From an optimization exercise on the open Yosys and OpenROAD flow, aimed at a short achievable clock period and few clock cycles; shortcuts taken in it are not production practice. Function was checked by simulation only, so behaviour that the tests miss may differ from the original. Not every run is shown, and edits may drop behaviour that the tests do not exercise. Power and IR drop assume default switching activity.

### run.sh
#!/bin/bash
# synth_recipe.tcl (not shown) runs the flow's synth.tcl, then flattens the netlist and writes it again
# the make line also repeats each setting of config.mk as NAME=value (left out here)
make -C /OpenROAD-flow-scripts/flow DESIGN_CONFIG=/design/flow/config.mk WORK_HOME=/design/flow/orfs CLKGATE_MAP_FILE= SYNTH_SCRIPT=/design/flow/synth_recipe.tcl finish
### config.mk
export PLATFORM = sky130hd
export DESIGN_NAME = SCPU_W_1
export DESIGN_NICKNAME = SCPU_W_1
export VERILOG_FILES = /design/flow/design.v
export SDC_FILE = /design/flow/constraint.sdc
export NUM_CORES = 4
export LEC_CHECK = 0
export CAP_MARGIN = 20
export CORE_MARGIN = 2
export CORE_UTILIZATION = 40
export PLACE_DENSITY = 0.6
export SLEW_MARGIN = 20
### constraint.sdc
create_clock -name core_clock -period 10.0 [get_ports {clk}]
set_input_delay 2.0000 -clock core_clock [delete_from_list [all_inputs] [get_ports {clk}]]
set_output_delay 2.0000 -clock core_clock [all_outputs]
set_load 0.01 [all_outputs]
### design.v
`timescale 1ns / 1ps
module SCPU_W_1(
  input wire clk,
  input wire rst,
  input wire [31:0]inst_in,
  input wire [31:0]Data_in,
  output wire MemRW,
  output wire [31:0]PC_out,
  output wire [31:0]Data_out,
  output wire [31:0]Addr_out,
  output wire [3:0]wea,
  output wire [31:0] Reg00,
  output wire [31:0] Reg01,
  output wire [31:0] Reg02,
  output wire[31:0] Reg03,
  output wire[31:0] Reg04,
  output wire[31:0] Reg05,
  output wire[31:0] Reg06,
  output wire[31:0] Reg07,
  output wire[31:0] Reg08,
  output wire[31:0] Reg09,
  output wire[31:0] Reg10,
  output wire[31:0] Reg11,
  output wire[31:0] Reg12,
  output wire[31:0] Reg13,
  output wire[31:0] Reg14,
  output wire[31:0] Reg15,
  output wire[31:0] Reg16,
  output wire[31:0] Reg17,
  output wire[31:0] Reg18,
  output wire[31:0] Reg19,
  output wire[31:0] Reg20,
  output wire[31:0] Reg21,
  output wire[31:0] Reg22,
  output wire[31:0] Reg23,
  output wire[31:0] Reg24,
  output wire[31:0] Reg25,
  output wire[31:0] Reg26,
  output wire[31:0] Reg27,
  output wire[31:0] Reg28,
  output wire[31:0] Reg29,
  output wire[31:0] Reg30,
  output wire[31:0] Reg31
);
  DataPath_W DataPath1(
    .clk(clk), 
    .rst(rst), 
    .OPcode(inst_in[6:2]), 
    .Fun3(inst_in[14:12]), 
    .Fun7(inst_in[30]),
    .MIO_ready(1'b0), 
    .inst_field(inst_in), 
    .Data_in(Data_in),
    .EX_MEM_MemRW(MemRW),
    .PC_out(PC_out), 
    .Data_out(Data_out), 
    .EX_MEM_ALU_out(Addr_out),
    .wea(wea),
    .Reg00(Reg00),
    .Reg01(Reg01),
    .Reg02(Reg02),
    .Reg03(Reg03),
    .Reg04(Reg04),
    .Reg05(Reg05),
    .Reg06(Reg06),
    .Reg07(Reg07),
    .Reg08(Reg08),
    .Reg09(Reg09),
    .Reg10(Reg10),
    .Reg11(Reg11),
    .Reg12(Reg12),
    .Reg13(Reg13),
    .Reg14(Reg14),
    .Reg15(Reg15),
    .Reg16(Reg16),
    .Reg17(Reg17),
    .Reg18(Reg18),
    .Reg19(Reg19),
    .Reg20(Reg20),
    .Reg21(Reg21),
    .Reg22(Reg22),
    .Reg23(Reg23),
    .Reg24(Reg24),
    .Reg25(Reg25),
    .Reg26(Reg26),
    .Reg27(Reg27),
    .Reg28(Reg28),
    .Reg29(Reg29),
    .Reg30(Reg30),
    .Reg31(Reg31)
    );
endmodule
`timescale 1ns / 1ps
module DataPath_W(
  input clk,
  input rst,
  input [4:0]       OPcode, 
  input [2:0]       Fun3,
  input             Fun7,
  input             MIO_ready,
  input [31:0]inst_field, 
  input [31:0]Data_in, 
  output wire EX_MEM_MemRW,
  output reg [31:0]PC_out, 
  output wire [31:0]Data_out, 
  output wire [31:0]EX_MEM_ALU_out, 
  output wire [3:0]wea,
  output [31:0] Reg00,
  output [31:0] Reg01,
  output [31:0] Reg02,
  output [31:0] Reg03,
  output [31:0] Reg04,
  output [31:0] Reg05,
  output [31:0] Reg06,
  output [31:0] Reg07,
  output [31:0] Reg08,
  output [31:0] Reg09,
  output [31:0] Reg10,
  output [31:0] Reg11,
  output [31:0] Reg12,
  output [31:0] Reg13,
  output [31:0] Reg14,
  output [31:0] Reg15,
  output [31:0] Reg16,
  output [31:0] Reg17,
  output [31:0] Reg18,
  output [31:0] Reg19,
  output [31:0] Reg20,
  output [31:0] Reg21,
  output [31:0] Reg22,
  output [31:0] Reg23,
  output [31:0] Reg24,
  output [31:0] Reg25,
  output [31:0] Reg26,
  output [31:0] Reg27,
  output [31:0] Reg28,
  output [31:0] Reg29,
  output [31:0] Reg30,
  output [31:0] Reg31
);
wire [1:0] EX_MEM_Jump;
wire Branch;
wire flush;
wire [31:0]IF_ID_inst_field,IF_ID_PC;
wire [2:0]IF_ID_Fun3;
wire IF_ID_Fun7;
wire [4:0]IF_ID_OPcode;
Reg_IF_ID IF_ID(
  .clk(clk),
  .rst(rst),
  .flush(flush),
  .PC(PC_out),
  .inst_field(inst_field),
  .IF_ID_PC(IF_ID_PC),
  .IF_ID_inst_field(IF_ID_inst_field),
  .IF_ID_Fun3(IF_ID_Fun3),
  .IF_ID_OPcode(IF_ID_OPcode),
  .IF_ID_Fun7(IF_ID_Fun7)
);
wire [2:0] ImmSel;
wire ALUSrc_B;
wire [2:0] MemtoReg;
wire [1:0] Jump;
wire Branch_Beq,Branch_Bne,Branch_Blt,Branch_Bltu,Branch_Bge,Branch_Bgeu;
wire [2:0] Length;
wire RegWrite;
wire [3:0] ALU_Control;
wire CPU_MIO;
wire MemRW;
SCPU_ctrl_W SCPU_CTRL(
  .OPcode(IF_ID_OPcode),
  .Fun3(IF_ID_Fun3),
  .Fun7(IF_ID_Fun7),
  .MIO_ready(MIO_ready),
  .ImmSel(ImmSel),
  .ALUSrc_B(ALUSrc_B),
  .MemtoReg(MemtoReg),
  .Jump(Jump),
  .Branch_Beq(Branch_Beq),
  .Branch_Bne(Branch_Bne),
  .Branch_Blt(Branch_Blt),
  .Branch_Bltu(Branch_Bltu),
  .Branch_Bge(Branch_Bge),
  .Branch_Bgeu(Branch_Bgeu),
  .Length(Length),
  .RegWrite(RegWrite),
  .MemRW(MemRW),
  .ALU_Control(ALU_Control),
  .CPU_MIO(CPU_MIO)
);  
wire [31:0] Rs1_data, Rs2_data;
reg [31:0]Wt_data;
wire [4:0] MEM_WB_Wt_addr;
wire MEM_WB_RegWrite;
wire [1:0]Forward_A,Forward_B;
Regs U1(
  .clk(clk),
  .rst(rst),
  .Rs1_addr(IF_ID_inst_field[19:15]),
  .Rs2_addr(IF_ID_inst_field[24:20]),
  .Wt_addr(MEM_WB_Wt_addr),
  .Wt_data(Wt_data),
  .RegWrite(MEM_WB_RegWrite),
  .Rs1_data(Rs1_data),
  .Rs2_data(Rs2_data),
    .Reg00(Reg00),
    .Reg01(Reg01),
    .Reg02(Reg02),
    .Reg03(Reg03),
    .Reg04(Reg04),
    .Reg05(Reg05),
    .Reg06(Reg06),
    .Reg07(Reg07),
    .Reg08(Reg08),
    .Reg09(Reg09),
    .Reg10(Reg10),
    .Reg11(Reg11),
    .Reg12(Reg12),
    .Reg13(Reg13),
    .Reg14(Reg14),
    .Reg15(Reg15),
    .Reg16(Reg16),
    .Reg17(Reg17),
    .Reg18(Reg18),
    .Reg19(Reg19),
    .Reg20(Reg20),
    .Reg21(Reg21),
    .Reg22(Reg22),
    .Reg23(Reg23),
    .Reg24(Reg24),
    .Reg25(Reg25),
    .Reg26(Reg26),
    .Reg27(Reg27),
    .Reg28(Reg28),
    .Reg29(Reg29),
    .Reg30(Reg30),
    .Reg31(Reg31)
);
wire [31:0] Imm_out;
ImmGen U2(
  .inst_field(IF_ID_inst_field),
  .ImmSel(ImmSel),
  .Imm_out(Imm_out)
);
wire [31:0]ID_EX_PC,ID_EX_Rs1_data,ID_EX_Rs2_data,ID_EX_Imm;
wire [2:0]ID_EX_Length,ID_EX_MemtoReg;
wire ID_EX_RegWrite;
wire ID_EX_Branch_Beq,ID_EX_Branch_Bne,ID_EX_Branch_Blt,ID_EX_Branch_Bltu,ID_EX_Branch_Bge,ID_EX_Branch_Bgeu;
wire ID_EX_MemRW;
wire [1:0]ID_EX_Jump;
wire [3:0]ID_EX_wea;
wire [3:0]ID_EX_ALU_Control;
wire ID_EX_ALUSrc_B;
wire [4:0]ID_EX_Wt_addr,ID_EX_Rs1_addr,ID_EX_Rs2_addr;
Reg_ID_EX ID_EX(
  .clk(clk),
  .rst(rst),
  .flush(flush),
  .PC(IF_ID_PC),
  .Rs1_addr(IF_ID_inst_field[19:15]),
  .Rs2_addr(IF_ID_inst_field[24:20]),
  .Rs1_data(Rs1_data),
  .Rs2_data(Rs2_data),
  .Imm(Imm_out),
  .Wt_addr(IF_ID_inst_field[11:7]),
  .Length(Length),
  .MemtoReg(MemtoReg),
  .RegWrite(RegWrite),
  .Branch_Beq(Branch_Beq),
  .Branch_Bne(Branch_Bne),
  .Branch_Bge(Branch_Bge),
  .Branch_Blt(Branch_Blt),
  .Branch_Bgeu(Branch_Bgeu),
  .Branch_Bltu(Branch_Bltu),
  .MemRW(MemRW),
  .Jump(Jump),
  .wea(wea),
  .ALU_Control(ALU_Control),
  .ALUSrc_B(ALUSrc_B),
  .ID_EX_PC(ID_EX_PC),
  .ID_EX_Rs1_data(ID_EX_Rs1_data),
  .ID_EX_Rs2_data(ID_EX_Rs2_data),
  .ID_EX_Imm(ID_EX_Imm),
  .ID_EX_Length(ID_EX_Length),
  .ID_EX_MemtoReg(ID_EX_MemtoReg),
  .ID_EX_RegWrite(ID_EX_RegWrite),
  .ID_EX_Branch_Beq(ID_EX_Branch_Beq),
  .ID_EX_Branch_Bne(ID_EX_Branch_Bne),
  .ID_EX_Branch_Bge(ID_EX_Branch_Bge),
  .ID_EX_Branch_Blt(ID_EX_Branch_Blt),
  .ID_EX_Branch_Bgeu(ID_EX_Branch_Bgeu),
  .ID_EX_Branch_Bltu(ID_EX_Branch_Bltu),
  .ID_EX_MemRW(ID_EX_MemRW),
  .ID_EX_Jump(ID_EX_Jump),
  .ID_EX_wea(ID_EX_wea),  
  .ID_EX_ALU_Control(ID_EX_ALU_Control),
  .ID_EX_ALUSrc_B(ID_EX_ALUSrc_B),
  .ID_EX_Rs1_addr(ID_EX_Rs1_addr),
  .ID_EX_Rs2_addr(ID_EX_Rs2_addr),
  .ID_EX_Wt_addr(ID_EX_Wt_addr)
);
wire [31:0] Ior2;
wire [31:0] Forward_A_data,Forward_B_data;
assign Forward_A_data = (Forward_A==2'b00)?ID_EX_Rs1_data:((Forward_A==2'b01)?Tem_RegWrite:((Forward_A==2'b10)?Wt_data:32'b0));
assign Forward_B_data = (Forward_B==2'b00)?ID_EX_Rs2_data:((Forward_B==2'b01)?Tem_RegWrite:((Forward_B==2'b10)?Wt_data:32'b0));
assign Ior2 = ID_EX_ALUSrc_B? ID_EX_Imm: Forward_B_data;
wire zero;
wire [31:0] EX_ALU_out;
wire [31:0] Tem_RegWrite;
ALU U3(
  .A(Forward_A_data),
  .B(Ior2),
  .ALU_operation(ID_EX_ALU_Control),
  .res(EX_ALU_out),
  .zero(zero)
);
wire [31:0] PC_Jal ;
assign PC_Jal = ID_EX_PC+ID_EX_Imm;
wire [31:0] EX_MEM_PC,EX_MEM_PC_Jal,EX_MEM_Rs2_data,EX_MEM_Imm;
wire [4:0] EX_MEM_Wt_addr,EX_MEM_Rs2_addr;  
wire EX_MEM_zero;
wire EX_MEM_Branch_Beq,EX_MEM_Branch_Bne,EX_MEM_Branch_Blt,EX_MEM_Branch_Bltu,EX_MEM_Branch_Bge,EX_MEM_Branch_Bgeu;
wire [2:0] EX_MEM_Length,EX_MEM_MemtoReg;
wire EX_MEM_RegWrite;
wire [3:0] EX_MEM_wea;
Reg_EX_MEM EX_MEM(
  .clk(clk),
  .rst(rst),
  .flush(flush),
  .PC(ID_EX_PC),
  .PC_Jal(PC_Jal),
  .ALU_out(EX_ALU_out),
  .zero(zero),
  .Rs2_data(Forward_B_data),
  .Rs2_addr(ID_EX_Rs2_addr),
  .Imm(ID_EX_Imm),
  .Wt_addr(ID_EX_Wt_addr),
  .Length(ID_EX_Length),
  .MemtoReg(ID_EX_MemtoReg),
  .RegWrite(ID_EX_RegWrite),
  .Branch_Beq(ID_EX_Branch_Beq),
  .Branch_Bne(ID_EX_Branch_Bne),
  .Branch_Bge(ID_EX_Branch_Bge),
  .Branch_Blt(ID_EX_Branch_Blt),
  .Branch_Bgeu(ID_EX_Branch_Bgeu),
  .Branch_Bltu(ID_EX_Branch_Bltu),
  .MemRW(ID_EX_MemRW),
  .Jump(ID_EX_Jump),
  .wea(ID_EX_wea),
  .EX_MEM_PC(EX_MEM_PC),
  .EX_MEM_PC_Jal(EX_MEM_PC_Jal),
  .EX_MEM_ALU_out(EX_MEM_ALU_out),
  .EX_MEM_zero(EX_MEM_zero),
  .EX_MEM_Rs2_data(EX_MEM_Rs2_data),
  .EX_MEM_Rs2_addr(EX_MEM_Rs2_addr),
  .EX_MEM_Imm(EX_MEM_Imm),
  .EX_MEM_Wt_addr(EX_MEM_Wt_addr),
  .EX_MEM_Length(EX_MEM_Length),
  .EX_MEM_MemtoReg(EX_MEM_MemtoReg),
  .EX_MEM_RegWrite(EX_MEM_RegWrite),
  .EX_MEM_Branch_Beq(EX_MEM_Branch_Beq),
  .EX_MEM_Branch_Bne(EX_MEM_Branch_Bne),
  .EX_MEM_Branch_Bge(EX_MEM_Branch_Bge),
  .EX_MEM_Branch_Blt(EX_MEM_Branch_Blt),
  .EX_MEM_Branch_Bgeu(EX_MEM_Branch_Bgeu),
  .EX_MEM_Branch_Bltu(EX_MEM_Branch_Bltu),
  .EX_MEM_MemRW(EX_MEM_MemRW),
  .EX_MEM_Jump(EX_MEM_Jump),
  .EX_MEM_wea(EX_MEM_wea)
);
Tem_RegWrite Temreg(
  .MemtoReg(EX_MEM_MemtoReg),
  .Length(EX_MEM_Length),
  .Data_in(Data_in),
  .ALU_out(EX_MEM_ALU_out),
  .Imm(EX_MEM_Imm),
  .PC_out(EX_MEM_PC),
  .Tem_RegWrite(Tem_RegWrite)
);
wire [31:0] MEM_WB_PC,MEM_WB_ALU_out,MEM_WB_Data_in,MEM_WB_Imm;
wire [2:0] MEM_WB_Length,MEM_WB_MemtoReg;
Reg_MEM_WB MEM_WB(
  .clk(clk),
  .rst(rst),
  .PC(EX_MEM_PC),
  .ALU_out(EX_MEM_ALU_out),
  .Data_in(Data_in),
  .Imm(EX_MEM_Imm),
  .Wt_addr(EX_MEM_Wt_addr),
  .Length(EX_MEM_Length),
  .MemtoReg(EX_MEM_MemtoReg),
  .RegWrite(EX_MEM_RegWrite),
  .MEM_WB_PC(MEM_WB_PC),
  .MEM_WB_ALU_out(MEM_WB_ALU_out),
  .MEM_WB_Data_in(MEM_WB_Data_in),
  .MEM_WB_Imm(MEM_WB_Imm),
  .MEM_WB_Wt_addr(MEM_WB_Wt_addr),
  .MEM_WB_Length(MEM_WB_Length),
  .MEM_WB_MemtoReg(MEM_WB_MemtoReg),
  .MEM_WB_RegWrite(MEM_WB_RegWrite)
);
wire For_M;
Forwarding_Ctrl forward_strl(
  .ID_EX_Rs1_addr(ID_EX_Rs1_addr),
  .ID_EX_Rs2_addr(ID_EX_Rs2_addr),
  .EX_MEM_Wt_addr(EX_MEM_Wt_addr),
  .MEM_WB_Wt_addr(MEM_WB_Wt_addr),
  .EX_MEM_RegWrite(EX_MEM_RegWrite),
  .MEM_WB_RegWrite(MEM_WB_RegWrite),
  .EX_MEM_Rs2_addr(EX_MEM_Rs2_addr),
  .For_A(Forward_A),
  .For_B(Forward_B),
  .For_M(For_M)
);
assign Branch = (EX_MEM_Branch_Beq&EX_MEM_zero)|(EX_MEM_Branch_Bne&(~EX_MEM_zero))|(EX_MEM_Branch_Blt&EX_MEM_ALU_out[0])|(EX_MEM_Branch_Bltu&EX_MEM_ALU_out[0])|(EX_MEM_Branch_Bge&(~EX_MEM_ALU_out[0]))|(EX_MEM_Branch_Bgeu&(~EX_MEM_ALU_out[0]));
assign flush = Branch|(EX_MEM_Jump[0]^EX_MEM_Jump[1]);
wire [31:0] PC_Branch = Branch?EX_MEM_PC_Jal:PC_out+32'd4;
reg [31:0] PC_next;
wire [31:0] reg_mem;
wire [31:0] reg_Data_out;
reg [31:0] Tem_mem,Tem_Data;
reg [3:0]Tem_wea;
assign reg_Data_out = EX_MEM_Rs2_data;
assign reg_mem = Tem_mem;
assign wea = Tem_wea;
assign Data_out = Tem_Data;
always @(*)begin
  Tem_mem = 32'b0;
  Wt_data = 32'b0;
  PC_next = PC_out+32'd4;
  Tem_wea = 4'b0;
  Tem_Data = 32'b0;
  case(MEM_WB_Length) 
    3'b000: 
    case(MEM_WB_ALU_out[1:0])
      2'b00:Tem_mem = {24'b0,MEM_WB_Data_in[7:0]};
      2'b01:Tem_mem = {24'b0,MEM_WB_Data_in[15:8]};
      2'b10:Tem_mem = {24'b0,MEM_WB_Data_in[23:16]};
      2'b11:Tem_mem = {24'b0,MEM_WB_Data_in[31:24]};
    endcase
    3'b001: 
    case(MEM_WB_ALU_out[1:0])
      2'b00:Tem_mem = {{24{MEM_WB_Data_in[7]}},MEM_WB_Data_in[7:0]};
      2'b01:Tem_mem = {{24{MEM_WB_Data_in[15]}},MEM_WB_Data_in[15:8]};
      2'b10:Tem_mem = {{24{MEM_WB_Data_in[23]}},MEM_WB_Data_in[23:16]};
      2'b11:Tem_mem = {{24{MEM_WB_Data_in[31]}},MEM_WB_Data_in[31:24]};
    endcase
    3'b010:
    case(MEM_WB_ALU_out[1:0])
      2'b00:Tem_mem = {16'b0,MEM_WB_Data_in[15:0]};
      2'b01:Tem_mem = {16'b0,MEM_WB_Data_in[23:8]};
      2'b10:Tem_mem = {16'b0,MEM_WB_Data_in[31:16]};
    endcase
    3'b011: 
    case(MEM_WB_ALU_out[1:0])
      2'b00:Tem_mem = {{16{MEM_WB_Data_in[15]}},MEM_WB_Data_in[15:0]};
      2'b01:Tem_mem = {{16{MEM_WB_Data_in[23]}},MEM_WB_Data_in[23:8]};
      2'b10:Tem_mem = {{16{MEM_WB_Data_in[31]}},MEM_WB_Data_in[31:16]};
    endcase
    3'b100:
     Tem_mem = MEM_WB_Data_in;
  endcase
  case(MEM_WB_MemtoReg)
    3'b000: Wt_data = MEM_WB_ALU_out;
    3'b001: Wt_data = reg_mem;
    3'b010: Wt_data = MEM_WB_PC+32'd4;
    3'b011: Wt_data = MEM_WB_Imm<<12;
    3'b100: Wt_data = MEM_WB_PC+(MEM_WB_Imm<<12);
  endcase
  case(EX_MEM_Jump)
    2'b11: PC_next = PC_Branch;
    2'b01: PC_next = EX_MEM_PC_Jal;
    2'b10: PC_next = {EX_MEM_ALU_out[31:1],1'b0};
  endcase
  case(EX_MEM_Length) 
    3'b000:begin
      case(EX_MEM_ALU_out[1:0])
        2'b00: begin
          Tem_wea = 4'b0001;
          Tem_Data = {24'b0,reg_Data_out[7:0]};
        end
        2'b01: begin
          Tem_wea = 4'b0010;
          Tem_Data = {16'b0,reg_Data_out[7:0],8'b0};
        end
        2'b10: begin
          Tem_wea = 4'b0100;
          Tem_Data = {8'b0,reg_Data_out[7:0],16'b0};
        end
        2'b11: begin
          Tem_wea = 4'b1000;
          Tem_Data = {reg_Data_out[7:0],24'b0};
        end
      endcase
    end
    3'b010:begin
      case(EX_MEM_ALU_out[1:0])
        2'b00: begin
          Tem_wea = 4'b0011;
          Tem_Data = {16'b0,reg_Data_out[15:0]};
        end
        2'b01: begin
          Tem_wea = 4'b0110;
          Tem_Data = {8'b0,reg_Data_out[15:0],8'b0};
        end
        2'b10: begin
          Tem_wea = 4'b1100;
          Tem_Data = {reg_Data_out[15:0],16'b0};
        end
      endcase
    end
    3'b100:begin
    Tem_wea = 4'b1111;
    Tem_Data = reg_Data_out;
    end
  endcase
end
always @(posedge clk or posedge rst)begin
  if(rst)PC_out<=32'd0;
  else if(EX_MEM_Jump==2'b00)begin
    PC_out <= PC_out+32'd4;
  end
  else PC_out<=PC_next;
end
endmodule
`timescale 1ns / 1ps
module SCPU_ctrl_W(
  input [4:0]       OPcode, 
  input [2:0]       Fun3,
  input             Fun7,
  input             MIO_ready,
  output reg [2:0]  ImmSel,
  output reg        ALUSrc_B,
  output reg [2:0]  MemtoReg,
  output reg [1:0]       Jump,
  output reg        Branch_Beq,
  output reg        Branch_Bne,
  output reg        Branch_Blt,
  output reg        Branch_Bltu,
  output reg        Branch_Bge,
  output reg        Branch_Bgeu,
  output reg [2:0]  Length,
  output reg        RegWrite,
  output reg        MemRW,
  output reg [3:0]  ALU_Control,
  output reg        CPU_MIO
    );
always@(*)begin
    ImmSel = 3'b000;
    ALUSrc_B = 1'b0;
    MemtoReg = 3'b000;
    Jump = 2'b00;
    Branch_Beq = 1'b0;
    Branch_Bne = 1'b0;
    Branch_Blt = 1'b0;
    Branch_Bltu = 1'b0;
    Branch_Bge = 1'b0;
    Branch_Bgeu = 1'b0;
    Length = 3'b000;
    RegWrite = 1'b0;
    MemRW = 1'b0;
    ALU_Control = 4'b0000;
    CPU_MIO = 1'b0;
    case(OPcode)
        5'b01100:begin
            ImmSel = 3'b000;
            ALUSrc_B = 1'b0;
            MemtoReg = 3'b000;
            Jump = 2'b00;
            Branch_Beq = 1'b0;
            Branch_Bne = 1'b0;
            Branch_Blt = 1'b0;
            Branch_Bltu = 1'b0;
            Branch_Bge = 1'b0;
            Branch_Bgeu = 1'b0;
            Length = 3'b000;
            RegWrite = 1'b1;
            MemRW = 1'b0;
            CPU_MIO = 1'b0;
            case(Fun3)
                3'b000: ALU_Control = Fun7?4'b0001:4'b0000;
                3'b001: ALU_Control = 4'b0010;
                3'b010: ALU_Control = 4'b0011;
                3'b011: ALU_Control = 4'b0100;
                3'b100: ALU_Control = 4'b0101;
                3'b101: ALU_Control = Fun7?4'b0111:4'b0110;
                3'b110: ALU_Control = 4'b1000;
                3'b111: ALU_Control = 4'b1001;
            endcase
        end
        5'b00100: begin
            ImmSel = 3'b000;
            ALUSrc_B = 1'b1;
            MemtoReg = 3'b000;
            Jump = 2'b00;
            Branch_Beq = 1'b0;
            Branch_Bne = 1'b0;
            Branch_Blt = 1'b0;
            Branch_Bltu = 1'b0;
            Branch_Bge = 1'b0;
            Branch_Bgeu = 1'b0;
            Length = 3'b000;
            RegWrite = 1'b1;
            MemRW = 1'b0;
            CPU_MIO = 1'b0;
            case(Fun3)
                3'b000: ALU_Control = 4'b0000;
                3'b001: ALU_Control = 4'b0010;
                3'b010: ALU_Control = 4'b0011;
                3'b011: ALU_Control = 4'b0100;
                3'b100: ALU_Control = 4'b0101;
                3'b101: ALU_Control = Fun7?4'b0111:4'b0110;
                3'b110: ALU_Control = 4'b1000;
                3'b111: ALU_Control = 4'b1001;
            endcase
        end
        5'b00000:begin
            ImmSel = 3'b000;
            ALUSrc_B = 1'b1;
            MemtoReg = 3'b001;
            Jump = 2'b00;
            Branch_Beq = 1'b0;
            Branch_Bne = 1'b0;
            Branch_Blt = 1'b0;
            Branch_Bltu = 1'b0;
            Branch_Bge = 1'b0;
            Branch_Bgeu = 1'b0;
            RegWrite = 1'b1;
            MemRW = 1'b0;
            CPU_MIO = 1'b0;
            ALU_Control = 4'b0000; 
            case(Fun3)
                3'b000: Length = 3'b001;
                3'b001: Length = 3'b011;
                3'b010: Length = 3'b100;
                3'b100: Length = 3'b000;
                3'b101: Length = 3'b010;
            endcase
        end
        5'b11001:begin
            ImmSel = 3'b000;
            ALUSrc_B = 1'b1;
            MemtoReg = 3'b010;
            Jump = 2'b10;
            Branch_Beq = 1'b0;
            Branch_Bne = 1'b0;
            Branch_Blt = 1'b0;
            Branch_Bltu = 1'b0;
            Branch_Bge = 1'b0;
            Branch_Bgeu = 1'b0;
            Length = 3'b000;
            RegWrite = 1'b1;
            MemRW = 1'b0;
            CPU_MIO = 1'b1;
            ALU_Control = 4'b0000;
        end
        5'b01000:begin
            ImmSel = 3'b001;
            ALUSrc_B = 1'b1;
            MemtoReg = 3'b001;
            Jump = 2'b00;
            Branch_Beq = 1'b0;
            Branch_Bne = 1'b0;
            Branch_Blt = 1'b0;
            Branch_Bltu = 1'b0;
            Branch_Bge = 1'b0;
            Branch_Bgeu = 1'b0;
            RegWrite = 1'b0;
            MemRW = 1'b1;
            CPU_MIO = 1'b0;
            ALU_Control = 4'b0000;
            case(Fun3)
                3'b000: Length = 3'b000;
                3'b001: Length = 3'b010;
                3'b010: Length = 3'b100;
            endcase
        end
        5'b11000:begin
            ImmSel = 3'b010;
            ALUSrc_B = 1'b0;
            MemtoReg = 3'b000;
            Jump = 2'b11;
            Branch_Beq = (Fun3 == 3'b000)?1'b1:1'b0;
            Branch_Bne = (Fun3 == 3'b001)?1'b1:1'b0;
            Branch_Blt = (Fun3 == 3'b100)?1'b1:1'b0;
            Branch_Bltu = (Fun3 == 3'b110)?1'b1:1'b0;
            Branch_Bge = (Fun3 == 3'b101)?1'b1:1'b0;
            Branch_Bgeu = (Fun3 == 3'b111)?1'b1:1'b0;
            Length = 3'b000;
            RegWrite = 1'b0;
            MemRW = 1'b0;
            CPU_MIO = 1'b0;
            case(Fun3)
                3'b000: ALU_Control = 4'b0001;
                3'b001: ALU_Control = 4'b0001;
                3'b100: ALU_Control = 4'b0011;
                3'b101: ALU_Control = 4'b0011;
                3'b110: ALU_Control = 4'b0100;
                3'b111: ALU_Control = 4'b0100;
            endcase
        end
        5'b11011:begin
            ImmSel = 3'b100;
            ALUSrc_B = 1'b1;
            MemtoReg = 3'b010;
            Jump = 2'b01;
            Branch_Beq = 1'b0;
            Branch_Bne = 1'b0;
            Branch_Blt = 1'b0;
            Branch_Bltu = 1'b0;
            Branch_Bge = 1'b0;
            Branch_Bgeu = 1'b0;
            Length = 3'b000;
            RegWrite = 1'b1;
            MemRW = 1'b0;
            CPU_MIO = 1'b0;
            ALU_Control = 4'b0000;
        end
        5'b01101:begin
            ImmSel = 3'b011;
            ALUSrc_B = 1'b0;
            MemtoReg = 3'b011;
            Jump = 2'b00;
            Branch_Beq = 1'b0;
            Branch_Bne = 1'b0;
            Branch_Blt = 1'b0;
            Branch_Bltu = 1'b0;
            Branch_Bge = 1'b0;
            Branch_Bgeu = 1'b0;
            Length = 3'b000;
            RegWrite = 1'b1;
            MemRW = 1'b0;
            CPU_MIO = 1'b0;
            ALU_Control = 4'b0000;
        end
        5'b00101:begin
            ImmSel = 3'b011;
            ALUSrc_B = 1'b0;
            MemtoReg = 3'b100;
            Jump = 2'b00;
            Branch_Beq = 1'b0;
            Branch_Bne = 1'b0;
            Branch_Blt = 1'b0;
            Branch_Bltu = 1'b0;
            Branch_Bge = 1'b0;
            Branch_Bgeu = 1'b0;
            Length = 3'b000;
            RegWrite = 1'b1;
            MemRW = 1'b0;
            CPU_MIO = 1'b0;
            ALU_Control = 4'b0000;
        end
    endcase
end
endmodule
`timescale 1ns / 1ps
module Regs(
    input clk,
    input rst,
    input [4:0] Rs1_addr, 
    input [4:0] Rs2_addr, 
    input [4:0] Wt_addr, 
    input [31:0]Wt_data, 
    input RegWrite, 
    output wire [31:0] Rs1_data, 
    output wire[31:0] Rs2_data,
    output wire[31:0] Reg00,
    output wire[31:0] Reg01,
    output wire[31:0] Reg02,
    output wire[31:0] Reg03,
    output wire[31:0] Reg04,
    output wire[31:0] Reg05,
    output wire[31:0] Reg06,
    output wire[31:0] Reg07,
    output wire[31:0] Reg08,
    output wire[31:0] Reg09,
    output wire[31:0] Reg10,
    output wire[31:0] Reg11,
    output wire[31:0] Reg12,
    output wire[31:0] Reg13,
    output wire[31:0] Reg14,
    output wire[31:0] Reg15,
    output wire[31:0] Reg16,
    output wire[31:0] Reg17,
    output wire[31:0] Reg18,
    output wire[31:0] Reg19,
    output wire[31:0] Reg20,
    output wire[31:0] Reg21,
    output wire[31:0] Reg22,
    output wire[31:0] Reg23,
    output wire[31:0] Reg24,
    output wire[31:0] Reg25,
    output wire[31:0] Reg26,
    output wire[31:0] Reg27,
    output wire[31:0] Reg28,
    output wire[31:0] Reg29,
    output wire[31:0] Reg30,
    output wire[31:0] Reg31
);
reg [31:0]tem[1:31];
wire wr_en = RegWrite && !rst && (Wt_addr != 5'd0);
assign Rs1_data = (Rs1_addr == 5'd0) ? 32'd0 : (wr_en && Wt_addr == Rs1_addr) ? Wt_data : tem[Rs1_addr];
assign Rs2_data = (Rs2_addr == 5'd0) ? 32'd0 : (wr_en && Wt_addr == Rs2_addr) ? Wt_data : tem[Rs2_addr];
assign Reg00 = 32'd0;
assign Reg01 = tem[1];
assign Reg02 = tem[2];
assign Reg03 = tem[3];
assign Reg04 = tem[4];
assign Reg05 = tem[5];
assign Reg06 = tem[6];
assign Reg07 = tem[7];
assign Reg08 = tem[8];
assign Reg09 = tem[9];
assign Reg10 = tem[10];
assign Reg11 = tem[11];
assign Reg12 = tem[12];
assign Reg13 = tem[13];
assign Reg14 = tem[14];
assign Reg15 = tem[15];
assign Reg16 = tem[16];
assign Reg17 = tem[17];
assign Reg18 = tem[18];
assign Reg19 = tem[19];
assign Reg20 = tem[20];
assign Reg21 = tem[21];
assign Reg22 = tem[22];
assign Reg23 = tem[23];
assign Reg24 = tem[24];
assign Reg25 = tem[25];
assign Reg26 = tem[26];
assign Reg27 = tem[27];
assign Reg28 = tem[28];
assign Reg29 = tem[29];
assign Reg30 = tem[30];
assign Reg31 = tem[31];
always @(posedge clk) begin
if(wr_en)begin
   tem[Wt_addr] <= Wt_data;
 end
end
endmodule
`timescale 1ns / 1ps
module ALU (
  input [31:0]  A,
  input [31:0]  B,
  input [3:0]   ALU_operation,
  output[31:0]  res,
  output  zero
);
reg [31:0] tem;
reg flag;
always@(*)begin
case(ALU_operation)
    4'd0: tem = $signed(A) + $signed(B);
    4'd1: tem =  $signed(A) - $signed(B);
    4'd2: tem = A << B[4:0];
    4'd3: tem = $signed(A)<$signed(B)?32'd1:32'd0 ;
    4'd4: tem = $unsigned(A)<$unsigned(B)?32'd1:32'd0;
    4'd5: tem = A ^ B;
    4'd6: tem = A >> B[4:0];
    4'd7: tem = $signed(A)>>>B[4:0];
    4'd8: tem = A | B;
    4'd9: tem = A & B;
    default: tem = 32'd0;
endcase
flag = tem?1'b0:1'b1;
end
assign zero = flag;
assign res = tem;
endmodule
`timescale 1ns / 1ps
module ImmGen(
  input wire [2:0]   ImmSel,
  input wire [31:0]  inst_field,
  output reg [31:0]  Imm_out
);
always @(*) begin
case (ImmSel)
    3'd0: Imm_out = {{20{inst_field[31]}},inst_field[31:20]};
    3'd1: Imm_out = {{20{inst_field[31]}},inst_field[31:25],inst_field[11:7]};
    3'd2: Imm_out = {{19{inst_field[31]}},inst_field[31],inst_field[7],inst_field[30:25],inst_field[11:8],1'b0};
    3'd3: Imm_out = {{12{inst_field[31]}},inst_field[31:12]};
    3'd4: Imm_out = {{11{inst_field[31]}},inst_field[31],inst_field[19:12],inst_field[20],inst_field[30:21],1'b0};
    3'd5: Imm_out = {27'b0,inst_field[19:15]};
    default: Imm_out = 32'b0;
endcase
end
endmodule
`timescale 1ns / 1ps
module Reg_IF_ID(
    input clk,
    input rst,
    input flush,
    input [31:0] PC,
    input [31:0]inst_field,
    output reg [31:0]IF_ID_PC,
    output reg [31:0]IF_ID_inst_field,
    output reg [2:0]IF_ID_Fun3,
    output reg [4:0]IF_ID_OPcode,
    output reg IF_ID_Fun7
    );
always@(posedge clk or posedge rst)begin
    if(rst)begin
        IF_ID_PC <= 32'b0;
        IF_ID_inst_field <= 32'h00000013;
        IF_ID_Fun3 <= 3'b0;
        IF_ID_Fun7 <= 7'b0;
        IF_ID_OPcode <= 5'b0;
    end
    else if(flush)begin
        IF_ID_PC <= 32'b0;
        IF_ID_inst_field <= 32'h00000013;
        IF_ID_Fun3 <= 3'b0;
        IF_ID_Fun7 <= 7'b0;
        IF_ID_OPcode <= 5'b0;
    end
    else begin
        IF_ID_PC <= PC;
        IF_ID_inst_field <= inst_field;
        IF_ID_Fun3 <= inst_field[14:12];
        IF_ID_Fun7 <= inst_field[30];
        IF_ID_OPcode <= inst_field[6:2];
    end
end
endmodule
`timescale 1ns / 1ps
module Reg_ID_EX(
    input clk,
    input rst,
    input flush,
    input [31:0] PC,
    input [4:0]Rs1_addr,
    input [4:0]Rs2_addr,
    input [31:0] Rs1_data,
    input [31:0] Rs2_data,
    input [31:0] Imm,
    input [4:0]Wt_addr,
    input [2:0]Length,
    input [2:0]MemtoReg,
    input  RegWrite,
    input  Branch_Beq,
    input  Branch_Bne,
    input  Branch_Bge,
    input  Branch_Blt,
    input  Branch_Bgeu,
    input  Branch_Bltu,
    input  MemRW,
    input [1:0] Jump,
    input [3:0] wea,
    input [3:0]ALU_Control,
    input ALUSrc_B,
    output reg [4:0]ID_EX_Rs1_addr,
    output reg [4:0]ID_EX_Rs2_addr,
    output reg [31:0]ID_EX_PC,
    output reg [31:0]ID_EX_Rs1_data,
    output reg [31:0]ID_EX_Rs2_data,
    output reg [31:0]ID_EX_Imm,
    output reg [2:0]ID_EX_Length,
    output reg [2:0]ID_EX_MemtoReg,
    output reg ID_EX_RegWrite,
    output reg ID_EX_Branch_Beq,    
    output reg ID_EX_Branch_Bne,
    output reg ID_EX_Branch_Bge,
    output reg ID_EX_Branch_Blt,
    output reg ID_EX_Branch_Bgeu,
    output reg ID_EX_Branch_Bltu,
    output reg ID_EX_MemRW, 
    output reg [1:0]ID_EX_Jump,
    output reg [3:0]ID_EX_wea,
    output reg [3:0]ID_EX_ALU_Control,
    output reg ID_EX_ALUSrc_B,
    output reg [4:0]ID_EX_Wt_addr
    );
always@(posedge clk or posedge rst)begin
    if(rst)begin
        ID_EX_PC <= 32'b0;
        ID_EX_Rs1_data <= 32'b0;
        ID_EX_Rs2_data <= 32'b0;
        ID_EX_Imm <= 32'b0;
        ID_EX_Length <= 3'b0;
        ID_EX_MemtoReg <= 3'b0;
        ID_EX_RegWrite <= 1'b0;
        ID_EX_Branch_Beq <= 1'b0;
        ID_EX_Branch_Bne <= 1'b0;
        ID_EX_Branch_Bge <= 1'b0;
        ID_EX_Branch_Blt <= 1'b0;
        ID_EX_Branch_Bgeu <= 1'b0;
        ID_EX_Branch_Bltu <= 1'b0;
        ID_EX_MemRW <= 1'b0;
        ID_EX_Jump <= 2'b0;
        ID_EX_wea <= 4'b0;
        ID_EX_ALU_Control <= 4'b0;
        ID_EX_ALUSrc_B <= 1'b0;
        ID_EX_Wt_addr <= 5'b0;
        ID_EX_Rs1_addr <= 5'b0;
        ID_EX_Rs2_addr <= 5'b0;
    end
    else if(flush)begin
        ID_EX_PC <= 32'b0;
        ID_EX_Rs1_data <= 32'b0;
        ID_EX_Rs2_data <= 32'b0;
        ID_EX_Imm <= 32'b0;
        ID_EX_Length <= 3'b0;
        ID_EX_MemtoReg <= 3'b0;
        ID_EX_RegWrite <= 1'b0;
        ID_EX_Branch_Beq <= 1'b0;
        ID_EX_Branch_Bne <= 1'b0;
        ID_EX_Branch_Bge <= 1'b0;
        ID_EX_Branch_Blt <= 1'b0;
        ID_EX_Branch_Bgeu <= 1'b0;
        ID_EX_Branch_Bltu <= 1'b0;
        ID_EX_MemRW <= 1'b0;
        ID_EX_Jump <= 2'b0;
        ID_EX_wea <= 4'b0;
        ID_EX_ALU_Control <= 4'b0;
        ID_EX_ALUSrc_B <= 1'b0;
        ID_EX_Wt_addr <= 5'b0;
        ID_EX_Rs1_addr <= 5'b0;
        ID_EX_Rs2_addr <= 5'b0;
    end
    else begin
        ID_EX_PC <= PC;
        ID_EX_Rs1_data <= Rs1_data;
        ID_EX_Rs2_data <= Rs2_data;
        ID_EX_Imm <= Imm;
        ID_EX_Length <= Length;
        ID_EX_MemtoReg <= MemtoReg;
        ID_EX_RegWrite <= RegWrite;
        ID_EX_Branch_Beq <= Branch_Beq;
        ID_EX_Branch_Bne <= Branch_Bne;
        ID_EX_Branch_Bge <= Branch_Bge;
        ID_EX_Branch_Blt <= Branch_Blt;
        ID_EX_Branch_Bgeu <= Branch_Bgeu;
        ID_EX_Branch_Bltu <= Branch_Bltu;
        ID_EX_MemRW <= MemRW;
        ID_EX_Jump <= Jump;
        ID_EX_wea <= wea;
        ID_EX_ALU_Control <= ALU_Control;
        ID_EX_ALUSrc_B <= ALUSrc_B;
        ID_EX_Wt_addr <= Wt_addr;
        ID_EX_Rs1_addr <= Rs1_addr;
        ID_EX_Rs2_addr <= Rs2_addr;
    end
end
endmodule
`timescale 1ns / 1ps
module Reg_EX_MEM(
    input clk,
    input rst,
    input flush,
    input [31:0] PC,
    input [31:0] PC_Jal,
    input [31:0] ALU_out,
    input zero,
    input [31:0] Rs2_data,
    input [4:0] Rs2_addr,
    input [31:0] Imm,
    input [4:0]Wt_addr,
    input [2:0]Length,
    input [2:0]MemtoReg,
    input  RegWrite,
    input  Branch_Beq,
    input  Branch_Bne,
    input  Branch_Bge,
    input  Branch_Blt,
    input  Branch_Bgeu,
    input  Branch_Bltu,
    input  MemRW,
    input [1:0] Jump,
    input [3:0] wea,
    output reg [31:0]EX_MEM_PC,
    output reg [31:0]EX_MEM_PC_Jal,
    output reg [31:0]EX_MEM_ALU_out,
    output reg EX_MEM_zero,
    output reg [31:0]EX_MEM_Rs2_data,
    output reg [4:0]EX_MEM_Rs2_addr,
    output reg [31:0]EX_MEM_Imm,
    output reg [4:0]EX_MEM_Wt_addr,
    output reg [2:0]EX_MEM_Length,
    output reg [2:0]EX_MEM_MemtoReg,
    output reg EX_MEM_RegWrite,
    output reg EX_MEM_Branch_Beq,
    output reg EX_MEM_Branch_Bne,
    output reg EX_MEM_Branch_Bge,
    output reg EX_MEM_Branch_Blt,
    output reg EX_MEM_Branch_Bgeu,
    output reg EX_MEM_Branch_Bltu,
    output reg EX_MEM_MemRW,
    output reg [1:0]EX_MEM_Jump,
    output reg [3:0]EX_MEM_wea
    );
always@(posedge clk or posedge rst)begin
    if(rst) begin
        EX_MEM_PC <= 32'b0;
        EX_MEM_PC_Jal <= 32'b0;
        EX_MEM_ALU_out <= 32'b0;
        EX_MEM_zero <= 1'b0;
        EX_MEM_Rs2_data <= 32'b0;
        EX_MEM_Imm <= 32'b0;
        EX_MEM_Wt_addr <= 5'b0;
        EX_MEM_Length <= 3'b0;
        EX_MEM_MemtoReg <= 3'b0;
        EX_MEM_RegWrite <= 1'b0;
        EX_MEM_Branch_Beq <= 1'b0;
        EX_MEM_Branch_Bne <= 1'b0;
        EX_MEM_Branch_Bge <= 1'b0;
        EX_MEM_Branch_Blt <= 1'b0;
        EX_MEM_Branch_Bgeu <= 1'b0;
        EX_MEM_Branch_Bltu <= 1'b0;
        EX_MEM_MemRW <= 1'b0;
        EX_MEM_Jump <= 2'b0;
        EX_MEM_wea <= 4'b0;
        EX_MEM_Rs2_addr <= 5'b0;
    end
    else if(flush)begin
        EX_MEM_PC <= 32'b0;
        EX_MEM_PC_Jal <= 32'b0;
        EX_MEM_ALU_out <= 32'b0;
        EX_MEM_zero <= 1'b0;
        EX_MEM_Rs2_data <= 32'b0;
        EX_MEM_Imm <= 32'b0;
        EX_MEM_Wt_addr <= 5'b0;
        EX_MEM_Length <= 3'b0;
        EX_MEM_MemtoReg <= 3'b0;
        EX_MEM_RegWrite <= 1'b0;
        EX_MEM_Branch_Beq <= 1'b0;
        EX_MEM_Branch_Bne <= 1'b0;
        EX_MEM_Branch_Bge <= 1'b0;
        EX_MEM_Branch_Blt <= 1'b0;
        EX_MEM_Branch_Bgeu <= 1'b0;
        EX_MEM_Branch_Bltu <= 1'b0;
        EX_MEM_MemRW <= 1'b0;
        EX_MEM_Jump <= 2'b0;
        EX_MEM_wea <= 4'b0;
        EX_MEM_Rs2_addr <= 5'b0;
    end
    else begin
        EX_MEM_PC <= PC;
        EX_MEM_PC_Jal <= PC_Jal;
        EX_MEM_ALU_out <= ALU_out;
        EX_MEM_zero <= zero;
        EX_MEM_Rs2_data <= Rs2_data;
        EX_MEM_Imm <= Imm;
        EX_MEM_Wt_addr <= Wt_addr;
        EX_MEM_Length <= Length;
        EX_MEM_MemtoReg <= MemtoReg;
        EX_MEM_RegWrite <= RegWrite;
        EX_MEM_Branch_Beq <= Branch_Beq;
        EX_MEM_Branch_Bne <= Branch_Bne;
        EX_MEM_Branch_Bge <= Branch_Bge;
        EX_MEM_Branch_Blt <= Branch_Blt;
        EX_MEM_Branch_Bgeu <= Branch_Bgeu;
        EX_MEM_Branch_Bltu <= Branch_Bltu;
        EX_MEM_MemRW <= MemRW;
        EX_MEM_Jump <= Jump;
        EX_MEM_wea <= wea;
        EX_MEM_Rs2_addr <= Rs2_addr;
    end
end
endmodule
`timescale 1ns / 1ps
module Reg_MEM_WB(
    input clk,
    input rst,
    input [31:0] PC,
    input [31:0] ALU_out,
    input [31:0] Data_in,
    input [31:0] Imm,
    input [4:0]Wt_addr,
    input [2:0]Length,
    input [2:0]MemtoReg,
    input  RegWrite,
    output reg [31:0]MEM_WB_PC,
    output reg [31:0]MEM_WB_ALU_out,
    output reg [31:0]MEM_WB_Data_in,
    output reg [31:0]MEM_WB_Imm,
    output reg [4:0]MEM_WB_Wt_addr,
    output reg [2:0]MEM_WB_Length,
    output reg [2:0]MEM_WB_MemtoReg,
    output reg MEM_WB_RegWrite
    );
always@(posedge clk or posedge rst)begin
    if(rst) begin
        MEM_WB_PC <= 32'b0;
        MEM_WB_ALU_out <= 32'b0;
        MEM_WB_Data_in <= 32'b0;
        MEM_WB_Imm <= 32'b0;
        MEM_WB_Wt_addr <= 5'b0;
        MEM_WB_Length <= 3'b0;
        MEM_WB_MemtoReg <= 3'b0;
        MEM_WB_RegWrite <= 1'b0;
    end
    else begin
        MEM_WB_PC <= PC;
        MEM_WB_ALU_out <= ALU_out;
        MEM_WB_Data_in <= Data_in;
        MEM_WB_Imm <= Imm;
        MEM_WB_Wt_addr <= Wt_addr;
        MEM_WB_Length <= Length;
        MEM_WB_MemtoReg <= MemtoReg;
        MEM_WB_RegWrite <= RegWrite;
    end
end
endmodule
`timescale 1ns / 1ps
module Tem_RegWrite(
    input [2:0]MemtoReg,
    input [2:0]Length,
    input [31:0]Data_in,    
    input [31:0]ALU_out,
    input [31:0]Imm,
    input [31:0]PC_out,
    output reg [31:0]Tem_RegWrite
    );
wire [31:0] reg_mem;
reg [31:0]tem_mem;
assign reg_mem = tem_mem;
always@(*)begin
    tem_mem = 32'b0;
    Tem_RegWrite = 32'b0;
    case(Length)
        3'b000: 
        case(ALU_out[1:0])
            2'b00: tem_mem = {24'b0, Data_in[7:0]};
            2'b01: tem_mem = {24'b0, Data_in[15:8]};
            2'b10: tem_mem = {24'b0, Data_in[23:16]};
            2'b11: tem_mem = {24'b0, Data_in[31:24]};
        endcase
        3'b001:
        case(ALU_out[1:0])
            2'b00: tem_mem = {{24{Data_in[7]}}, Data_in[7:0]};
            2'b01: tem_mem =  {{24{Data_in[15]}}, Data_in[15:8]};
            2'b10: tem_mem =  {{24{Data_in[23]}}, Data_in[23:16]};
            2'b11: tem_mem =  {{24{Data_in[31]}}, Data_in[31:24]};
        endcase
        3'b010:
        case(ALU_out[1:0])
            2'b00: tem_mem = {16'b0, Data_in[15:0]};
            2'b01: tem_mem = {16'b0, Data_in[23:8]};
            2'b10: tem_mem = {16'b0, Data_in[31:16]};
        endcase
        3'b011:
        case(ALU_out[1:0])
            2'b00: tem_mem = {{16{Data_in[15]}}, Data_in[15:0]};
            2'b01: tem_mem =  {{16{Data_in[23]}}, Data_in[23:8]};
            2'b10: tem_mem =  {{16{Data_in[31]}}, Data_in[31:16]};
        endcase
        3'b100:
            tem_mem = Data_in;
    endcase
    case(MemtoReg)
        3'b000: Tem_RegWrite = ALU_out;
        3'b001: Tem_RegWrite = reg_mem;
        3'b010: Tem_RegWrite = PC_out+32'd4;
        3'b011: Tem_RegWrite = Imm<<12;
        3'b100: Tem_RegWrite = PC_out+(Imm<<12);
    endcase
end
endmodule
`timescale 1ns / 1ps
module Forwarding_Ctrl(
    input [4:0]ID_EX_Rs1_addr,
    input [4:0]ID_EX_Rs2_addr,
    input [4:0]EX_MEM_Wt_addr,
    input [4:0]MEM_WB_Wt_addr,
    input [4:0]EX_MEM_Rs2_addr,
    input EX_MEM_RegWrite,
    input MEM_WB_RegWrite,
    output reg [1:0]For_A,
    output reg [1:0]For_B,
    output reg For_M
    );
    always@(*)begin
        if(EX_MEM_RegWrite && ID_EX_Rs1_addr == EX_MEM_Wt_addr && EX_MEM_Wt_addr != 5'b0)begin
            For_A <= 2'b01;
        end
        else if(MEM_WB_RegWrite && ID_EX_Rs1_addr == MEM_WB_Wt_addr && MEM_WB_Wt_addr != 5'b0)begin
            For_A <= 2'b10;
        end
        else begin
            For_A <= 2'b00;
        end
        if(EX_MEM_RegWrite &&ID_EX_Rs2_addr == EX_MEM_Wt_addr && EX_MEM_Wt_addr != 5'b0)begin
            For_B <= 2'b01;
        end
        else if(MEM_WB_RegWrite && ID_EX_Rs2_addr == MEM_WB_Wt_addr && MEM_WB_Wt_addr != 5'b0)begin
            For_B <= 2'b10;
        end
        else begin
            For_B <= 2'b00;
        end
        if(MEM_WB_RegWrite && MEM_WB_Wt_addr==EX_MEM_Rs2_addr) begin
            For_M <= 1'b1;
        end
        else begin
            For_M <= 1'b0;
        end
    end
endmodule
==> out/metrics.yaml, run 1 <==
synthTopCellsByArea: "edfxtp_1 36%, mux4_2 17%, dfrtp_1 16%"
cts_resized: 0
wl_um: 485000
postCtsSetupBuffers: 0
fin_nets: 7931
wl_met2_um: 209000
globalRouteOverflowTotal: 0
dp_hpwl_um: 371000
yosysWarnings: 11
syn-cell-area_um2: 85400
drt-initial-drc-count: 11722
cts_tree: "done"
whs_ns: 0.430
hold_end: "DataPath1.MEM_WB.MEM_WB_PC[0]$_DFF_PP0_"
power_density_nw_per_um2: 337
dr.pass1.iters: 9
crit_fanout: 17
grt_max_degree: 130
reg2reg_from: "DataPath1.MEM_WB.MEM_WB_MemtoReg[2]$_DFF_PP0_"
use_met3_pct: 14.7
rsz0062_at_grt: "no"
critPathCapture: "DataPath1.EX_MEM.EX_MEM_zero$_DFF_PP0_"
pg_comb_w: 0.0193
required_ns: 10.70
synth-edff-count: 1024
power_w: 0.0363
critPathArrivalTime_ns: 9.52
n_fill_cell: 18281
ir_worst_vdd_v: 0.000217
powerClk_w: 0.00683
synth_seq_cells: 1569
die_w_um: 466
clk_path_buf_depth: 3
netlist_instances: 6440
postCtsHoldBufs: 0
place_inst: 10320
post-route-period-util_pct: 88.1
ys_seq_area_share_pct: 52.0
fin_ws_ns: 1.19
hp-class: "flop to flop"
initial_core_util_pct: 40.2
layout-drive-gt1-share_pct: 19.1
switching_share_pct: 46.7
synth_top_flop_cell: "edfxtp_1"
dr_wl_met3_um: 60400
instances_no_fill: 10659
setup_violations: 0
leakage_nw: 39.0
drc: 0
tns_ns: 0
pre_cts_slack_ns: 0.493
netlist.area_leader.share_pct: 36.0
skew_ns: 0.0964
crit_type: "flop to flop"
tightest_slew_ns: 1.29
cts_buffers: 174
clock_sinks: 1569
p_clk_share_pct: 18.8
relSlewSlack_pct: 13.4
crit_start: "DataPath1.MEM_WB.MEM_WB_MemtoReg[2]$_DFF_PP0_"
largest_register_ffs: 1024
ys_types: 121
top_usage_layer: "met2"
status: "finished clean"
fin_crit_ns: 8.81
vias_per_cell: 6.80
p_switching_w: 0.0170
r2r_setup_slack_ns: 1.19
worst-r2r-cell-count: 24
antenna_found_initial: 50
intPower_w: 0.0193
max_freq_ghz: 0.113
die_h_um: 466
hold_viol_final: 0
design.die.area_um2: 217000
worstHoldStart: "DataPath1.EX_MEM.EX_MEM_PC[0]$_DFF_PP0_"
cts.clk_slew.worst_paths_ns: 0.06
power.group.top: "combinational logic"
p_comb_share_pct: 53.1
area_delta_synth_final_pct: 26.4
wl_per_cell_um: 45.5
top_register: "DataPath1.U1.tem"
whs_path_depth: 0
via_count: 72501
seq-power_w: 0.0102
clk_latency_ns: 0.90
root_buffer: "clkbuf_16"
grt_use_met2_pct: 63.7
pwr-share-seq_pct: 28.0
grt_pass1_wl_um: 639000
htreeDepth: 4
ant_nets: 0
gr-usage-met1_pct: 54.9
synthArstFlopShare_pct: 34.7
cp-start-kind: "flop"
reg2reg_to: "DataPath1.EX_MEM.EX_MEM_zero$_DFF_PP0_"
avgSynthCellArea_um2: 13.3
yosys.area.top_type: "edfxtp_1"
placed_area_um2: 102000
cap_violations: 0
critPathCaptureType: "flop"
drv_slew: 0
grt_pass1_vias: 68689
gp_congestion: 1.04
Testbench counts for the RTL of run 1, summed over its fixed seeds: cycles 19,114.
==> run 1: synthesized netlist by cell type (38+ instances only) <==
library cell	count
a211oi_1	130
a21o_1	45
a21oi_1	241
a222oi_1	41
a22oi_1	97
and2_1	244
and3_1	51
buf_1	87
buf_4	38
clkbuf_1	324
dfrtp_1	545
edfxtp_1	1024
ha_1	181
inv_1	152
mux2_2	79
mux2i_1	95
mux4_2	647
nand2_1	306
nand2b_1	65
nand3_1	128
nand4_1	49
nor2_1	480
nor3_1	109
o211ai_1	93
o21ai_0	270
o22ai_1	64
xnor2_1	74
xor2_1	62
==> run 1: critical path, stage by stage, from the launching register on <==
cell and delay [ns]:
dfrtp_1 0.62, nor3b_1 0.74, o211ai_1 0.20, buf_4 0.25, a2111oi_2 0.93, nor2_1 0.24, nand2_1 0.14, o211ai_1 0.10
o21ai_0 0.12, mux2_2 0.35, inv_1 0.11, ha_1 0.26, or3_1 0.31, o21ai_0 0.44, a21oi_1 0.29, a221oi_1 0.80
a21oi_1 0.21, a31o_2 0.32, a211oi_1 0.25, o2111ai_1 0.28, a2111oi_4 0.41, nand4_1 0.15, or4_1 0.43, or4_1 0.43
nor4_2 0.28
==> run 1: cells in the final DEF (no fill, tap or decap), types with 238 or more instances in the layout <==
| cell type | count |
|---|---|
| clkdlybuf4s50_1 | 1156 |
| edfxtp_1 | 1024 |
| mux4_2 | 647 |
| dfrtp_1 | 535 |
| nor2_1 | 448 |
| buf_4 | 313 |
| nand2_1 | 305 |
| o21ai_0 | 268 |
| and2_1 | 243 |
| a21oi_1 | 238 |
==> run 1: kinds of logic after synthesis <==
logic type | count (synthesis) | synth area share (%)
other | 1 | 0.00439
adders and majority gates | 186 | 2.77
muxes | 824 | 19.3
xor gates and xnor gates | 136 | 1.40
DFF | 1569 | 52.0
buffers and inverters | 641 | 3.12
and+or+nand+nor | 1656 | 9.84
AOI/OAI and AO/OA | 1427 | 11.6
==> run 1: area by class of cell <==
cell class / count / area [µm²] / area share, %
antenna: 16 / 40.0 / 0.0371
clock buffer: 220 / 4650 / 4.31
clock inverter: 99 / 1330 / 1.23
inverter: 160 / 604 / 0.560
multi-input combinational: 4293 / 39200 / 36.3
sequential: 1569 / 44400 / 41.2
tap: 2821 / 3530 / 3.27
timing repair buffer: 1481 / 14100 / 13.1
Figure 1. Cell classes on the final placement (run 1).
Scale: 1 px per µm.
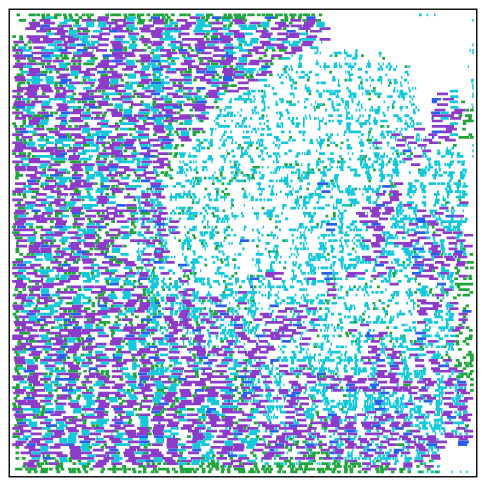
other buffers and delay cells -> green  # cells 1481, share of their area 14%
clock drivers and dummy loads -> blue  # cells 319, share of their area 5.7%
flip-flops -> purple  # cells 1569, share of their area 43%
all other logic -> cyan  # cells 4453, share of their area 38%
row count: 169
total core area: 212000 µm²
design area: 108000 µm²
Finished Core Util: 50.9%

Figure 2. The routed nets (run 1).
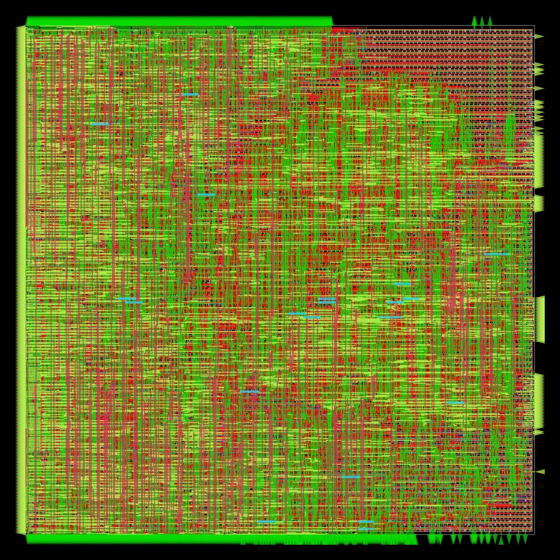
top sig layer: met5
Tot GR Track Use: 43.7%
Post-Route M1 WL: 175000 µm

Figure 3. I/O nets highlighted (run 1).
Scale: 1 px per µm.
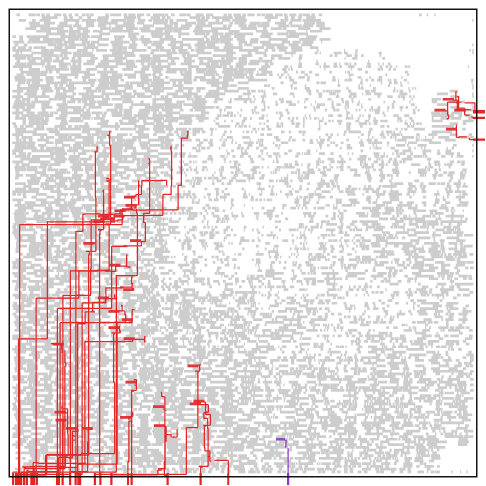
`MemRW` -> purple  # bits 1, direction output, end cells 1, buffers 1, wire 37.3 µm
`Reg28` -> red  # bits 32, direction output, end cells 32, buffers 32, wire 7140 µm
num ports: 1191
Port Buffers: 1156

==> run 2: a larger rewrite; changed files in full <==
==> design.v <==
`timescale 1ns / 1ps
module SCPU_W_1(
  input wire clk,
  input wire rst,
  input wire [31:0]inst_in,
  input wire [31:0]Data_in,
  output wire MemRW,
  output wire [31:0]PC_out,
  output wire [31:0]Data_out,
  output wire [31:0]Addr_out,
  output wire [3:0]wea,
  output wire [31:0] Reg00,
  output wire [31:0] Reg01,
  output wire [31:0] Reg02,
  output wire[31:0] Reg03,
  output wire[31:0] Reg04,
  output wire[31:0] Reg05,
  output wire[31:0] Reg06,
  output wire[31:0] Reg07,
  output wire[31:0] Reg08,
  output wire[31:0] Reg09,
  output wire[31:0] Reg10,
  output wire[31:0] Reg11,
  output wire[31:0] Reg12,
  output wire[31:0] Reg13,
  output wire[31:0] Reg14,
  output wire[31:0] Reg15,
  output wire[31:0] Reg16,
  output wire[31:0] Reg17,
  output wire[31:0] Reg18,
  output wire[31:0] Reg19,
  output wire[31:0] Reg20,
  output wire[31:0] Reg21,
  output wire[31:0] Reg22,
  output wire[31:0] Reg23,
  output wire[31:0] Reg24,
  output wire[31:0] Reg25,
  output wire[31:0] Reg26,
  output wire[31:0] Reg27,
  output wire[31:0] Reg28,
  output wire[31:0] Reg29,
  output wire[31:0] Reg30,
  output wire[31:0] Reg31
);
  reg [31:0] rf [1:31];
  reg [31:2] pc_f;                  
  reg        d_valid;
  reg [31:0] d_ir;
  reg [31:2] d_pc;
  reg [31:2] d_pnpc;                
  reg        e_valid;
  reg [31:2] e_pc4;
  reg [31:2] e_tgt;                 
  reg [31:2] e_pnpc;                
  reg        e_eq_t, e_eq_4;        
  reg [31:0] e_a, e_b, e_s;         
  reg [31:0] e_imm;
  reg        e_fa, e_fb, e_fs;      
  reg [4:0]  e_rd;
  reg        e_wen;                 
  reg        e_load, e_store, e_br, e_jal, e_jalr;
  reg [2:0]  e_f3;
  reg [31:0] e_pv;                  
  reg        e_s_add, e_s_sub, e_s_slt, e_s_sltu, e_s_xor, e_s_or, e_s_and,
             e_s_sll, e_s_srl, e_s_sra, e_s_pv;
  reg        x_valid;               
  reg        x_wen;
  reg [4:0]  x_rd;
  reg [31:0] x_res;
  reg        x_load;
  reg [2:0]  x_f3;
  reg [1:0]  x_al;                  
  reg        mem_we;
  reg [31:0] mem_addr, mem_data;
  reg [3:0]  mem_wea;
  wire [4:0] d_opc = d_ir[6:2];
  wire [4:0] d_rd  = d_ir[11:7];
  wire [4:0] d_rs1 = d_ir[19:15];
  wire [4:0] d_rs2 = d_ir[24:20];
  wire [2:0] d_f3  = d_ir[14:12];
  wire       d_f7  = d_ir[30];
  wire d_is_op    = d_opc == 5'b01100;
  wire d_is_opi   = d_opc == 5'b00100;
  wire d_is_load  = d_opc == 5'b00000;
  wire d_is_store = d_opc == 5'b01000;
  wire d_is_br    = d_opc == 5'b11000;
  wire d_is_jal   = d_opc == 5'b11011;
  wire d_is_jalr  = d_opc == 5'b11001;
  wire d_is_lui   = d_opc == 5'b01101;
  wire d_is_auipc = d_opc == 5'b00101;
  wire d_use1 = d_is_op | d_is_opi | d_is_load | d_is_store | d_is_br | d_is_jalr;
  wire d_use2 = d_is_op | d_is_store | d_is_br;
  wire d_writes = d_is_op | d_is_opi | d_is_load | d_is_jal | d_is_jalr | d_is_lui | d_is_auipc;
  wire [31:0] imm_i = {{20{d_ir[31]}}, d_ir[31:20]};
  wire [31:0] imm_s = {{20{d_ir[31]}}, d_ir[31:25], d_ir[11:7]};
  wire [31:0] imm_b = {{20{d_ir[31]}}, d_ir[7], d_ir[30:25], d_ir[11:8], 1'b0};
  wire [31:0] imm_u = {d_ir[31:12], 12'b0};
  wire [31:0] imm_j = {{12{d_ir[31]}}, d_ir[19:12], d_ir[20], d_ir[30:21], 1'b0};
  wire [31:0] d_imm = d_is_store ? imm_s : imm_i;
  wire        d_use_imm = d_is_opi | d_is_load | d_is_store | d_is_jalr;
  wire [31:2] d_pc4 = d_pc + 30'd1;
  wire [31:2] d_tgt = d_pc + (d_is_jal ? imm_j[31:2] : imm_b[31:2]);
  wire [31:0] d_auipc = {d_pc, 2'b00} + imm_u;
  wire d_pred_t = d_is_jal | (d_is_br & d_ir[31]);
  wire [31:0] m_wdata;
  wire [31:0] rf1 = (d_rs1 == 5'd0) ? 32'd0 : rf[d_rs1];
  wire [31:0] rf2 = (d_rs2 == 5'd0) ? 32'd0 : rf[d_rs2];
  wire        byp1 = x_wen && (x_rd == d_rs1);
  wire        byp2 = x_wen && (x_rd == d_rs2);
  wire [31:0] d_r1 = byp1 ? m_wdata : rf1;
  wire [31:0] d_r2 = byp2 ? m_wdata : rf2;
  wire stall = d_valid & e_valid & e_load & e_wen &
               ((d_use1 & (e_rd == d_rs1)) | (d_use2 & (e_rd == d_rs2)));
  wire d_redirect = d_valid & ~stall & d_pred_t & (d_pnpc != d_tgt);
  wire [31:0] a = e_fa ? x_res : e_a;
  wire [31:0] b = e_fb ? x_res : e_b;
  wire [31:0] s = e_fs ? x_res : e_s;
  wire [31:0] sum  = a + b;
  wire [32:0] diff = {1'b0, a} - {1'b0, b};
  wire        ltu  = diff[32];
  wire        lts  = (a[31] ^ b[31]) ? a[31] : diff[31];
  wire        eq   = a == b;
  wire [31:0] sll  = a << b[4:0];
  wire [31:0] srl  = a >> b[4:0];
  wire [31:0] sra  = $signed(a) >>> b[4:0];
  wire [31:0] res =
      ({32{e_s_add}}  & sum)       |
      ({32{e_s_sub}}  & diff[31:0]) |
      ({32{e_s_slt}}  & {31'd0, lts}) |
      ({32{e_s_sltu}} & {31'd0, ltu}) |
      ({32{e_s_xor}}  & (a ^ b))   |
      ({32{e_s_or}}   & (a | b))   |
      ({32{e_s_and}}  & (a & b))   |
      ({32{e_s_sll}}  & sll)       |
      ({32{e_s_srl}}  & srl)       |
      ({32{e_s_sra}}  & sra)       |
      ({32{e_s_pv}}   & e_pv);
  reg taken;
  always @(*) begin
    case (e_f3)
      3'b000: taken = eq;
      3'b001: taken = ~eq;
      3'b100: taken = lts;
      3'b101: taken = ~lts;
      3'b110: taken = ltu;
      3'b111: taken = ~ltu;
      default: taken = 1'b0;
    endcase
  end
  wire [31:2] jalr_t = sum[31:2];
  reg         e_mis;
  reg  [31:2] e_rtgt;
  always @(*) begin
    if (e_br) begin
      e_mis  = taken ? ~e_eq_t : ~e_eq_4;
      e_rtgt = taken ? e_tgt : e_pc4;
    end else if (e_jal) begin
      e_mis  = ~e_eq_t;
      e_rtgt = e_tgt;
    end else if (e_jalr) begin
      e_mis  = jalr_t != e_pnpc;
      e_rtgt = jalr_t;
    end else begin
      e_mis  = ~e_eq_4;
      e_rtgt = e_pc4;
    end
  end
  wire e_redirect = e_valid & e_mis;
  reg [3:0] st_wea;
  always @(*) begin
    case (e_f3[1:0])
      2'b00: st_wea = 4'b0001 << sum[1:0];
      2'b01: st_wea = sum[1] ? 4'b1100 : 4'b0011;
      default: st_wea = 4'b1111;
    endcase
  end
  wire [31:0] st_data = (e_f3[1:0] == 2'b00) ? {4{s[7:0]}} :
                        (e_f3[1:0] == 2'b01) ? {2{s[15:0]}} : s;
  wire [7:0]  ld_b = x_al[1] ? (x_al[0] ? Data_in[31:24] : Data_in[23:16])
                             : (x_al[0] ? Data_in[15:8]  : Data_in[7:0]);
  wire [15:0] ld_h = x_al[1] ? Data_in[31:16] : Data_in[15:0];
  reg  [31:0] ld_v;
  always @(*) begin
    case (x_f3)
      3'b000: ld_v = {{24{ld_b[7]}}, ld_b};
      3'b001: ld_v = {{16{ld_h[15]}}, ld_h};
      3'b100: ld_v = {24'd0, ld_b};
      3'b101: ld_v = {16'd0, ld_h};
      default: ld_v = Data_in;
    endcase
  end
  assign m_wdata = x_load ? ld_v : x_res;
  wire [31:2] f_pnpc = pc_f + 30'd1;
  always @(posedge clk or posedge rst) begin
    if (rst) begin
      pc_f    <= 30'd0;
      d_valid <= 1'b0;
      e_valid <= 1'b0;
      x_valid <= 1'b0;
      x_wen   <= 1'b0;
      mem_we  <= 1'b0;
    end else begin
      if (e_redirect)      pc_f <= e_rtgt;
      else if (stall)      pc_f <= pc_f;
      else if (d_redirect) pc_f <= d_tgt;
      else                 pc_f <= f_pnpc;
      if (e_redirect | d_redirect) d_valid <= 1'b0;
      else if (!stall)             d_valid <= 1'b1;
      e_valid <= d_valid & ~stall & ~e_redirect;
      x_valid <= e_valid;
      x_wen   <= e_valid & e_wen;
      mem_we  <= e_valid & e_store;
    end
  end
  always @(posedge clk) begin
    if (!stall) begin
      d_ir   <= inst_in;
      d_pc   <= pc_f;
      d_pnpc <= f_pnpc;
    end
    e_pc4   <= d_pc4;
    e_tgt   <= d_tgt;
    e_pnpc  <= d_redirect ? d_tgt : d_pnpc;
    e_eq_t  <= d_redirect | (d_pnpc == d_tgt);
    e_eq_4  <= d_redirect ? (d_tgt == d_pc4) : (d_pnpc == d_pc4);
    e_a     <= d_r1;
    e_b     <= d_use_imm ? d_imm : d_r2;
    e_s     <= d_r2;
    e_imm   <= d_imm;
    e_fa    <= e_valid & e_wen & (e_rd == d_rs1);
    e_fb    <= e_valid & e_wen & (e_rd == d_rs2) & ~d_use_imm;
    e_fs    <= e_valid & e_wen & (e_rd == d_rs2);
    e_rd    <= d_rd;
    e_wen   <= d_writes & (d_rd != 5'd0);
    e_load  <= d_is_load;
    e_store <= d_is_store;
    e_br    <= d_is_br;
    e_jal   <= d_is_jal;
    e_jalr  <= d_is_jalr;
    e_f3    <= d_f3;
    e_pv    <= d_is_lui ? imm_u : d_is_auipc ? d_auipc : {d_pc4, 2'b00};
    e_s_add  <= d_is_load | d_is_store | ((d_is_op | d_is_opi) & d_f3 == 3'b000 & ~(d_is_op & d_f7));
    e_s_sub  <= d_is_op & d_f3 == 3'b000 & d_f7;
    e_s_slt  <= (d_is_op | d_is_opi) & d_f3 == 3'b010;
    e_s_sltu <= (d_is_op | d_is_opi) & d_f3 == 3'b011;
    e_s_xor  <= (d_is_op | d_is_opi) & d_f3 == 3'b100;
    e_s_or   <= (d_is_op | d_is_opi) & d_f3 == 3'b110;
    e_s_and  <= (d_is_op | d_is_opi) & d_f3 == 3'b111;
    e_s_sll  <= (d_is_op | d_is_opi) & d_f3 == 3'b001;
    e_s_srl  <= (d_is_op | d_is_opi) & d_f3 == 3'b101 & ~d_f7;
    e_s_sra  <= (d_is_op | d_is_opi) & d_f3 == 3'b101 & d_f7;
    e_s_pv   <= d_is_lui | d_is_auipc | d_is_jal | d_is_jalr;
    x_rd    <= e_rd;
    x_res   <= res;
    x_load  <= e_load;
    x_f3    <= e_f3;
    x_al    <= sum[1:0];
    mem_addr <= sum;
    mem_data <= st_data;
    mem_wea  <= st_wea;
    if (x_wen) rf[x_rd] <= m_wdata;
  end
  assign PC_out   = {pc_f, 2'b00};
  assign MemRW    = mem_we;
  assign Addr_out = mem_addr;
  assign Data_out = mem_data;
  assign wea      = mem_wea;
  assign Reg00 = 32'd0;
  assign Reg01 = rf[1];
  assign Reg02 = rf[2];
  assign Reg03 = rf[3];
  assign Reg04 = rf[4];
  assign Reg05 = rf[5];
  assign Reg06 = rf[6];
  assign Reg07 = rf[7];
  assign Reg08 = rf[8];
  assign Reg09 = rf[9];
  assign Reg10 = rf[10];
  assign Reg11 = rf[11];
  assign Reg12 = rf[12];
  assign Reg13 = rf[13];
  assign Reg14 = rf[14];
  assign Reg15 = rf[15];
  assign Reg16 = rf[16];
  assign Reg17 = rf[17];
  assign Reg18 = rf[18];
  assign Reg19 = rf[19];
  assign Reg20 = rf[20];
  assign Reg21 = rf[21];
  assign Reg22 = rf[22];
  assign Reg23 = rf[23];
  assign Reg24 = rf[24];
  assign Reg25 = rf[25];
  assign Reg26 = rf[26];
  assign Reg27 = rf[27];
  assign Reg28 = rf[28];
  assign Reg29 = rf[29];
  assign Reg30 = rf[30];
  assign Reg31 = rf[31];
endmodule
==> config.mk <==
export PLATFORM = sky130hd
export DESIGN_NAME = SCPU_W_1
export DESIGN_NICKNAME = SCPU_W_1
export VERILOG_FILES = /design/flow/design.v
export SDC_FILE = /design/flow/constraint.sdc
export NUM_CORES = 4
export LEC_CHECK = 0
export CAP_MARGIN = 20
export CORE_MARGIN = 2
export CORE_UTILIZATION = 40
export PLACE_DENSITY = 0.6
export SETUP_SLACK_MARGIN = 5
export SLEW_MARGIN = 20
export TNS_END_PERCENT = 100
Figure 4. The routed nets (run 2).
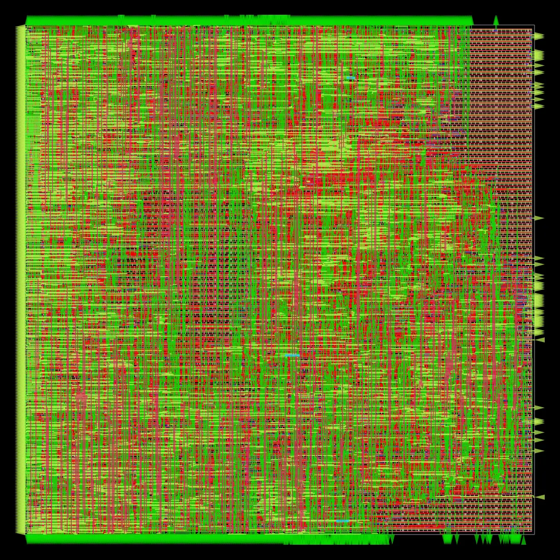
WL per Instance: 41.6 µm
drt total wl: 415000 µm
Post-Route M1 WL: 147000 µm
Tot GR Track Use: 39.8%
Via Count: 64248

Figure 5. Signal wires on met3 (run 2).
Scale: 1.5 px per µm.
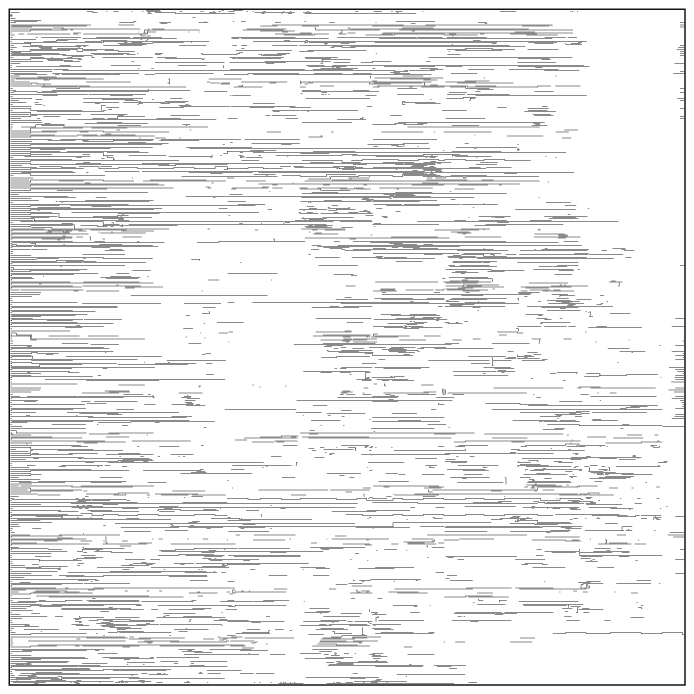
longest straight run = 222 µm
wire length on this layer = 49.4 mm
main direction = horizontal
share of all routed wire = 12%
GRT met3 Usage: 13.6%

==> run 2 against run 1 <==
- largest power group is now sequential cells
- critical path type unchanged
- core utilization rose by 1.4 points
- critical path depth rose by 3
- via count fell by 11%
- synthesized area fell by 7.0%
==> out/metrics.yaml, run 2 <==
synth_commonest_cells: "1114 x edfxtp_1, 641 x mux4_2, 472 x nor2_1, 410 x nand2_1, 365 x dfxtp_1"
rsz0062_at_grt: "yes"
cts.clk_slew.worst_paths_ns: 0.06
clk_latency_ns: 0.86
fin_ws_ns: 4.12
avgSynthCellArea_um2: 13.3
globalRouteOverflowTotal: 0
max_stage_delay_ns: 0.47
layout_common_cells: "1154 x clkdlybuf4s50_1, 1114 x edfxtp_1, 641 x mux4_2, 435 x nor2_1, 384 x nand2_1"
placed_area_um2: 94300
synth_xor_area_share_pct: 2.79
whs_ns: 0.352
power_w: 0.0221
core_um2: 197000
crit_slowest_cell: "a311o_1"
relSlewSlack_pct: 25.7
instances_no_fill: 9976
syn-cell-area_um2: 79400
synth_compound_area_share_pct: 9.28
status: "finished clean"
critPathArrivalTime_ns: 6.61
layout-drive-gt1-share_pct: 21.5
crit_type: "flop to flop"
clk_path_buf_depth: 3
area_delta_synth_final_pct: 29.7
ant_nets: 0
tns_ns: 0
fin_nets: 7385
synth_top_flop_cell: "edfxtp_1"
ios: 1191
max_freq_ghz: 0.170
critPathCaptureType: "flop"
largest_register_ffs: 1024
root_buffer: "clkbuf_16"
synth-simple-area-share_pct: 7.23
grt_max_degree: 102
netlist.area_leader.share_pct: 42.1
netlist_instances: 5950
dr.pass1.iters: 8
htreeDepth: 4
design.die.area_um2: 202000
die_w_um: 450
hold_viol_final: 0
ir_worst_vdd_v: 0.000208
drt-initial-drc-count: 8530
reg2reg_from: "e_fb$_DFF_P_"
synth_seq_cells: 1513
setup_violations: 0
post-route-util_pct: 52.2
antenna_found_initial: 44
required_ns: 10.72
dp_hpwl_um: 308000
initial_core_util_pct: 40.3
crit_start: "e_fb$_DFF_P_"
tightest_slew_ns: 1.11
top_register: "rf"
synth_top_family_by_area: "multiplexers"
hp-class: "flop to flop"
synth_fa_ha_area_share_pct: 2.47
cp_common_cell: "a31oi_4"
synth-edff-count: 1114
fin_crit_ns: 5.88
gp_congestion: 1.03
layout_commonest_cell: "clkdlybuf4s50_1"
leakage_nw: 36.6
yosys-mux-area-fraction_pct: 22.4
yosys.area.top_type: "edfxtp_1"
yosysWarnings: 1
port_buffers: 1154
drc: 0
worstPathBufferInverterCount: 6
cp-start-kind: "flop"
crit_fanout: 6
die_h_um: 450
skew_ns: 0.0810
pre_cts_slack_ns: 2.37
drv_slew: 0
grt_pass1_vias: 61303
grt_pass1_wl_um: 549000
synth_most_common_cell: "edfxtp_1"
cp_top_family: "compound AO/OA/AOI/OAI gates"
Testbench counts for the RTL of run 2, summed over its fixed seeds: cycles 16,750.
Figure 6. Cell classes on the final placement (run 2).
Scale: 1 px per µm.
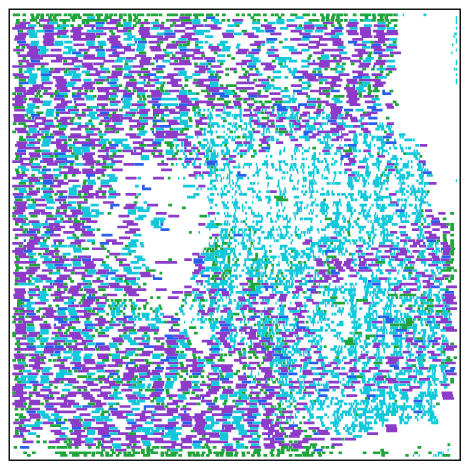
all other logic -> cyan  # cells 4021, share of their area 38%
flip-flops -> purple  # cells 1513, share of their area 42%
clock drivers and dummy loads -> blue  # cells 314, share of their area 5.7%
other buffers and delay cells -> green  # cells 1458, share of their area 15%
design area: 103000 µm²
sequential cell area share: 40.4%
row count: 163

Figure 7. Zoomed window (run 2).
Region (102, 327) to (122, 347) µm. Cells in grey, sequential cells in the stronger grey; small squares are vias.
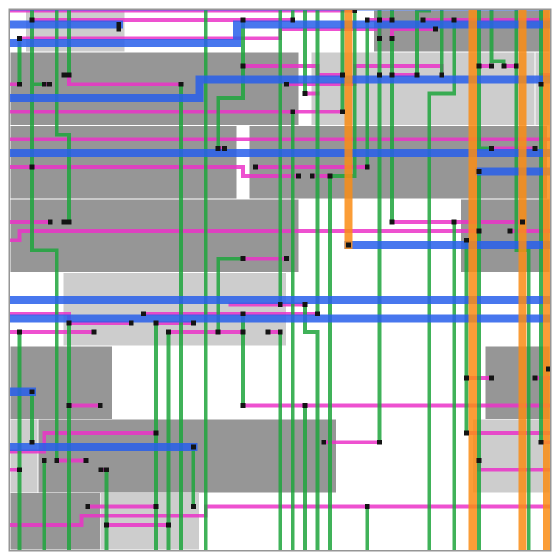
met3 -> blue
met1 -> magenta
met4 -> orange
met2 -> green
most frequent = edfxtp_1 (6), clkdlybuf4s50_1 (3), mux4_2 (2)
cells with their middle in the window = 11
sequential cells in the window = 6
netlist names of flops here include = `rf` (6)

-- run 2: cell count changes after synthesis, sizes merged, moves of 72 or more --
cell and delta:
xnor2 +80, nand2 +103, mux2i +156, a22oi -72, dfrtp -511, dfxtp +365
a21oi +85, and2 -226, edfxtp +90
-- run 2: per-layer routing --
layer,up-vias,global-route usage (%),share of wire [%]
li1,25576,-,-
met1,33370,48.4,35
met2,4365,60.6,45
met3,931,13.6,12
met4,6,25.4,7.7
met5,-,0,0.0060
-- run 2: what timing repair did --
| item | 4_1_cts | 5_1_grt |
|---|---|---|
| pin swaps | 42 | 47 |
| setup endpoints to repair | 130 | 67 |
| gates resized for setup | 205 | 128 |
| gates cloned | 9 | 7 |
| hold endpoints to repair | 0 | 0 |
| buffers inserted | 83 | 44 |
-- run 2: cells by family (layout without fill, tap and decap cells) --
kind of cell / after synthesis / in the layout
other: 1 / 64
muxes: 966 / 967
buffers and inverters: 662 / 1984
and+or+nand+nor: 1275 / 1275
adders and majority gates: 154 / 154
xor gates and xnor gates: 240 / 240
AOI/OAI and AO/OA: 1139 / 1139
DFF: 1513 / 1513
-- run 2: power breakdown --
group | leakage, nW | total (W) | switching (W) | internal (W)
clock | 2.74 | 0.00642 | 0.00283 | 0.00359
sequential | 13.9 | 0.00854 | 0.000863 | 0.00767
combinational | 20.0 | 0.00715 | 0.00439 | 0.00275
-- run 2: worst paths after layout --
kind | slack, ns | end | cells past startpoint
max reg2reg | 4.12 | pc_f[5]$_DFFE_PP0P_ | 27
max in group asynchronous | 7.90 | e_valid$_DFF_PP0_ | 3
min reg2reg | 0.35 | x_load$_DFF_P_ | 0
max | 4.12 | pc_f[5]$_DFFE_PP0P_ | 27
min in group asynchronous | 1.65 | pc_f[12]$_DFFE_PP0P_ | 3
min | 0.35 | x_load$_DFF_P_ | 0
-- run 2: final cells by class --
type	instances	area [µm²]	area share, %
flip-flops and latches	1513	41700	40.4
multi-input cells	3809	37000	35.9
repair buffers	1458	14600	14.1
clock buffers	219	4630	4.50
well taps	2640	3300	3.21
clock inverters	95	1020	0.989
inverters	212	806	0.782
diodes	30	75.1	0.0729
==> run 2 -> run 3 <==
--- a/design.v
+++ b/design.v
@@ -49,9 +49,12 @@
   reg [31:2] d_pc;
   reg [31:2] d_pnpc;                
+  reg        d_hit, d_ftaken;       
+  reg [1:0]  d_ctr;
   reg        e_valid;
   reg [31:2] e_pc4;
   reg [31:2] e_tgt;                 
   reg [31:2] e_pnpc;                
-  reg        e_eq_t, e_eq_4;        
+  reg        e_hit;
+  reg [1:0]  e_ctr;
   reg [31:0] e_a, e_b, e_s;         
   reg [31:0] e_imm;
@@ -71,4 +74,6 @@
   reg [2:0]  x_f3;
   reg [1:0]  x_al;                  
+  reg        x_jalr;                
+  reg [31:2] x_jt, x_pnpc;
   reg        mem_we;
   reg [31:0] mem_addr, mem_data;
@@ -102,5 +107,4 @@
   wire [31:2] d_tgt = d_pc + (d_is_jal ? imm_j[31:2] : imm_b[31:2]);
   wire [31:0] d_auipc = {d_pc, 2'b00} + imm_u;
-  wire d_pred_t = d_is_jal | (d_is_br & d_ir[31]);
   wire [31:0] m_wdata;
   wire [31:0] rf1 = (d_rs1 == 5'd0) ? 32'd0 : rf[d_rs1];
@@ -112,13 +116,17 @@
   wire stall = d_valid & e_valid & e_load & e_wen &
                ((d_use1 & (e_rd == d_rs1)) | (d_use2 & (e_rd == d_rs2)));
-  wire d_redirect = d_valid & ~stall & d_pred_t & (d_pnpc != d_tgt);
+  wire d_redirect = d_valid & ~stall & ~d_ftaken &
+                    (d_is_jal | (d_is_br & ~d_hit & d_ir[31]));
   wire [31:0] a = e_fa ? x_res : e_a;
   wire [31:0] b = e_fb ? x_res : e_b;
   wire [31:0] s = e_fs ? x_res : e_s;
   wire [31:0] sum  = a + b;
-  wire [32:0] diff = {1'b0, a} - {1'b0, b};
-  wire        ltu  = diff[32];
-  wire        lts  = (a[31] ^ b[31]) ? a[31] : diff[31];
-  wire        eq   = a == b;
+  wire [31:0] diff = a - b;
+  wire [31:0] addr = a + e_imm;
+  wire eq_rr = e_a == e_b, eq_xr = x_res == e_b, eq_rx = e_a == x_res;
+  wire lu_rr = e_a < e_b,  lu_xr = x_res < e_b,  lu_rx = e_a < x_res;
+  wire eq  = e_fa ? (e_fb ? 1'b1 : eq_xr) : (e_fb ? eq_rx : eq_rr);
+  wire ltu = e_fa ? (e_fb ? 1'b0 : lu_xr) : (e_fb ? lu_rx : lu_rr);
+  wire lts = (a[31] ^ b[31]) ? a[31] : ltu;
   wire [31:0] sll  = a << b[4:0];
   wire [31:0] srl  = a >> b[4:0];
@@ -126,5 +134,5 @@
   wire [31:0] res =
       ({32{e_s_add}}  & sum)       |
-      ({32{e_s_sub}}  & diff[31:0]) |
+      ({32{e_s_sub}}  & diff)      |
       ({32{e_s_slt}}  & {31'd0, lts}) |
       ({32{e_s_sltu}} & {31'd0, ltu}) |
@@ -148,5 +156,7 @@
     endcase
   end
-  wire [31:2] jalr_t = sum[31:2];
+  wire [31:2] jalr_t = addr[31:2];
+  wire        e_eq_t = e_pnpc == e_tgt;
+  wire        e_eq_4 = e_pnpc == e_pc4;
   reg         e_mis;
   reg  [31:2] e_rtgt;
@@ -159,6 +169,6 @@
       e_rtgt = e_tgt;
     end else if (e_jalr) begin
-      e_mis  = jalr_t != e_pnpc;
-      e_rtgt = jalr_t;
+      e_mis  = 1'b0;                  
+      e_rtgt = e_pc4;
     end else begin
       e_mis  = ~e_eq_4;
@@ -167,9 +177,32 @@
   end
   wire e_redirect = e_valid & e_mis;
+  wire m_redirect = x_valid & x_jalr & (x_jt != x_pnpc);
+  localparam BI = 5;                        
+  localparam BN = 1 << BI;
+  reg [BN-1:0]   btb_v;
+  reg [31:BI+2]  btb_tag [0:BN-1];
+  reg [31:2]     btb_tgt [0:BN-1];
+  reg [1:0]      btb_ctr [0:BN-1];
+  wire [BI-1:0]  f_bi   = pc_f[BI+1:2];
+  wire           f_hit  = btb_v[f_bi] & (btb_tag[f_bi] == pc_f[31:BI+2]);
+  wire [1:0]     f_ctr  = btb_ctr[f_bi];
+  wire           f_taken = f_hit & f_ctr[1];
+  wire           b_we   = e_valid & (e_br | e_jal | e_jalr) & ~m_redirect;
+  wire           b_tk   = ~e_br | taken;
+  wire [31:2]    e_pc   = e_pc4 - 30'd1;
+  wire [BI-1:0]  b_i    = e_pc[BI+1:2];
+  reg  [1:0]     b_ctr;
+  always @(*) begin
+    if (~e_br)       b_ctr = 2'b11;
+    else if (~e_hit) b_ctr = taken ? 2'b10 : 2'b01;
+    else if (taken)  b_ctr = (e_ctr == 2'b11) ? 2'b11 : e_ctr + 2'b01;
+    else             b_ctr = (e_ctr == 2'b00) ? 2'b00 : e_ctr - 2'b01;
+  end
+  wire [31:2]    b_tgt  = e_jalr ? jalr_t : e_tgt;
   reg [3:0] st_wea;
   always @(*) begin
     case (e_f3[1:0])
-      2'b00: st_wea = 4'b0001 << sum[1:0];
-      2'b01: st_wea = sum[1] ? 4'b1100 : 4'b0011;
+      2'b00: st_wea = 4'b0001 << addr[1:0];
+      2'b01: st_wea = addr[1] ? 4'b1100 : 4'b0011;
       default: st_wea = 4'b1111;
     endcase
@@ -191,5 +224,5 @@
   end
   assign m_wdata = x_load ? ld_v : x_res;
-  wire [31:2] f_pnpc = pc_f + 30'd1;
+  wire [31:2] f_pnpc = f_taken ? btb_tgt[f_bi] : pc_f + 30'd1;
   always @(posedge clk or posedge rst) begin
     if (rst) begin
@@ -200,15 +233,18 @@
       x_wen   <= 1'b0;
       mem_we  <= 1'b0;
+      btb_v   <= {BN{1'b0}};
     end else begin
-      if (e_redirect)      pc_f <= e_rtgt;
+      if (b_we) btb_v[b_i] <= 1'b1;
+      if (m_redirect)      pc_f <= x_jt;
+      else if (e_redirect) pc_f <= e_rtgt;
       else if (stall)      pc_f <= pc_f;
       else if (d_redirect) pc_f <= d_tgt;
       else                 pc_f <= f_pnpc;
-      if (e_redirect | d_redirect) d_valid <= 1'b0;
+      if (m_redirect | e_redirect | d_redirect) d_valid <= 1'b0;
       else if (!stall)             d_valid <= 1'b1;
-      e_valid <= d_valid & ~stall & ~e_redirect;
-      x_valid <= e_valid;
-      x_wen   <= e_valid & e_wen;
-      mem_we  <= e_valid & e_store;
+      e_valid <= d_valid & ~stall & ~e_redirect & ~m_redirect;
+      x_valid <= e_valid & ~m_redirect;
+      x_wen   <= e_valid & e_wen & ~m_redirect;
+      mem_we  <= e_valid & e_store & ~m_redirect;
     end
   end
@@ -218,10 +254,18 @@
       d_pc   <= pc_f;
       d_pnpc <= f_pnpc;
+      d_hit  <= f_hit;
+      d_ftaken <= f_taken;
+      d_ctr  <= f_ctr;
+    end
+    if (b_we) begin
+      btb_tag[b_i] <= e_pc[31:BI+2];
+      btb_tgt[b_i] <= b_tgt;
+      btb_ctr[b_i] <= b_ctr;
     end
+    e_hit   <= d_hit;
+    e_ctr   <= d_ctr;
     e_pc4   <= d_pc4;
     e_tgt   <= d_tgt;
     e_pnpc  <= d_redirect ? d_tgt : d_pnpc;
-    e_eq_t  <= d_redirect | (d_pnpc == d_tgt);
-    e_eq_4  <= d_redirect ? (d_tgt == d_pc4) : (d_pnpc == d_pc4);
     e_a     <= d_r1;
     e_b     <= d_use_imm ? d_imm : d_r2;
@@ -255,6 +299,9 @@
     x_load  <= e_load;
     x_f3    <= e_f3;
-    x_al    <= sum[1:0];
-    mem_addr <= sum;
+    x_al    <= addr[1:0];
+    x_jalr  <= e_jalr;
+    x_jt    <= jalr_t;
+    x_pnpc  <= e_pnpc;
+    mem_addr <= addr;
     mem_data <= st_data;
     mem_wea  <= st_wea;
Figure 8. Signal wires on met3 (run 3).
Scale: 1 px per µm.
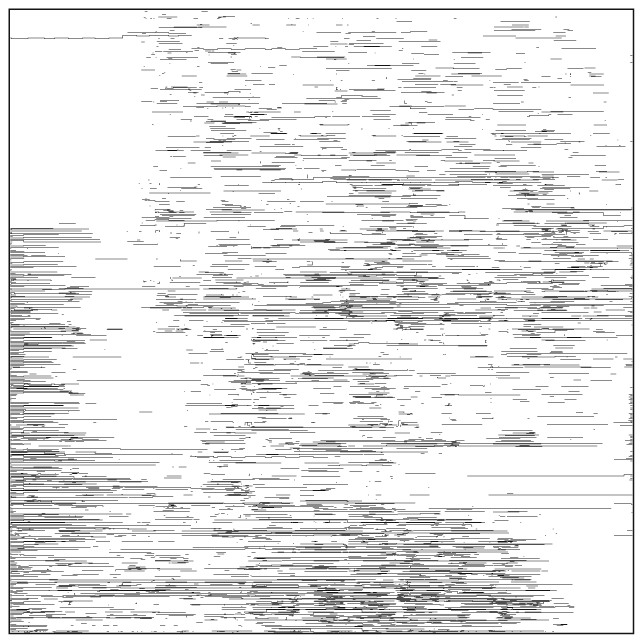
wire length on this layer = 77.2 mm
share of all routed wire = 11%
main direction = horizontal
Via Count: 102115
drt total wl: 677000 µm

Figure 9. I/O nets highlighted (run 3).
Scale: 1 px per µm.
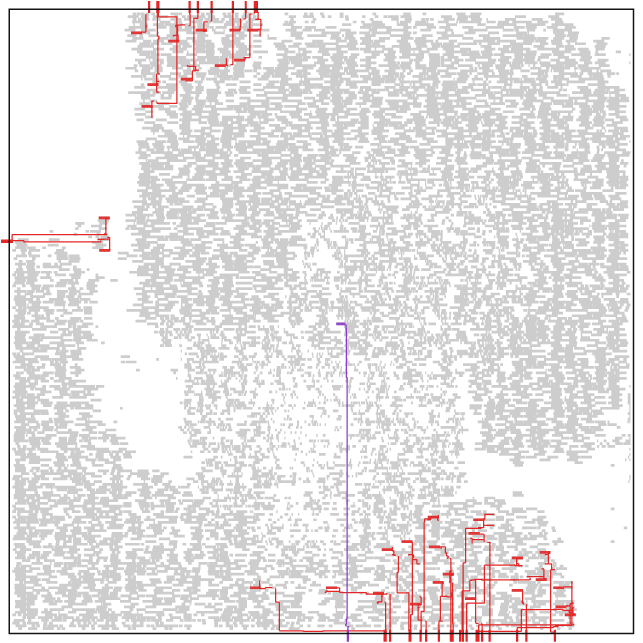
`MemRW` -> purple  # bits 1, direction output, end cells 1, buffers 1, wire 312 µm
`Reg28` -> red  # bits 32, direction output, end cells 32, buffers 32, wire 3040 µm
Port Buffers: 1154

==> run 3 against run 2 <==
- still clean
- sequential share of layout area rose by 12 points
- via count is 59% higher
- clock power grew 110%
- sequential power up 120%
- highest routed layer unchanged
==> out/metrics.yaml, run 3 <==
dp_hpwl_um: 465000
synth_top_flop_cell: "edfxtp_1"
max_freq_ghz: 0.201
crit_fanout: 22
dr.pass1.iters: 8
powerClk_w: 0.0138
grt_usage_pct: 33.8
avgSynthCellArea_um2: 16.7
synth-simple-area-share_pct: 4.21
netlist.area_leader.share_pct: 57.7
seq-power_w: 0.0190
htreeDepth: 5
setup_violations: 0
ir_worst_vdd_v: 0.000211
drt-initial-drc-count: 14833
path_cells: "inv_1, ha_1, nand4_1, nor4_4, buf_4, o21ai_1, o211ai_1, a211oi_1, a211oi_2, mux2_2, a21o_1, and4_4, nor3_2, buf_6, and3_1, a211oi_2"
synth_fa_ha_area_share_pct: 2.37
cap_violations: 0
crit_slowest_cell: "o211ai_1"
multi_input_area_um2: 53100
cts.clk_slew.worst_paths_ns: 0.06
rsz0062_at_grt: "yes"
layout_common_cells: "2942 x edfxtp_1, 1154 x clkdlybuf4s50_1, 1119 x mux4_2, 435 x nand2_1, 428 x nor2_1"
required_ns: 10.86
synth_seq_cells: 3418
clock_sinks: 3418
pre_cts_slack_ns: 3.35
cp_common_cell: "a211oi_2"
synth_most_common_cell: "edfxtp_1"
fin_ws_ns: 5.02
wl_per_cell_um: 42.2
grt_pass1_wl_um: 888000
clk_path_buf_depth: 4
drc: 0
fin_nets: 10902
ys_seq_area_share_pct: 64.2
instances_no_fill: 16050
n_fill_cell: 31987
yosysWarnings: 1
intPower_w: 0.0307
pwr-share-seq_pct: 40.6
fin_crit_ns: 4.98
layout_commonest_cell: "edfxtp_1"
grt_max_degree: 117
root_buffer: "clkbuf_16"
postCtsHoldBufs: 0
critPathArrivalTime_ns: 5.84
cp-start-kind: "flop"
antenna_found_initial: 79
synth_top_family_by_area: "multiplexers"
drv_slew: 0
p_clk_share_pct: 29.5
layout-drive-gt1-share_pct: 21.7
syn-cell-area_um2: 153000
skew_ns: 0.111
power.group.top: "sequential cells"
clk_latency_ns: 1.01
pg_comb_w: 0.0140
relSlewSlack_pct: 10.9
die_h_um: 623
crit_type: "flop to flop"
ios: 1191
cp_top_family: "compound AO/OA/AOI/OAI gates"
gp_congestion: 0.999
ys_types: 92
design.die.area_um2: 388000
switching_share_pct: 34.4
synth_commonest_cells: "2942 x edfxtp_1, 1119 x mux4_2, 498 x nor2_1, 440 x nand2_1, 409 x dfxtp_1"
initial_core_util_pct: 40.1
largest_register_ffs: 1024
cts_buffers: 370
globalRouteOverflowTotal: 0
synth_compound_area_share_pct: 5.91
grt_pass1_vias: 96827
critPathCaptureType: "flop"
power_density_nw_per_um2: 250
tightest_slew_ns: 1.32
tns_ns: 0
place_inst: 15098
p_switching_w: 0.0161
ant_nets: 0
status: "finished clean"
die_w_um: 623
max_stage_delay_ns: 0.54
synthTopCellsByArea: "edfxtp_1 58%, mux4_2 16%, dfxtp_1 5.3%"
top_register: "rf"
post-route-period-util_pct: 49.8
synthArstFlopShare_pct: 1.96
worstPathBufferInverterCount: 3
leakage_nw: 63.1
vias_per_cell: 6.36
cts_tree: "done"
yosys-mux-area-fraction_pct: 19.2
synth-edff-count: 2942
p_comb_share_pct: 29.9
netlist_instances: 9178
area_delta_synth_final_pct: 21.9
synth_xor_area_share_pct: 1.81
hp-class: "flop to flop"
seqCellArea_um2: 98300
hold_viol_final: 0
yosys.area.top_type: "edfxtp_1"
Testbench counts for the RTL of run 3, summed over its fixed seeds: cycles 15,249.
Figure 10. Zoomed window (run 3).
Region (146, 457) to (166, 477) µm. Cells in grey, sequential cells in the stronger grey; small squares are vias.
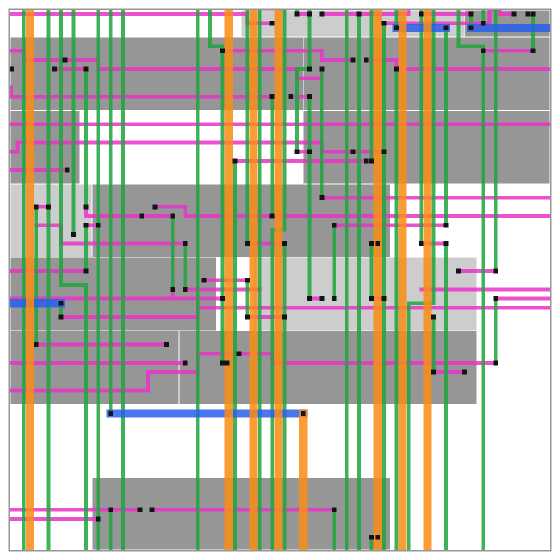
met4 -> orange
met1 -> magenta
met3 -> blue
met2 -> green
most frequent = edfxtp_1 (8), mux4_2 (1)
sequential cells in the window = 8
netlist names of flops here include = `btb_ctr` (5), `btb_tgt` (3)
cells with their middle in the window = 9

Figure 11. Cell classes on the final placement (run 3).
Scale: 1 px per µm.
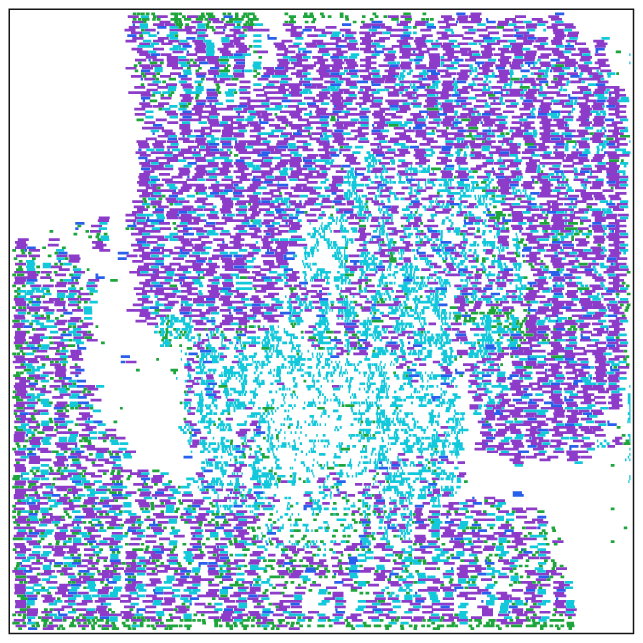
all other logic -> cyan  # cells 5229, share of their area 30%
clock drivers and dummy loads -> blue  # cells 683, share of their area 6.7%
flip-flops -> purple  # cells 3418, share of their area 55%
other buffers and delay cells -> green  # cells 1530, share of their area 8.6%
total core area: 382000 µm²
row count: 227

-- run 3: changes by cell type after synthesis, sizes merged, moves of 32 or more --
| cell | previous run | this run |
|---|---|---|
| mux4 | 641 | 1120 |
| ha | 149 | 282 |
| clkbuf | 291 | 332 |
| a21o | 65 | 118 |
| dfxtp | 365 | 409 |
| mux2i | 251 | 345 |
| buf | 159 | 244 |
| xnor2 | 154 | 188 |
| edfxtp | 1114 | 2942 |
| o21a | 19 | 51 |
| xor2 | 79 | 128 |
| dfrtp | 34 | 67 |
| a22oi | 25 | 79 |
| o22ai | 79 | 138 |
-- run 3: layer usage --
layer / track usage (%) / share of wire [%]
met1: 44.2 / 38
met2: 50.6 / 44
met3: 10.2 / 11
met4: 18.5 / 6.5
met5: 0 / 0.045
-- run 3: what timing repair did --
action,CTS,global route
endpoints found under the setup margin,2295,563
buffers inserted,45,40
pin swaps,32,19
resized for setup,172,77
gates cloned,14,16
hold endpoints to repair,0,0
-- run 3: through the flow --
stage | hold slack, ns | utilization, % | total power [W] | instance area (µm²)
CTS | 0.339 | 48.5 | 0.0462 | 185000
floorplan | 0.323 | - | 0.0267 | 153000
finish | 0.339 | 48.9 | 0.0467 | 187000
global placement | 0.326 | 44.9 | 0.0319 | 172000
global route | 0.360 | 48.9 | 0.0481 | 187000
detailed placement | 0.329 | 44.9 | 0.0321 | 172000
-- run 3: worst paths after layout --
| path | cells after the start | slack (ns) | endpoint | startpoint |
|---|---|---|---|---|
| worst min register to register | 0 | 0.34 | e_ctr[0]$_DFF_P_ | d_ctr[0]$_DFFE_PN_ |
| worst max-delay path | 16 | 5.02 | pc_f[4]$_DFFE_PP0P_ | e_b[11]$_DFF_P_ |
| min in group asynchronous | 2 | 1.29 | pc_f[27]$_DFFE_PP0P_ | rst |
| max in group asynchronous | 3 | 7.38 | btb_v[6]$_DFFE_PP0P_ | rst |
| worst max register to register | 16 | 5.02 | pc_f[4]$_DFFE_PP0P_ | e_b[11]$_DFF_P_ |
| worst min-delay path | 0 | 0.34 | e_ctr[0]$_DFF_P_ | d_ctr[0]$_DFFE_PN_ |
-- run 3: cell type report --
type | instances | area share [%]
flip-flops and latches | 3418 | 52.7
multi-input cells | 4991 | 28.5
repair buffers | 1530 | 8.31
clock buffers | 463 | 5.25
well taps | 5038 | 3.38
clock inverters | 220 | 1.20
inverters | 238 | 0.492
diodes | 152 | 0.204
## Run 4: files that changed since run 3, shown whole
removed: run.sh
==> design.v <==
`timescale 1ns / 1ps
module SCPU_W_1(
  input wire clk,
  input wire rst,
  input wire [31:0]inst_in,
  input wire [31:0]Data_in,
  output wire MemRW,
  output wire [31:0]PC_out,
  output wire [31:0]Data_out,
  output wire [31:0]Addr_out,
  output wire [3:0]wea,
  output wire [31:0] Reg00,
  output wire [31:0] Reg01,
  output wire [31:0] Reg02,
  output wire[31:0] Reg03,
  output wire[31:0] Reg04,
  output wire[31:0] Reg05,
  output wire[31:0] Reg06,
  output wire[31:0] Reg07,
  output wire[31:0] Reg08,
  output wire[31:0] Reg09,
  output wire[31:0] Reg10,
  output wire[31:0] Reg11,
  output wire[31:0] Reg12,
  output wire[31:0] Reg13,
  output wire[31:0] Reg14,
  output wire[31:0] Reg15,
  output wire[31:0] Reg16,
  output wire[31:0] Reg17,
  output wire[31:0] Reg18,
  output wire[31:0] Reg19,
  output wire[31:0] Reg20,
  output wire[31:0] Reg21,
  output wire[31:0] Reg22,
  output wire[31:0] Reg23,
  output wire[31:0] Reg24,
  output wire[31:0] Reg25,
  output wire[31:0] Reg26,
  output wire[31:0] Reg27,
  output wire[31:0] Reg28,
  output wire[31:0] Reg29,
  output wire[31:0] Reg30,
  output wire[31:0] Reg31
);
  reg [31:0] rf [1:31];
  reg [31:2] pc_f;                  
  reg        e_valid;
  reg [31:2] e_pc4;
  reg [31:2] e_pc;
  reg [31:2] e_bimm;                
  reg        e_auipc;
  reg [31:2] e_pnpc;                
  reg        e_hit;
  reg [1:0]  e_ctr;
  reg [31:0] e_a, e_b, e_s;         
  reg        e_fa, e_fb, e_fs;      
  reg        e_rr, e_xr, e_rx, e_xx;  
  reg [4:0]  e_rd;
  reg        e_wen;                 
  reg        e_load, e_store, e_br, e_jal, e_jalr;
  reg [2:0]  e_f3;
  reg [31:0] e_pv;                  
  reg        e_add_rr, e_add_xr, e_add_rx, e_add_xx;
  reg        e_sub_rr, e_sub_xr, e_sub_rx;
  reg        e_s_slt, e_s_sltu, e_s_xor, e_s_or, e_s_and,
             e_s_sll, e_s_srl, e_s_sra, e_s_pv;
  reg        x_valid;
  reg        x_wen;
  reg [4:0]  x_rd;
  reg [31:0] x_res;
  reg        x_load;
  reg [2:0]  x_f3;
  reg [1:0]  x_al;                  
  reg        x_jalr;                
  reg [31:2] x_jt, x_pnpc;
  reg        mem_we;
  reg [31:0] mem_addr, mem_data;
  reg [3:0]  mem_wea;
  wire [4:0] f_opc = inst_in[6:2];
  wire [4:0] f_rd  = inst_in[11:7];
  wire [4:0] f_rs1 = inst_in[19:15];
  wire [4:0] f_rs2 = inst_in[24:20];
  wire [2:0] f_f3  = inst_in[14:12];
  wire       f_f7  = inst_in[30];
  wire f_is_op    = f_opc == 5'b01100;
  wire f_is_opi   = f_opc == 5'b00100;
  wire f_is_load  = f_opc == 5'b00000;
  wire f_is_store = f_opc == 5'b01000;
  wire f_is_br    = f_opc == 5'b11000;
  wire f_is_jal   = f_opc == 5'b11011;
  wire f_is_jalr  = f_opc == 5'b11001;
  wire f_is_lui   = f_opc == 5'b01101;
  wire f_is_auipc = f_opc == 5'b00101;
  wire f_alu      = f_is_op | f_is_opi;
  wire f_use1    = f_alu | f_is_load | f_is_store | f_is_br | f_is_jalr;
  wire f_use2    = f_is_op | f_is_store | f_is_br;
  wire f_use_imm = f_is_opi | f_is_load | f_is_store | f_is_jalr;
  wire f_wen     = (f_alu | f_is_load | f_is_jal | f_is_jalr | f_is_lui | f_is_auipc) &
                   (f_rd != 5'd0);
  wire [31:0] f_imm_i = {{20{inst_in[31]}}, inst_in[31:20]};
  wire [31:0] f_imm_s = {{20{inst_in[31]}}, inst_in[31:25], inst_in[11:7]};
  wire [31:2] f_imm_b = {{20{inst_in[31]}}, inst_in[7], inst_in[30:25], inst_in[11:9]};
  wire [31:2] f_imm_j = {{12{inst_in[31]}}, inst_in[19:12], inst_in[20], inst_in[30:22]};
  wire [31:0] f_imm   = f_is_store ? f_imm_s : f_imm_i;
  wire [31:2] f_pc4   = pc_f + 30'd1;
  wire [31:0] m_wdata;
  wire [31:0] rf1 = (f_rs1 == 5'd0) ? 32'd0 : rf[f_rs1];
  wire [31:0] rf2 = (f_rs2 == 5'd0) ? 32'd0 : rf[f_rs2];
  wire        byp1 = x_wen && (x_rd == f_rs1);
  wire        byp2 = x_wen && (x_rd == f_rs2);
  wire [31:0] f_r1 = byp1 ? m_wdata : rf1;
  wire [31:0] f_r2 = byp2 ? m_wdata : rf2;
  wire stall = e_valid & e_load & e_wen &
               ((f_use1 & (e_rd == f_rs1)) | (f_use2 & (e_rd == f_rs2)));
  wire f_fa = e_valid & e_wen & (e_rd == f_rs1);
  wire f_fs = e_valid & e_wen & (e_rd == f_rs2);
  wire f_fb = f_fs & ~f_use_imm;
  wire f_s_add  = (f_alu & f_f3 == 3'b000 & ~(f_is_op & f_f7));
  wire f_s_sub  = f_is_op & f_f3 == 3'b000 & f_f7;
  wire [31:0] a = e_fa ? x_res : e_a;
  wire [31:0] b = e_fb ? x_res : e_b;
  wire [31:0] s = e_fs ? x_res : e_s;
  wire [31:0] sum_rr = e_a + e_b;
  wire [31:0] sum_xr = x_res + e_b;
  wire [31:0] sum_rx = e_a + x_res;
  wire [31:0] sum_xx = {x_res[30:0], 1'b0};
  wire [31:0] dif_rr = e_a - e_b;
  wire [31:0] dif_xr = x_res - e_b;
  wire [31:0] dif_rx = e_a - x_res;
  wire eq_rr = e_a == e_b, eq_xr = x_res == e_b, eq_rx = e_a == x_res;
  wire lu_rr = e_a < e_b,  lu_xr = x_res < e_b,  lu_rx = e_a < x_res;
  wire eq  = e_xx | (e_rr & eq_rr) | (e_xr & eq_xr) | (e_rx & eq_rx);
  wire ltu = (e_rr & lu_rr) | (e_xr & lu_xr) | (e_rx & lu_rx);
  wire lts = (a[31] ^ b[31]) ? a[31] : ltu;
  wire [31:0] addr = e_fa ? sum_xr : sum_rr;
  wire [31:0] sll  = a << b[4:0];
  wire [31:0] srl  = a >> b[4:0];
  wire [31:0] sra  = $signed(a) >>> b[4:0];
  wire [31:0] res =
      ({32{e_add_rr}} & sum_rr)    |
      ({32{e_add_xr}} & sum_xr)    |
      ({32{e_add_rx}} & sum_rx)    |
      ({32{e_add_xx}} & sum_xx)    |
      ({32{e_sub_rr}} & dif_rr)    |
      ({32{e_sub_xr}} & dif_xr)    |
      ({32{e_sub_rx}} & dif_rx)    |
      ({32{e_s_slt}}  & {31'd0, lts}) |
      ({32{e_s_sltu}} & {31'd0, ltu}) |
      ({32{e_s_xor}}  & (a ^ b))   |
      ({32{e_s_or}}   & (a | b))   |
      ({32{e_s_and}}  & (a & b))   |
      ({32{e_s_sll}}  & sll)       |
      ({32{e_s_srl}}  & srl)       |
      ({32{e_s_sra}}  & sra)       |
      ({32{e_s_pv}}   & (e_auipc ? {e_auipc_v, e_pc[11:2], 2'b00} : e_pv));
  reg taken;
  always @(*) begin
    case (e_f3)
      3'b000: taken = eq;
      3'b001: taken = ~eq;
      3'b100: taken = lts;
      3'b101: taken = ~lts;
      3'b110: taken = ltu;
      3'b111: taken = ~ltu;
      default: taken = 1'b0;
    endcase
  end
  wire [31:2] jalr_t = addr[31:2];
  wire [31:2] e_tgt  = e_pc + e_bimm;
  wire [31:2] t_x    = e_pc ^ e_bimm ^ e_pnpc;
  wire [31:2] t_c    = (e_pc & e_bimm) | ((e_pc ^ e_bimm) & ~e_pnpc);
  wire        e_eq_t = t_x == {t_c[30:2], 1'b0};
  wire [31:12] e_auipc_v = e_pc[31:12] + e_pv[31:12];
  wire        e_eq_4 = e_pnpc == e_pc4;
  reg         e_mis;
  reg  [31:2] e_rtgt;
  always @(*) begin
    if (e_br) begin
      e_mis  = taken ? ~e_eq_t : ~e_eq_4;
      e_rtgt = taken ? e_tgt : e_pc4;
    end else if (e_jal) begin
      e_mis  = ~e_eq_t;
      e_rtgt = e_tgt;
    end else if (e_jalr) begin
      e_mis  = 1'b0;                  
      e_rtgt = e_pc4;
    end else begin
      e_mis  = ~e_eq_4;
      e_rtgt = e_pc4;
    end
  end
  wire e_redirect = e_valid & e_mis;
  wire m_redirect = x_valid & x_jalr & (x_jt != x_pnpc);
  reg [3:0] st_wea;
  always @(*) begin
    case (e_f3[1:0])
      2'b00: st_wea = 4'b0001 << addr[1:0];
      2'b01: st_wea = addr[1] ? 4'b1100 : 4'b0011;
      default: st_wea = 4'b1111;
    endcase
  end
  wire [31:0] st_data = (e_f3[1:0] == 2'b00) ? {4{s[7:0]}} :
                        (e_f3[1:0] == 2'b01) ? {2{s[15:0]}} : s;
  localparam BI = 5;                        
  localparam BN = 1 << BI;
  localparam TH = BI + 2 + 8;               
  localparam GH = 16;                       
  reg [BN-1:0]   btb_v;
  reg [TH-1:BI+2] btb_tag [0:BN-1];
  reg [GH-1:2]   btb_tgt [0:BN-1];
  reg [1:0]      btb_ctr [0:BN-1];
  wire [BI-1:0]  f_bi   = pc_f[BI+1:2];
  wire           f_hit  = btb_v[f_bi] & (btb_tag[f_bi] == pc_f[TH-1:BI+2]);
  wire [1:0]     f_ctr  = btb_ctr[f_bi];
  wire           f_taken = f_hit & f_ctr[1];
  wire [31:2]    f_pnpc = f_taken ? {pc_f[31:GH], btb_tgt[f_bi]} : f_pc4;
  wire           b_we   = e_valid & (e_br | e_jal | e_jalr) & ~m_redirect;
  reg  [1:0]     b_ctr;
  always @(*) begin
    if (~e_br)       b_ctr = 2'b11;
    else if (~e_hit) b_ctr = taken ? 2'b10 : 2'b01;
    else if (taken)  b_ctr = (e_ctr == 2'b11) ? 2'b11 : e_ctr + 2'b01;
    else             b_ctr = (e_ctr == 2'b00) ? 2'b00 : e_ctr - 2'b01;
  end
  reg            u_we;
  reg [TH-1:2]   u_pc;
  reg [GH-1:2]   u_tgt;
  reg [1:0]      u_ctr;
  wire [7:0]  ld_b = x_al[1] ? (x_al[0] ? Data_in[31:24] : Data_in[23:16])
                             : (x_al[0] ? Data_in[15:8]  : Data_in[7:0]);
  wire [15:0] ld_h = x_al[1] ? Data_in[31:16] : Data_in[15:0];
  reg  [31:0] ld_v;
  always @(*) begin
    case (x_f3)
      3'b000: ld_v = {{24{ld_b[7]}}, ld_b};
      3'b001: ld_v = {{16{ld_h[15]}}, ld_h};
      3'b100: ld_v = {24'd0, ld_b};
      3'b101: ld_v = {16'd0, ld_h};
      default: ld_v = Data_in;
    endcase
  end
  assign m_wdata = x_load ? ld_v : x_res;
  always @(posedge clk or posedge rst) begin
    if (rst) begin
      pc_f    <= 30'd0;
      e_valid <= 1'b0;
      x_valid <= 1'b0;
      x_wen   <= 1'b0;
      mem_we  <= 1'b0;
      u_we    <= 1'b0;
      btb_v   <= {BN{1'b0}};
    end else begin
      if (m_redirect)      pc_f <= x_jt;
      else if (e_redirect) pc_f <= e_rtgt;
      else if (stall)      pc_f <= pc_f;
      else                 pc_f <= f_pnpc;
      e_valid <= ~stall & ~e_redirect & ~m_redirect;
      x_valid <= e_valid & ~m_redirect;
      x_wen   <= e_valid & e_wen & ~m_redirect;
      mem_we  <= e_valid & e_store & ~m_redirect;
      u_we    <= b_we;
      if (u_we) btb_v[u_pc[BI+1:2]] <= 1'b1;
    end
  end
  always @(posedge clk) begin
    e_pc4   <= f_pc4;
    e_pc    <= pc_f;
    e_bimm  <= f_is_jal ? f_imm_j : f_imm_b;
    e_auipc <= f_is_auipc;
    e_pnpc  <= f_pnpc;
    e_hit   <= f_hit;
    e_ctr   <= f_ctr;
    e_a     <= f_r1;
    e_b     <= f_use_imm ? f_imm : f_r2;
    e_s     <= f_r2;
    e_fa    <= f_fa;
    e_fb    <= f_fb;
    e_fs    <= f_fs;
    e_rr    <= ~f_fa & ~f_fb;
    e_xr    <= f_fa & ~f_fb;
    e_rx    <= ~f_fa & f_fb;
    e_xx    <= f_fa & f_fb;
    e_rd    <= f_rd;
    e_wen   <= f_wen;
    e_load  <= f_is_load;
    e_store <= f_is_store;
    e_br    <= f_is_br;
    e_jal   <= f_is_jal;
    e_jalr  <= f_is_jalr;
    e_f3    <= f_f3;
    e_pv    <= (f_is_lui | f_is_auipc) ? {inst_in[31:12], 12'd0} : {f_pc4, 2'b00};
    e_add_rr <= f_s_add & ~f_fa & ~f_fb;
    e_add_xr <= f_s_add & f_fa & ~f_fb;
    e_add_rx <= f_s_add & ~f_fa & f_fb;
    e_add_xx <= f_s_add & f_fa & f_fb;
    e_sub_rr <= f_s_sub & ~f_fa & ~f_fb;
    e_sub_xr <= f_s_sub & f_fa & ~f_fb;
    e_sub_rx <= f_s_sub & ~f_fa & f_fb;
    e_s_slt  <= f_alu & f_f3 == 3'b010;
    e_s_sltu <= f_alu & f_f3 == 3'b011;
    e_s_xor  <= f_alu & f_f3 == 3'b100;
    e_s_or   <= f_alu & f_f3 == 3'b110;
    e_s_and  <= f_alu & f_f3 == 3'b111;
    e_s_sll  <= f_alu & f_f3 == 3'b001;
    e_s_srl  <= f_alu & f_f3 == 3'b101 & ~f_f7;
    e_s_sra  <= f_alu & f_f3 == 3'b101 & f_f7;
    e_s_pv   <= f_is_lui | f_is_auipc | f_is_jal | f_is_jalr;
    x_rd    <= e_rd;
    x_res   <= res;
    x_load  <= e_load;
    x_f3    <= e_f3;
    x_al    <= addr[1:0];
    x_jalr  <= e_jalr;
    x_jt    <= jalr_t;
    x_pnpc  <= e_pnpc;
    mem_addr <= addr;
    mem_data <= st_data;
    mem_wea  <= st_wea;
    u_pc    <= e_pc[TH-1:2];
    u_tgt   <= e_jalr ? jalr_t[GH-1:2] : e_tgt[GH-1:2];
    u_ctr   <= b_ctr;
    if (u_we) begin
      btb_tag[u_pc[BI+1:2]] <= u_pc[TH-1:BI+2];
      btb_tgt[u_pc[BI+1:2]] <= u_tgt;
      btb_ctr[u_pc[BI+1:2]] <= u_ctr;
    end
    if (x_wen) rf[x_rd] <= m_wdata;
  end
  assign PC_out   = {pc_f, 2'b00};
  assign MemRW    = mem_we;
  assign Addr_out = mem_addr;
  assign Data_out = mem_data;
  assign wea      = mem_wea;
  assign Reg00 = 32'd0;
  assign Reg01 = rf[1];
  assign Reg02 = rf[2];
  assign Reg03 = rf[3];
  assign Reg04 = rf[4];
  assign Reg05 = rf[5];
  assign Reg06 = rf[6];
  assign Reg07 = rf[7];
  assign Reg08 = rf[8];
  assign Reg09 = rf[9];
  assign Reg10 = rf[10];
  assign Reg11 = rf[11];
  assign Reg12 = rf[12];
  assign Reg13 = rf[13];
  assign Reg14 = rf[14];
  assign Reg15 = rf[15];
  assign Reg16 = rf[16];
  assign Reg17 = rf[17];
  assign Reg18 = rf[18];
  assign Reg19 = rf[19];
  assign Reg20 = rf[20];
  assign Reg21 = rf[21];
  assign Reg22 = rf[22];
  assign Reg23 = rf[23];
  assign Reg24 = rf[24];
  assign Reg25 = rf[25];
  assign Reg26 = rf[26];
  assign Reg27 = rf[27];
  assign Reg28 = rf[28];
  assign Reg29 = rf[29];
  assign Reg30 = rf[30];
  assign Reg31 = rf[31];
endmodule
==> flow/run.sh <==
#!/bin/bash
set -o pipefail
bash standard.sh SETUP_SLACK_MARGIN=6.5 TNS_END_PERCENT=100 finish > flow.log 2>&1
==> standard.sh <==
#!/bin/bash
# synth_recipe.tcl (not shown) runs the flow's synth.tcl, then flattens the netlist and writes it again
# the make line also repeats each setting of config.mk as NAME=value (left out here)
make -C /OpenROAD-flow-scripts/flow DESIGN_CONFIG=/design/flow/config.mk WORK_HOME=/design/flow/orfs CLKGATE_MAP_FILE= SYNTH_SCRIPT=/design/flow/synth_recipe.tcl "${@:-finish}"
Figure 12. I/O nets highlighted (run 4).
Scale: 1 px per µm.
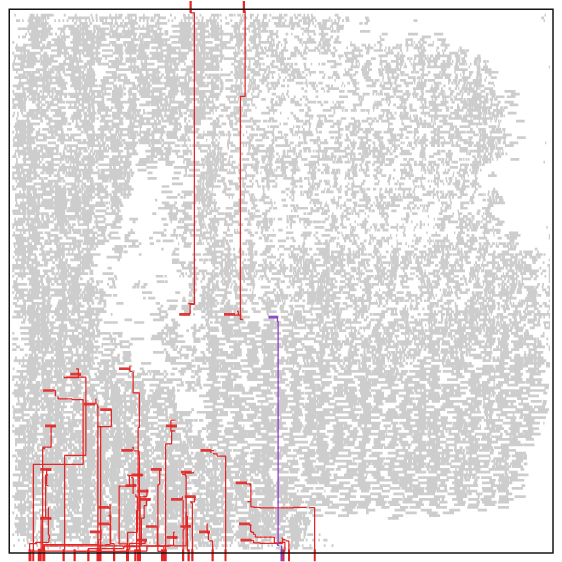
`Reg28` -> red  # bits 32, direction output, end cells 32, buffers 32, wire 4000 µm
`MemRW` -> purple  # bits 1, direction output, end cells 1, buffers 1, wire 237 µm

Figure 13. Signal wires on met3 (run 4).
Scale: 1 px per µm.
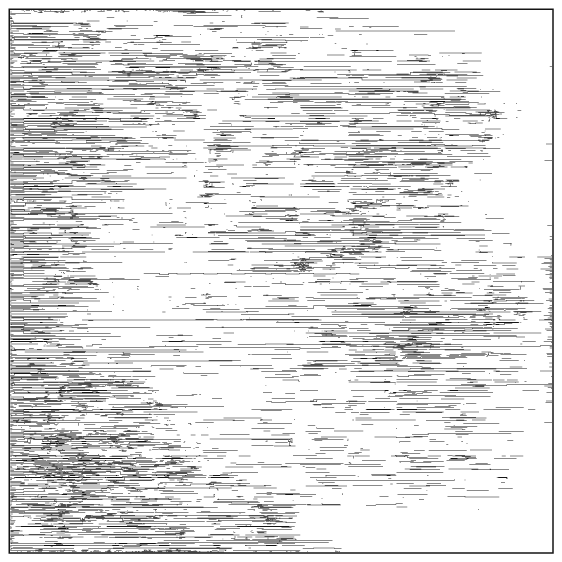
Via Count: 95993
GRT met3 Usage: 12.1%
drt total wl: 631000 µm

==> run 4 against run 3 <==
- still clean on timing, DRC and antenna
- synthesized area is 24% lower
- design area is 14% lower
- final cell count is 6.4% lower
- combinational power is 3% higher
- worst hold slack better by 0.041 ns
- via count is 6.0% lower
- non-clock buffer count is 1369 higher
- clock skew is 0.040 ns lower
- global-route usage is 7.3 points higher
- routed wire length is 6.7% lower
- critical path type is now input pin to flop
- sequential power is 32% lower
==> out/metrics.yaml, run 4 <==
root_buffer: "clkbuf_16"
cts_tree: "done"
seq-power_w: 0.0130
power.group.top: "combinational logic"
p_switching_w: 0.0141
n_fill_cell: 23179
drc: 0
synth_top_flop_cell: "edfxtp_1"
cts_buffers: 266
synth_most_common_cell: "edfxtp_1"
gp_congestion: 1.02
dr.pass1.iters: 6
tightest_slew_ns: 1.27
synth-simple-area-share_pct: 6.21
netlist.area_leader.share_pct: 46.4
pwr-share-seq_pct: 34.6
leakage_nw: 60.7
layout-drive-gt1-share_pct: 46.2
r2r_setup_slack_ns: 6.07
area_delta_synth_final_pct: 39.1
max_freq_ghz: 0.242
pg_comb_w: 0.0144
synth-edff-count: 1792
fin_nets: 11354
clk_path_buf_depth: 4
core_um2: 288000
top_register: "rf"
required_ns: 10.76
vias_per_cell: 6.39
layout_commonest_cell: "edfxtp_1"
fin_area_um2: 161000
switching_share_pct: 37.6
synth_top_family_by_area: "multiplexers"
clock_sinks: 2304
path_cells: "buf_16, buf_4, buf_16, buf_16, mux4_2, mux4_2, o211ai_1, o21ai_2, nor2_1, nor2_1"
power_density_nw_per_um2: 232
skew_ns: 0.0708
synth_commonest_cells: "1792 x edfxtp_1, 790 x mux4_2, 546 x nor2_1, 445 x dfxtp_1, 414 x nand2_1"
grt_pass1_wl_um: 816000
yosys-mux-area-fraction_pct: 19.4
crit_type: "input pin to flop"
hold_viol_final: 0
cap_violations: 0
ios: 1191
max_stage_delay_ns: 0.68
rsz0062_at_grt: "yes"
design.die.area_um2: 294000
syn-cell-area_um2: 116000
synthArstFlopShare_pct: 2.91
dp_hpwl_um: 418000
critPathCaptureType: "flop"
synth_seq_cells: 2304
ys_types: 94
cp_common_cell: "buf_16"
synthTopCellsByArea: "edfxtp_1 46%, mux4_2 15%, dfxtp_1 7.7%"
clk_latency_ns: 0.94
intPower_w: 0.0234
die_w_um: 542
drv_slew: 0
die_h_um: 542
htreeDepth: 5
ant_nets: 0
initial_core_util_pct: 40.2
tns_ns: 0
crit_fanout: 7
grt_usage_pct: 41.2
ir_worst_vdd_v: 0.000166
grt_max_degree: 68
status: "finished clean"
fin_crit_ns: 4.13
yosys.area.top_type: "edfxtp_1"
grt_pass1_vias: 89906
yosysWarnings: 1
hp-class: "flop to flop"
critPathArrivalTime_ns: 4.89
synth_xor_area_share_pct: 2.43
netlist_instances: 8281
ys_seq_area_share_pct: 55.6
cp-start-kind: "input pin"
crit_slowest_cell: "mux4_2"
post-route-period-util_pct: 41.3
port_buffers: 1154
avgSynthCellArea_um2: 14.0
placed_area_um2: 132000
largest_register_ffs: 1024
relSlewSlack_pct: 14.5
synth_fa_ha_area_share_pct: 3.95
row_count: 197
postCtsHoldBufs: 0
antenna_found_initial: 66
synth_compound_area_share_pct: 9.22
cts.clk_slew.worst_paths_ns: 0.06
drt-initial-drc-count: 14856
p_clk_share_pct: 26.9
layout_common_cells: "1792 x edfxtp_1, 1478 x buf_4, 790 x mux4_2, 629 x buf_6, 461 x buf_2"
globalRouteOverflowTotal: 0
setup_violations: 0
powerClk_w: 0.0101
p_comb_share_pct: 38.4
Testbench counts for the RTL of run 4, summed over its fixed seeds: cycles 14,765.
Figure 14. The routed nets (run 4).
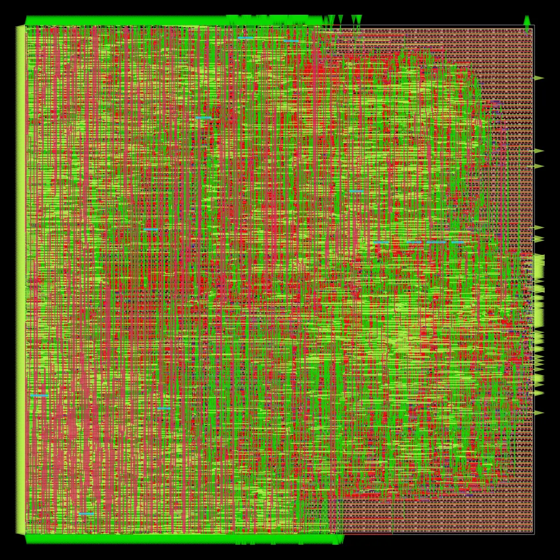
Post-Route M1 WL: 218000 µm
WL met2: 267000 µm
met3 wire length: 77100 µm
WL per Instance: 42.0 µm

Figure 15. Zoomed window (run 4).
Region (126, 397) to (146, 417) µm. Cells in grey, sequential cells in the stronger grey; small squares are vias.
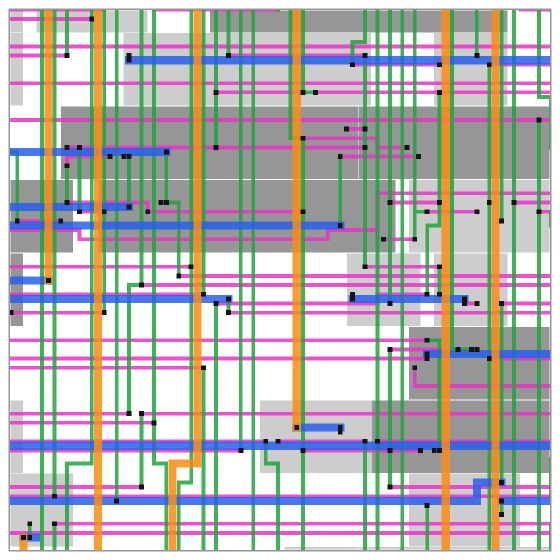
met1 -> magenta
met4 -> orange
met3 -> blue
met2 -> green
cells with their middle in the window = 11
netlist names of flops here include = `rf` (4)
most frequent = edfxtp_1 (4), buf_4 (3), buf_6 (2)
sequential cells in the window = 4

## run 4: cell types whose count changed after synthesis, sizes merged, moves of 57 or more
cell and change:
nand2b +57, edfxtp -1150, o21ai +63, o22ai -104, mux4 -330, inv +112, o21bai +61
## run 4: worst max-delay path, delay by kind of cell
kind / cells / cell delay [ns]
buffers and inverters: 4 / 0.62
muxes: 2 / 1.20
and+or+nand+nor: 2 / 0.20
AOI/OAI and AO/OA: 2 / 0.81
## run 4: metal layers
layer  GRT usage, %  routed length [µm]  vias up
li1               -                   -    37817
met1           50.2              218000    49007
met2           59.7              267000     7313
met3           12.1               77100     1832
met4           35.6               68600       24
met5              0                 167        -
## run 4: layout make-up
cell class	instances	area [µm²]	share of cell area, %
Sequential cell	2304	64800	40.2
Multi-Input combinational cell	5110	53600	33.2
Timing Repair Buffer	2899	27400	17.0
Clock buffer	348	7180	4.45
Tap cell	3781	4730	2.93
Clock inverter	134	1610	0.997
Inverter	350	1590	0.985
Timing Repair inverter	13	229	0.142
Antenna cell	78	195	0.121
## run 4: stage by stage
| step | total power (W) | hold WS [ns] | instances | setup slack, ns | util (%) |
|---|---|---|---|---|---|
| after floorplan | 0.0192 | 0.362 | 8314 | 6.14 | - |
| after global placement | 0.0236 | 0.372 | 12893 | 3.36 | 45.9 |
| after detailed placement | 0.0237 | 0.372 | 12895 | 3.74 | 45.9 |
| after CTS | 0.0359 | 0.379 | 14540 | 6.11 | 53.7 |
| after global routing | 0.0383 | 0.388 | 15004 | 5.99 | 55.9 |
| final | 0.0374 | 0.381 | 15017 | 5.87 | 55.9 |
## run 4: final timing paths
kind	start	endpoint	depth (start not counted)
max	inst_in[20]	e_b[14]$_DFF_P_	10
min	e_pnpc[15]$_DFF_P_	x_pnpc[15]$_DFF_P_	0
max reg2reg	x_res[19]$_DFF_P_	pc_f[21]$_DFFE_PP0P_	14
min reg2reg	e_pnpc[15]$_DFF_P_	x_pnpc[15]$_DFF_P_	0
max in group asynchronous	rst	pc_f[7]$_DFFE_PP0P_	3
min in group asynchronous	rst	x_valid$_DFF_PP0_	3
## run 4: repair_timing
| item | in CTS | in global routing |
|---|---|---|
| pin swaps | 176 | 212 |
| gates resized for setup | 6826 | 664 |
| setup buffers | 1068 | 372 |
| gates cloned | 95 | 26 |
| setup endpoints to repair | 2343 | 1197 |
==> run 4 -> run 5 <==
--- a/design.v
+++ b/design.v
@@ -51,5 +51,5 @@
   reg        e_auipc;
   reg [31:2] e_pnpc;                
-  reg        e_hit;
+  reg        e_hit, e_ftaken;
   reg [1:0]  e_ctr;
   reg [31:0] e_a, e_b, e_s;         
@@ -129,5 +129,8 @@
   wire [31:0] dif_rx = e_a - x_res;
   wire eq_rr = e_a == e_b, eq_xr = x_res == e_b, eq_rx = e_a == x_res;
-  wire lu_rr = e_a < e_b,  lu_xr = x_res < e_b,  lu_rx = e_a < x_res;
+  wire lu_rr, lu_xr, lu_rx;
+  ltu32 u_c0(.a(e_a),   .b(e_b),   .lt(lu_rr));
+  ltu32 u_c1(.a(x_res), .b(e_b),   .lt(lu_xr));
+  ltu32 u_c2(.a(e_a),   .b(x_res), .lt(lu_rx));
   wire eq  = e_xx | (e_rr & eq_rr) | (e_xr & eq_xr) | (e_rx & eq_rx);
   wire ltu = (e_rr & lu_rr) | (e_xr & lu_xr) | (e_rx & lu_rx);
@@ -183,6 +186,6 @@
       e_rtgt = e_tgt;
     end else if (e_jalr) begin
-      e_mis  = 1'b0;                  
-      e_rtgt = e_pc4;
+      e_mis  = ~e_ftaken;
+      e_rtgt = jalr_t;
     end else begin
       e_mis  = ~e_eq_4;
@@ -270,4 +273,5 @@
     e_pnpc  <= f_pnpc;
     e_hit   <= f_hit;
+    e_ftaken <= f_taken;
     e_ctr   <= f_ctr;
     e_a     <= f_r1;
@@ -313,5 +317,5 @@
     x_jalr  <= e_jalr;
     x_jt    <= jalr_t;
-    x_pnpc  <= e_pnpc;
+    x_pnpc  <= (e_jalr & ~e_ftaken) ? jalr_t : e_pnpc;
     mem_addr <= addr;
     mem_data <= st_data;
@@ -365,2 +369,34 @@
   assign Reg31 = rf[31];
 endmodule
+module ltu32(
+  input  wire [31:0] a,
+  input  wire [31:0] b,
+  output wire        lt
+);
+  wire [31:0] l0 = ~a & b;
+  wire [31:0] e0 = ~(a ^ b);
+  wire [15:0] l1, e1;
+  wire [7:0]  l2, e2;
+  wire [3:0]  l3, e3;
+  wire [1:0]  l4, e4;
+  genvar i;
+  generate
+    for (i = 0; i < 16; i = i + 1) begin : g1
+      assign l1[i] = l0[2*i+1] | (e0[2*i+1] & l0[2*i]);
+      assign e1[i] = e0[2*i+1] & e0[2*i];
+    end
+    for (i = 0; i < 8; i = i + 1) begin : g2
+      assign l2[i] = l1[2*i+1] | (e1[2*i+1] & l1[2*i]);
+      assign e2[i] = e1[2*i+1] & e1[2*i];
+    end
+    for (i = 0; i < 4; i = i + 1) begin : g3
+      assign l3[i] = l2[2*i+1] | (e2[2*i+1] & l2[2*i]);
+      assign e3[i] = e2[2*i+1] & e2[2*i];
+    end
+    for (i = 0; i < 2; i = i + 1) begin : g4
+      assign l4[i] = l3[2*i+1] | (e3[2*i+1] & l3[2*i]);
+      assign e4[i] = e3[2*i+1] & e3[2*i];
+    end
+  endgenerate
+  assign lt = l4[1] | (e4[1] & l4[0]);
+endmodule
Figure 16. The routed nets (run 5).
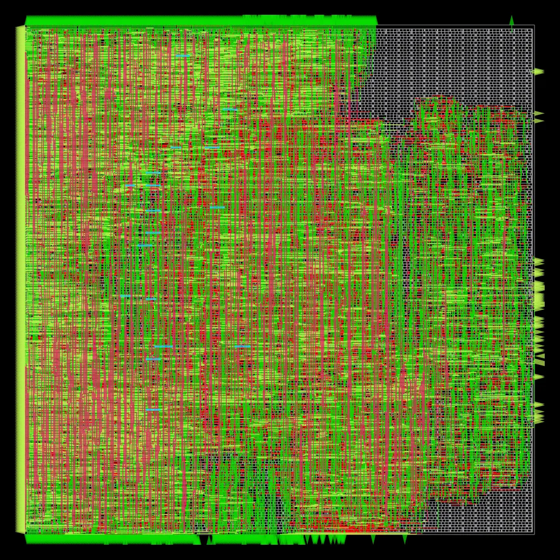
Post-Route M1 WL: 225000 µm
met3 wire length: 76300 µm

Figure 17. Cell classes on the final placement (run 5).
Scale: 1 px per µm.
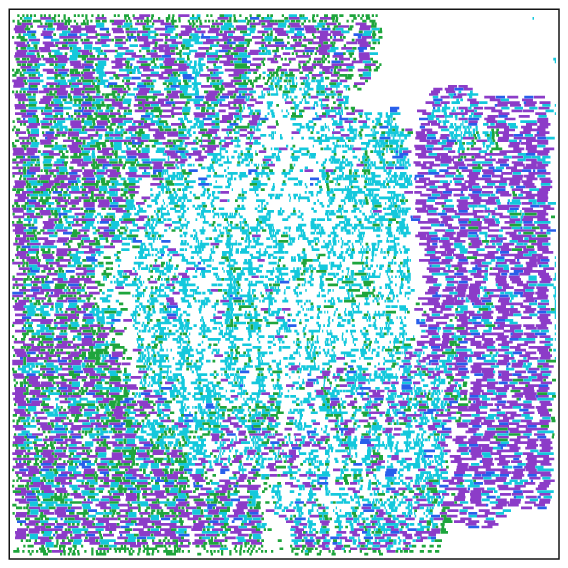
flip-flops -> purple  # cells 2305, share of their area 40%
all other logic -> cyan  # cells 5787, share of their area 37%
clock drivers and dummy loads -> blue  # cells 478, share of their area 5.3%
other buffers and delay cells -> green  # cells 3114, share of their area 18%
total core area: 294000 µm²
Finished Core Util: 56.6%
row count: 199
sequential cell area share: 39.0%

==> run 5 against run 4 <==
- still clean on timing, DRC and antenna
- worst hold slack better by 0.0021 ns
- count of clock-buffer cells in the layout is 6 lower
- first-iteration DRC count is 5.6% lower
- largest power group unchanged
- highest routed layer unchanged
==> out/metrics.yaml, run 5 <==
status: "finished clean"
critPathArrivalTime_ns: 4.96
instances_no_fill: 15728
n_all_inverters: 372
pre_cts_slack_ns: 3.69
placed_area_um2: 136000
synth-edff-count: 1792
cts_buffers: 265
power_density_nw_per_um2: 236
diodes: 125
gp_congestion: 1.03
synthTopCellsByArea: "edfxtp_1 45%, mux4_2 15%, dfxtp_1 7.5%"
bufAreaShareNonClock_pct: 17.2
multi_input_area_um2: 57600
reg2reg_from: "e_b[0]$_DFF_P_"
area_delta_synth_final_pct: 40.7
cts_resized: 7184
Testbench counts for the RTL of run 5, summed over its fixed seeds: cycles 14,699.
Figure 18. Zoomed window (run 5).
Region (127, 401) to (147, 421) µm. Cells in grey, sequential cells in the stronger grey; small squares are vias.
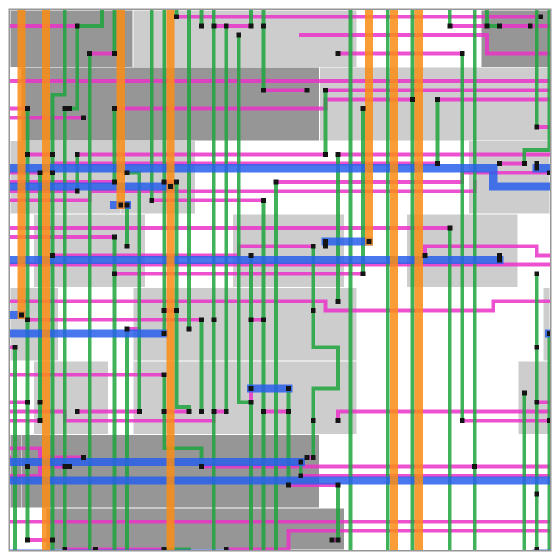

Figure 19. Signal wires on met3 (run 5).
Scale: 1 px per µm.
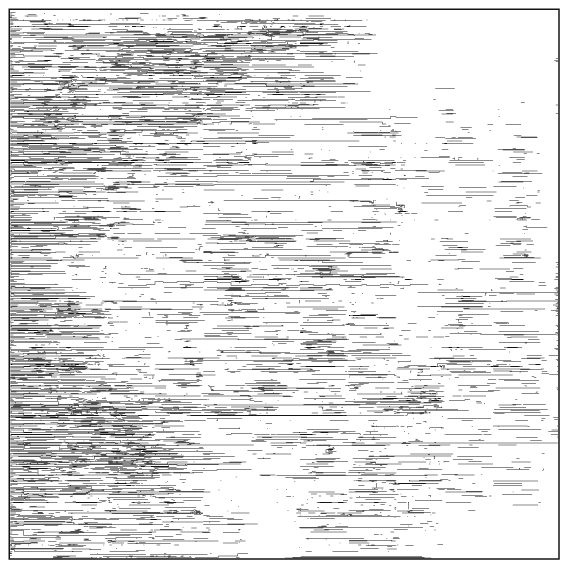
nets with wire on the layer = 2418
main direction = horizontal
longest straight run = 252 µm
Via Count: 100470
GRT met3 Usage: 13.0%

run 5: critical path: stages, from the launching register on:
cell and delay [ns]:
dfxtp_4 0.39, ha_4 0.18, fa_2 0.37, nor2b_4 0.14, o311a_4 0.34, o2111ai_4 0.32
a31oi_4 0.15, nor2_2 0.11, buf_6 0.17, o311ai_4 0.11, o221ai_1 0.19, buf_4 0.25
mux2_4 0.32, o211ai_1 0.29, o2111ai_2 0.30, a31oi_1 0.27, o22ai_1 0.12
run 5: where the power goes:
| part | switching [W] | leakage [nW] | total, W | internal [W] |
|---|---|---|---|---|
| logic | 0.00961 | 38.1 | 0.0162 | 0.00661 |
| clock network | 0.00433 | 4.20 | 0.00993 | 0.00560 |
| registers | 0.00137 | 20.8 | 0.0132 | 0.0119 |

[what the ideal ports hide]
No port has a modelled driver above. Below, the same layouts with a new extraction and two added sets of constraints.
Step 1 sets driving cells, clkbuf_16 on the clock port and buf_2 on the other inputs (assumed; they add their load-dependent delay and slew).
Step 2, shift: input delay + t, output delay - t, t = (earliest + latest rising clock arrival at the registers) / 2. This alone moves slack from input paths to output paths.
a / b / c = ideal / step 1 / step 2; a / b = the first two.
run	t (ns)	setup slack, ns
run 1	0.946	1.185 / 1.185 / 0.359
run 2	0.926	4.117 / 4.117 / 3.942
run 3	1.082	5.022 / 5.022 / 4.263
run 4	0.990	5.871 / 5.537 / 4.546
run 5	1.011	5.847 / 5.847 / 4.952
After both steps every run listed still meets setup and hold.
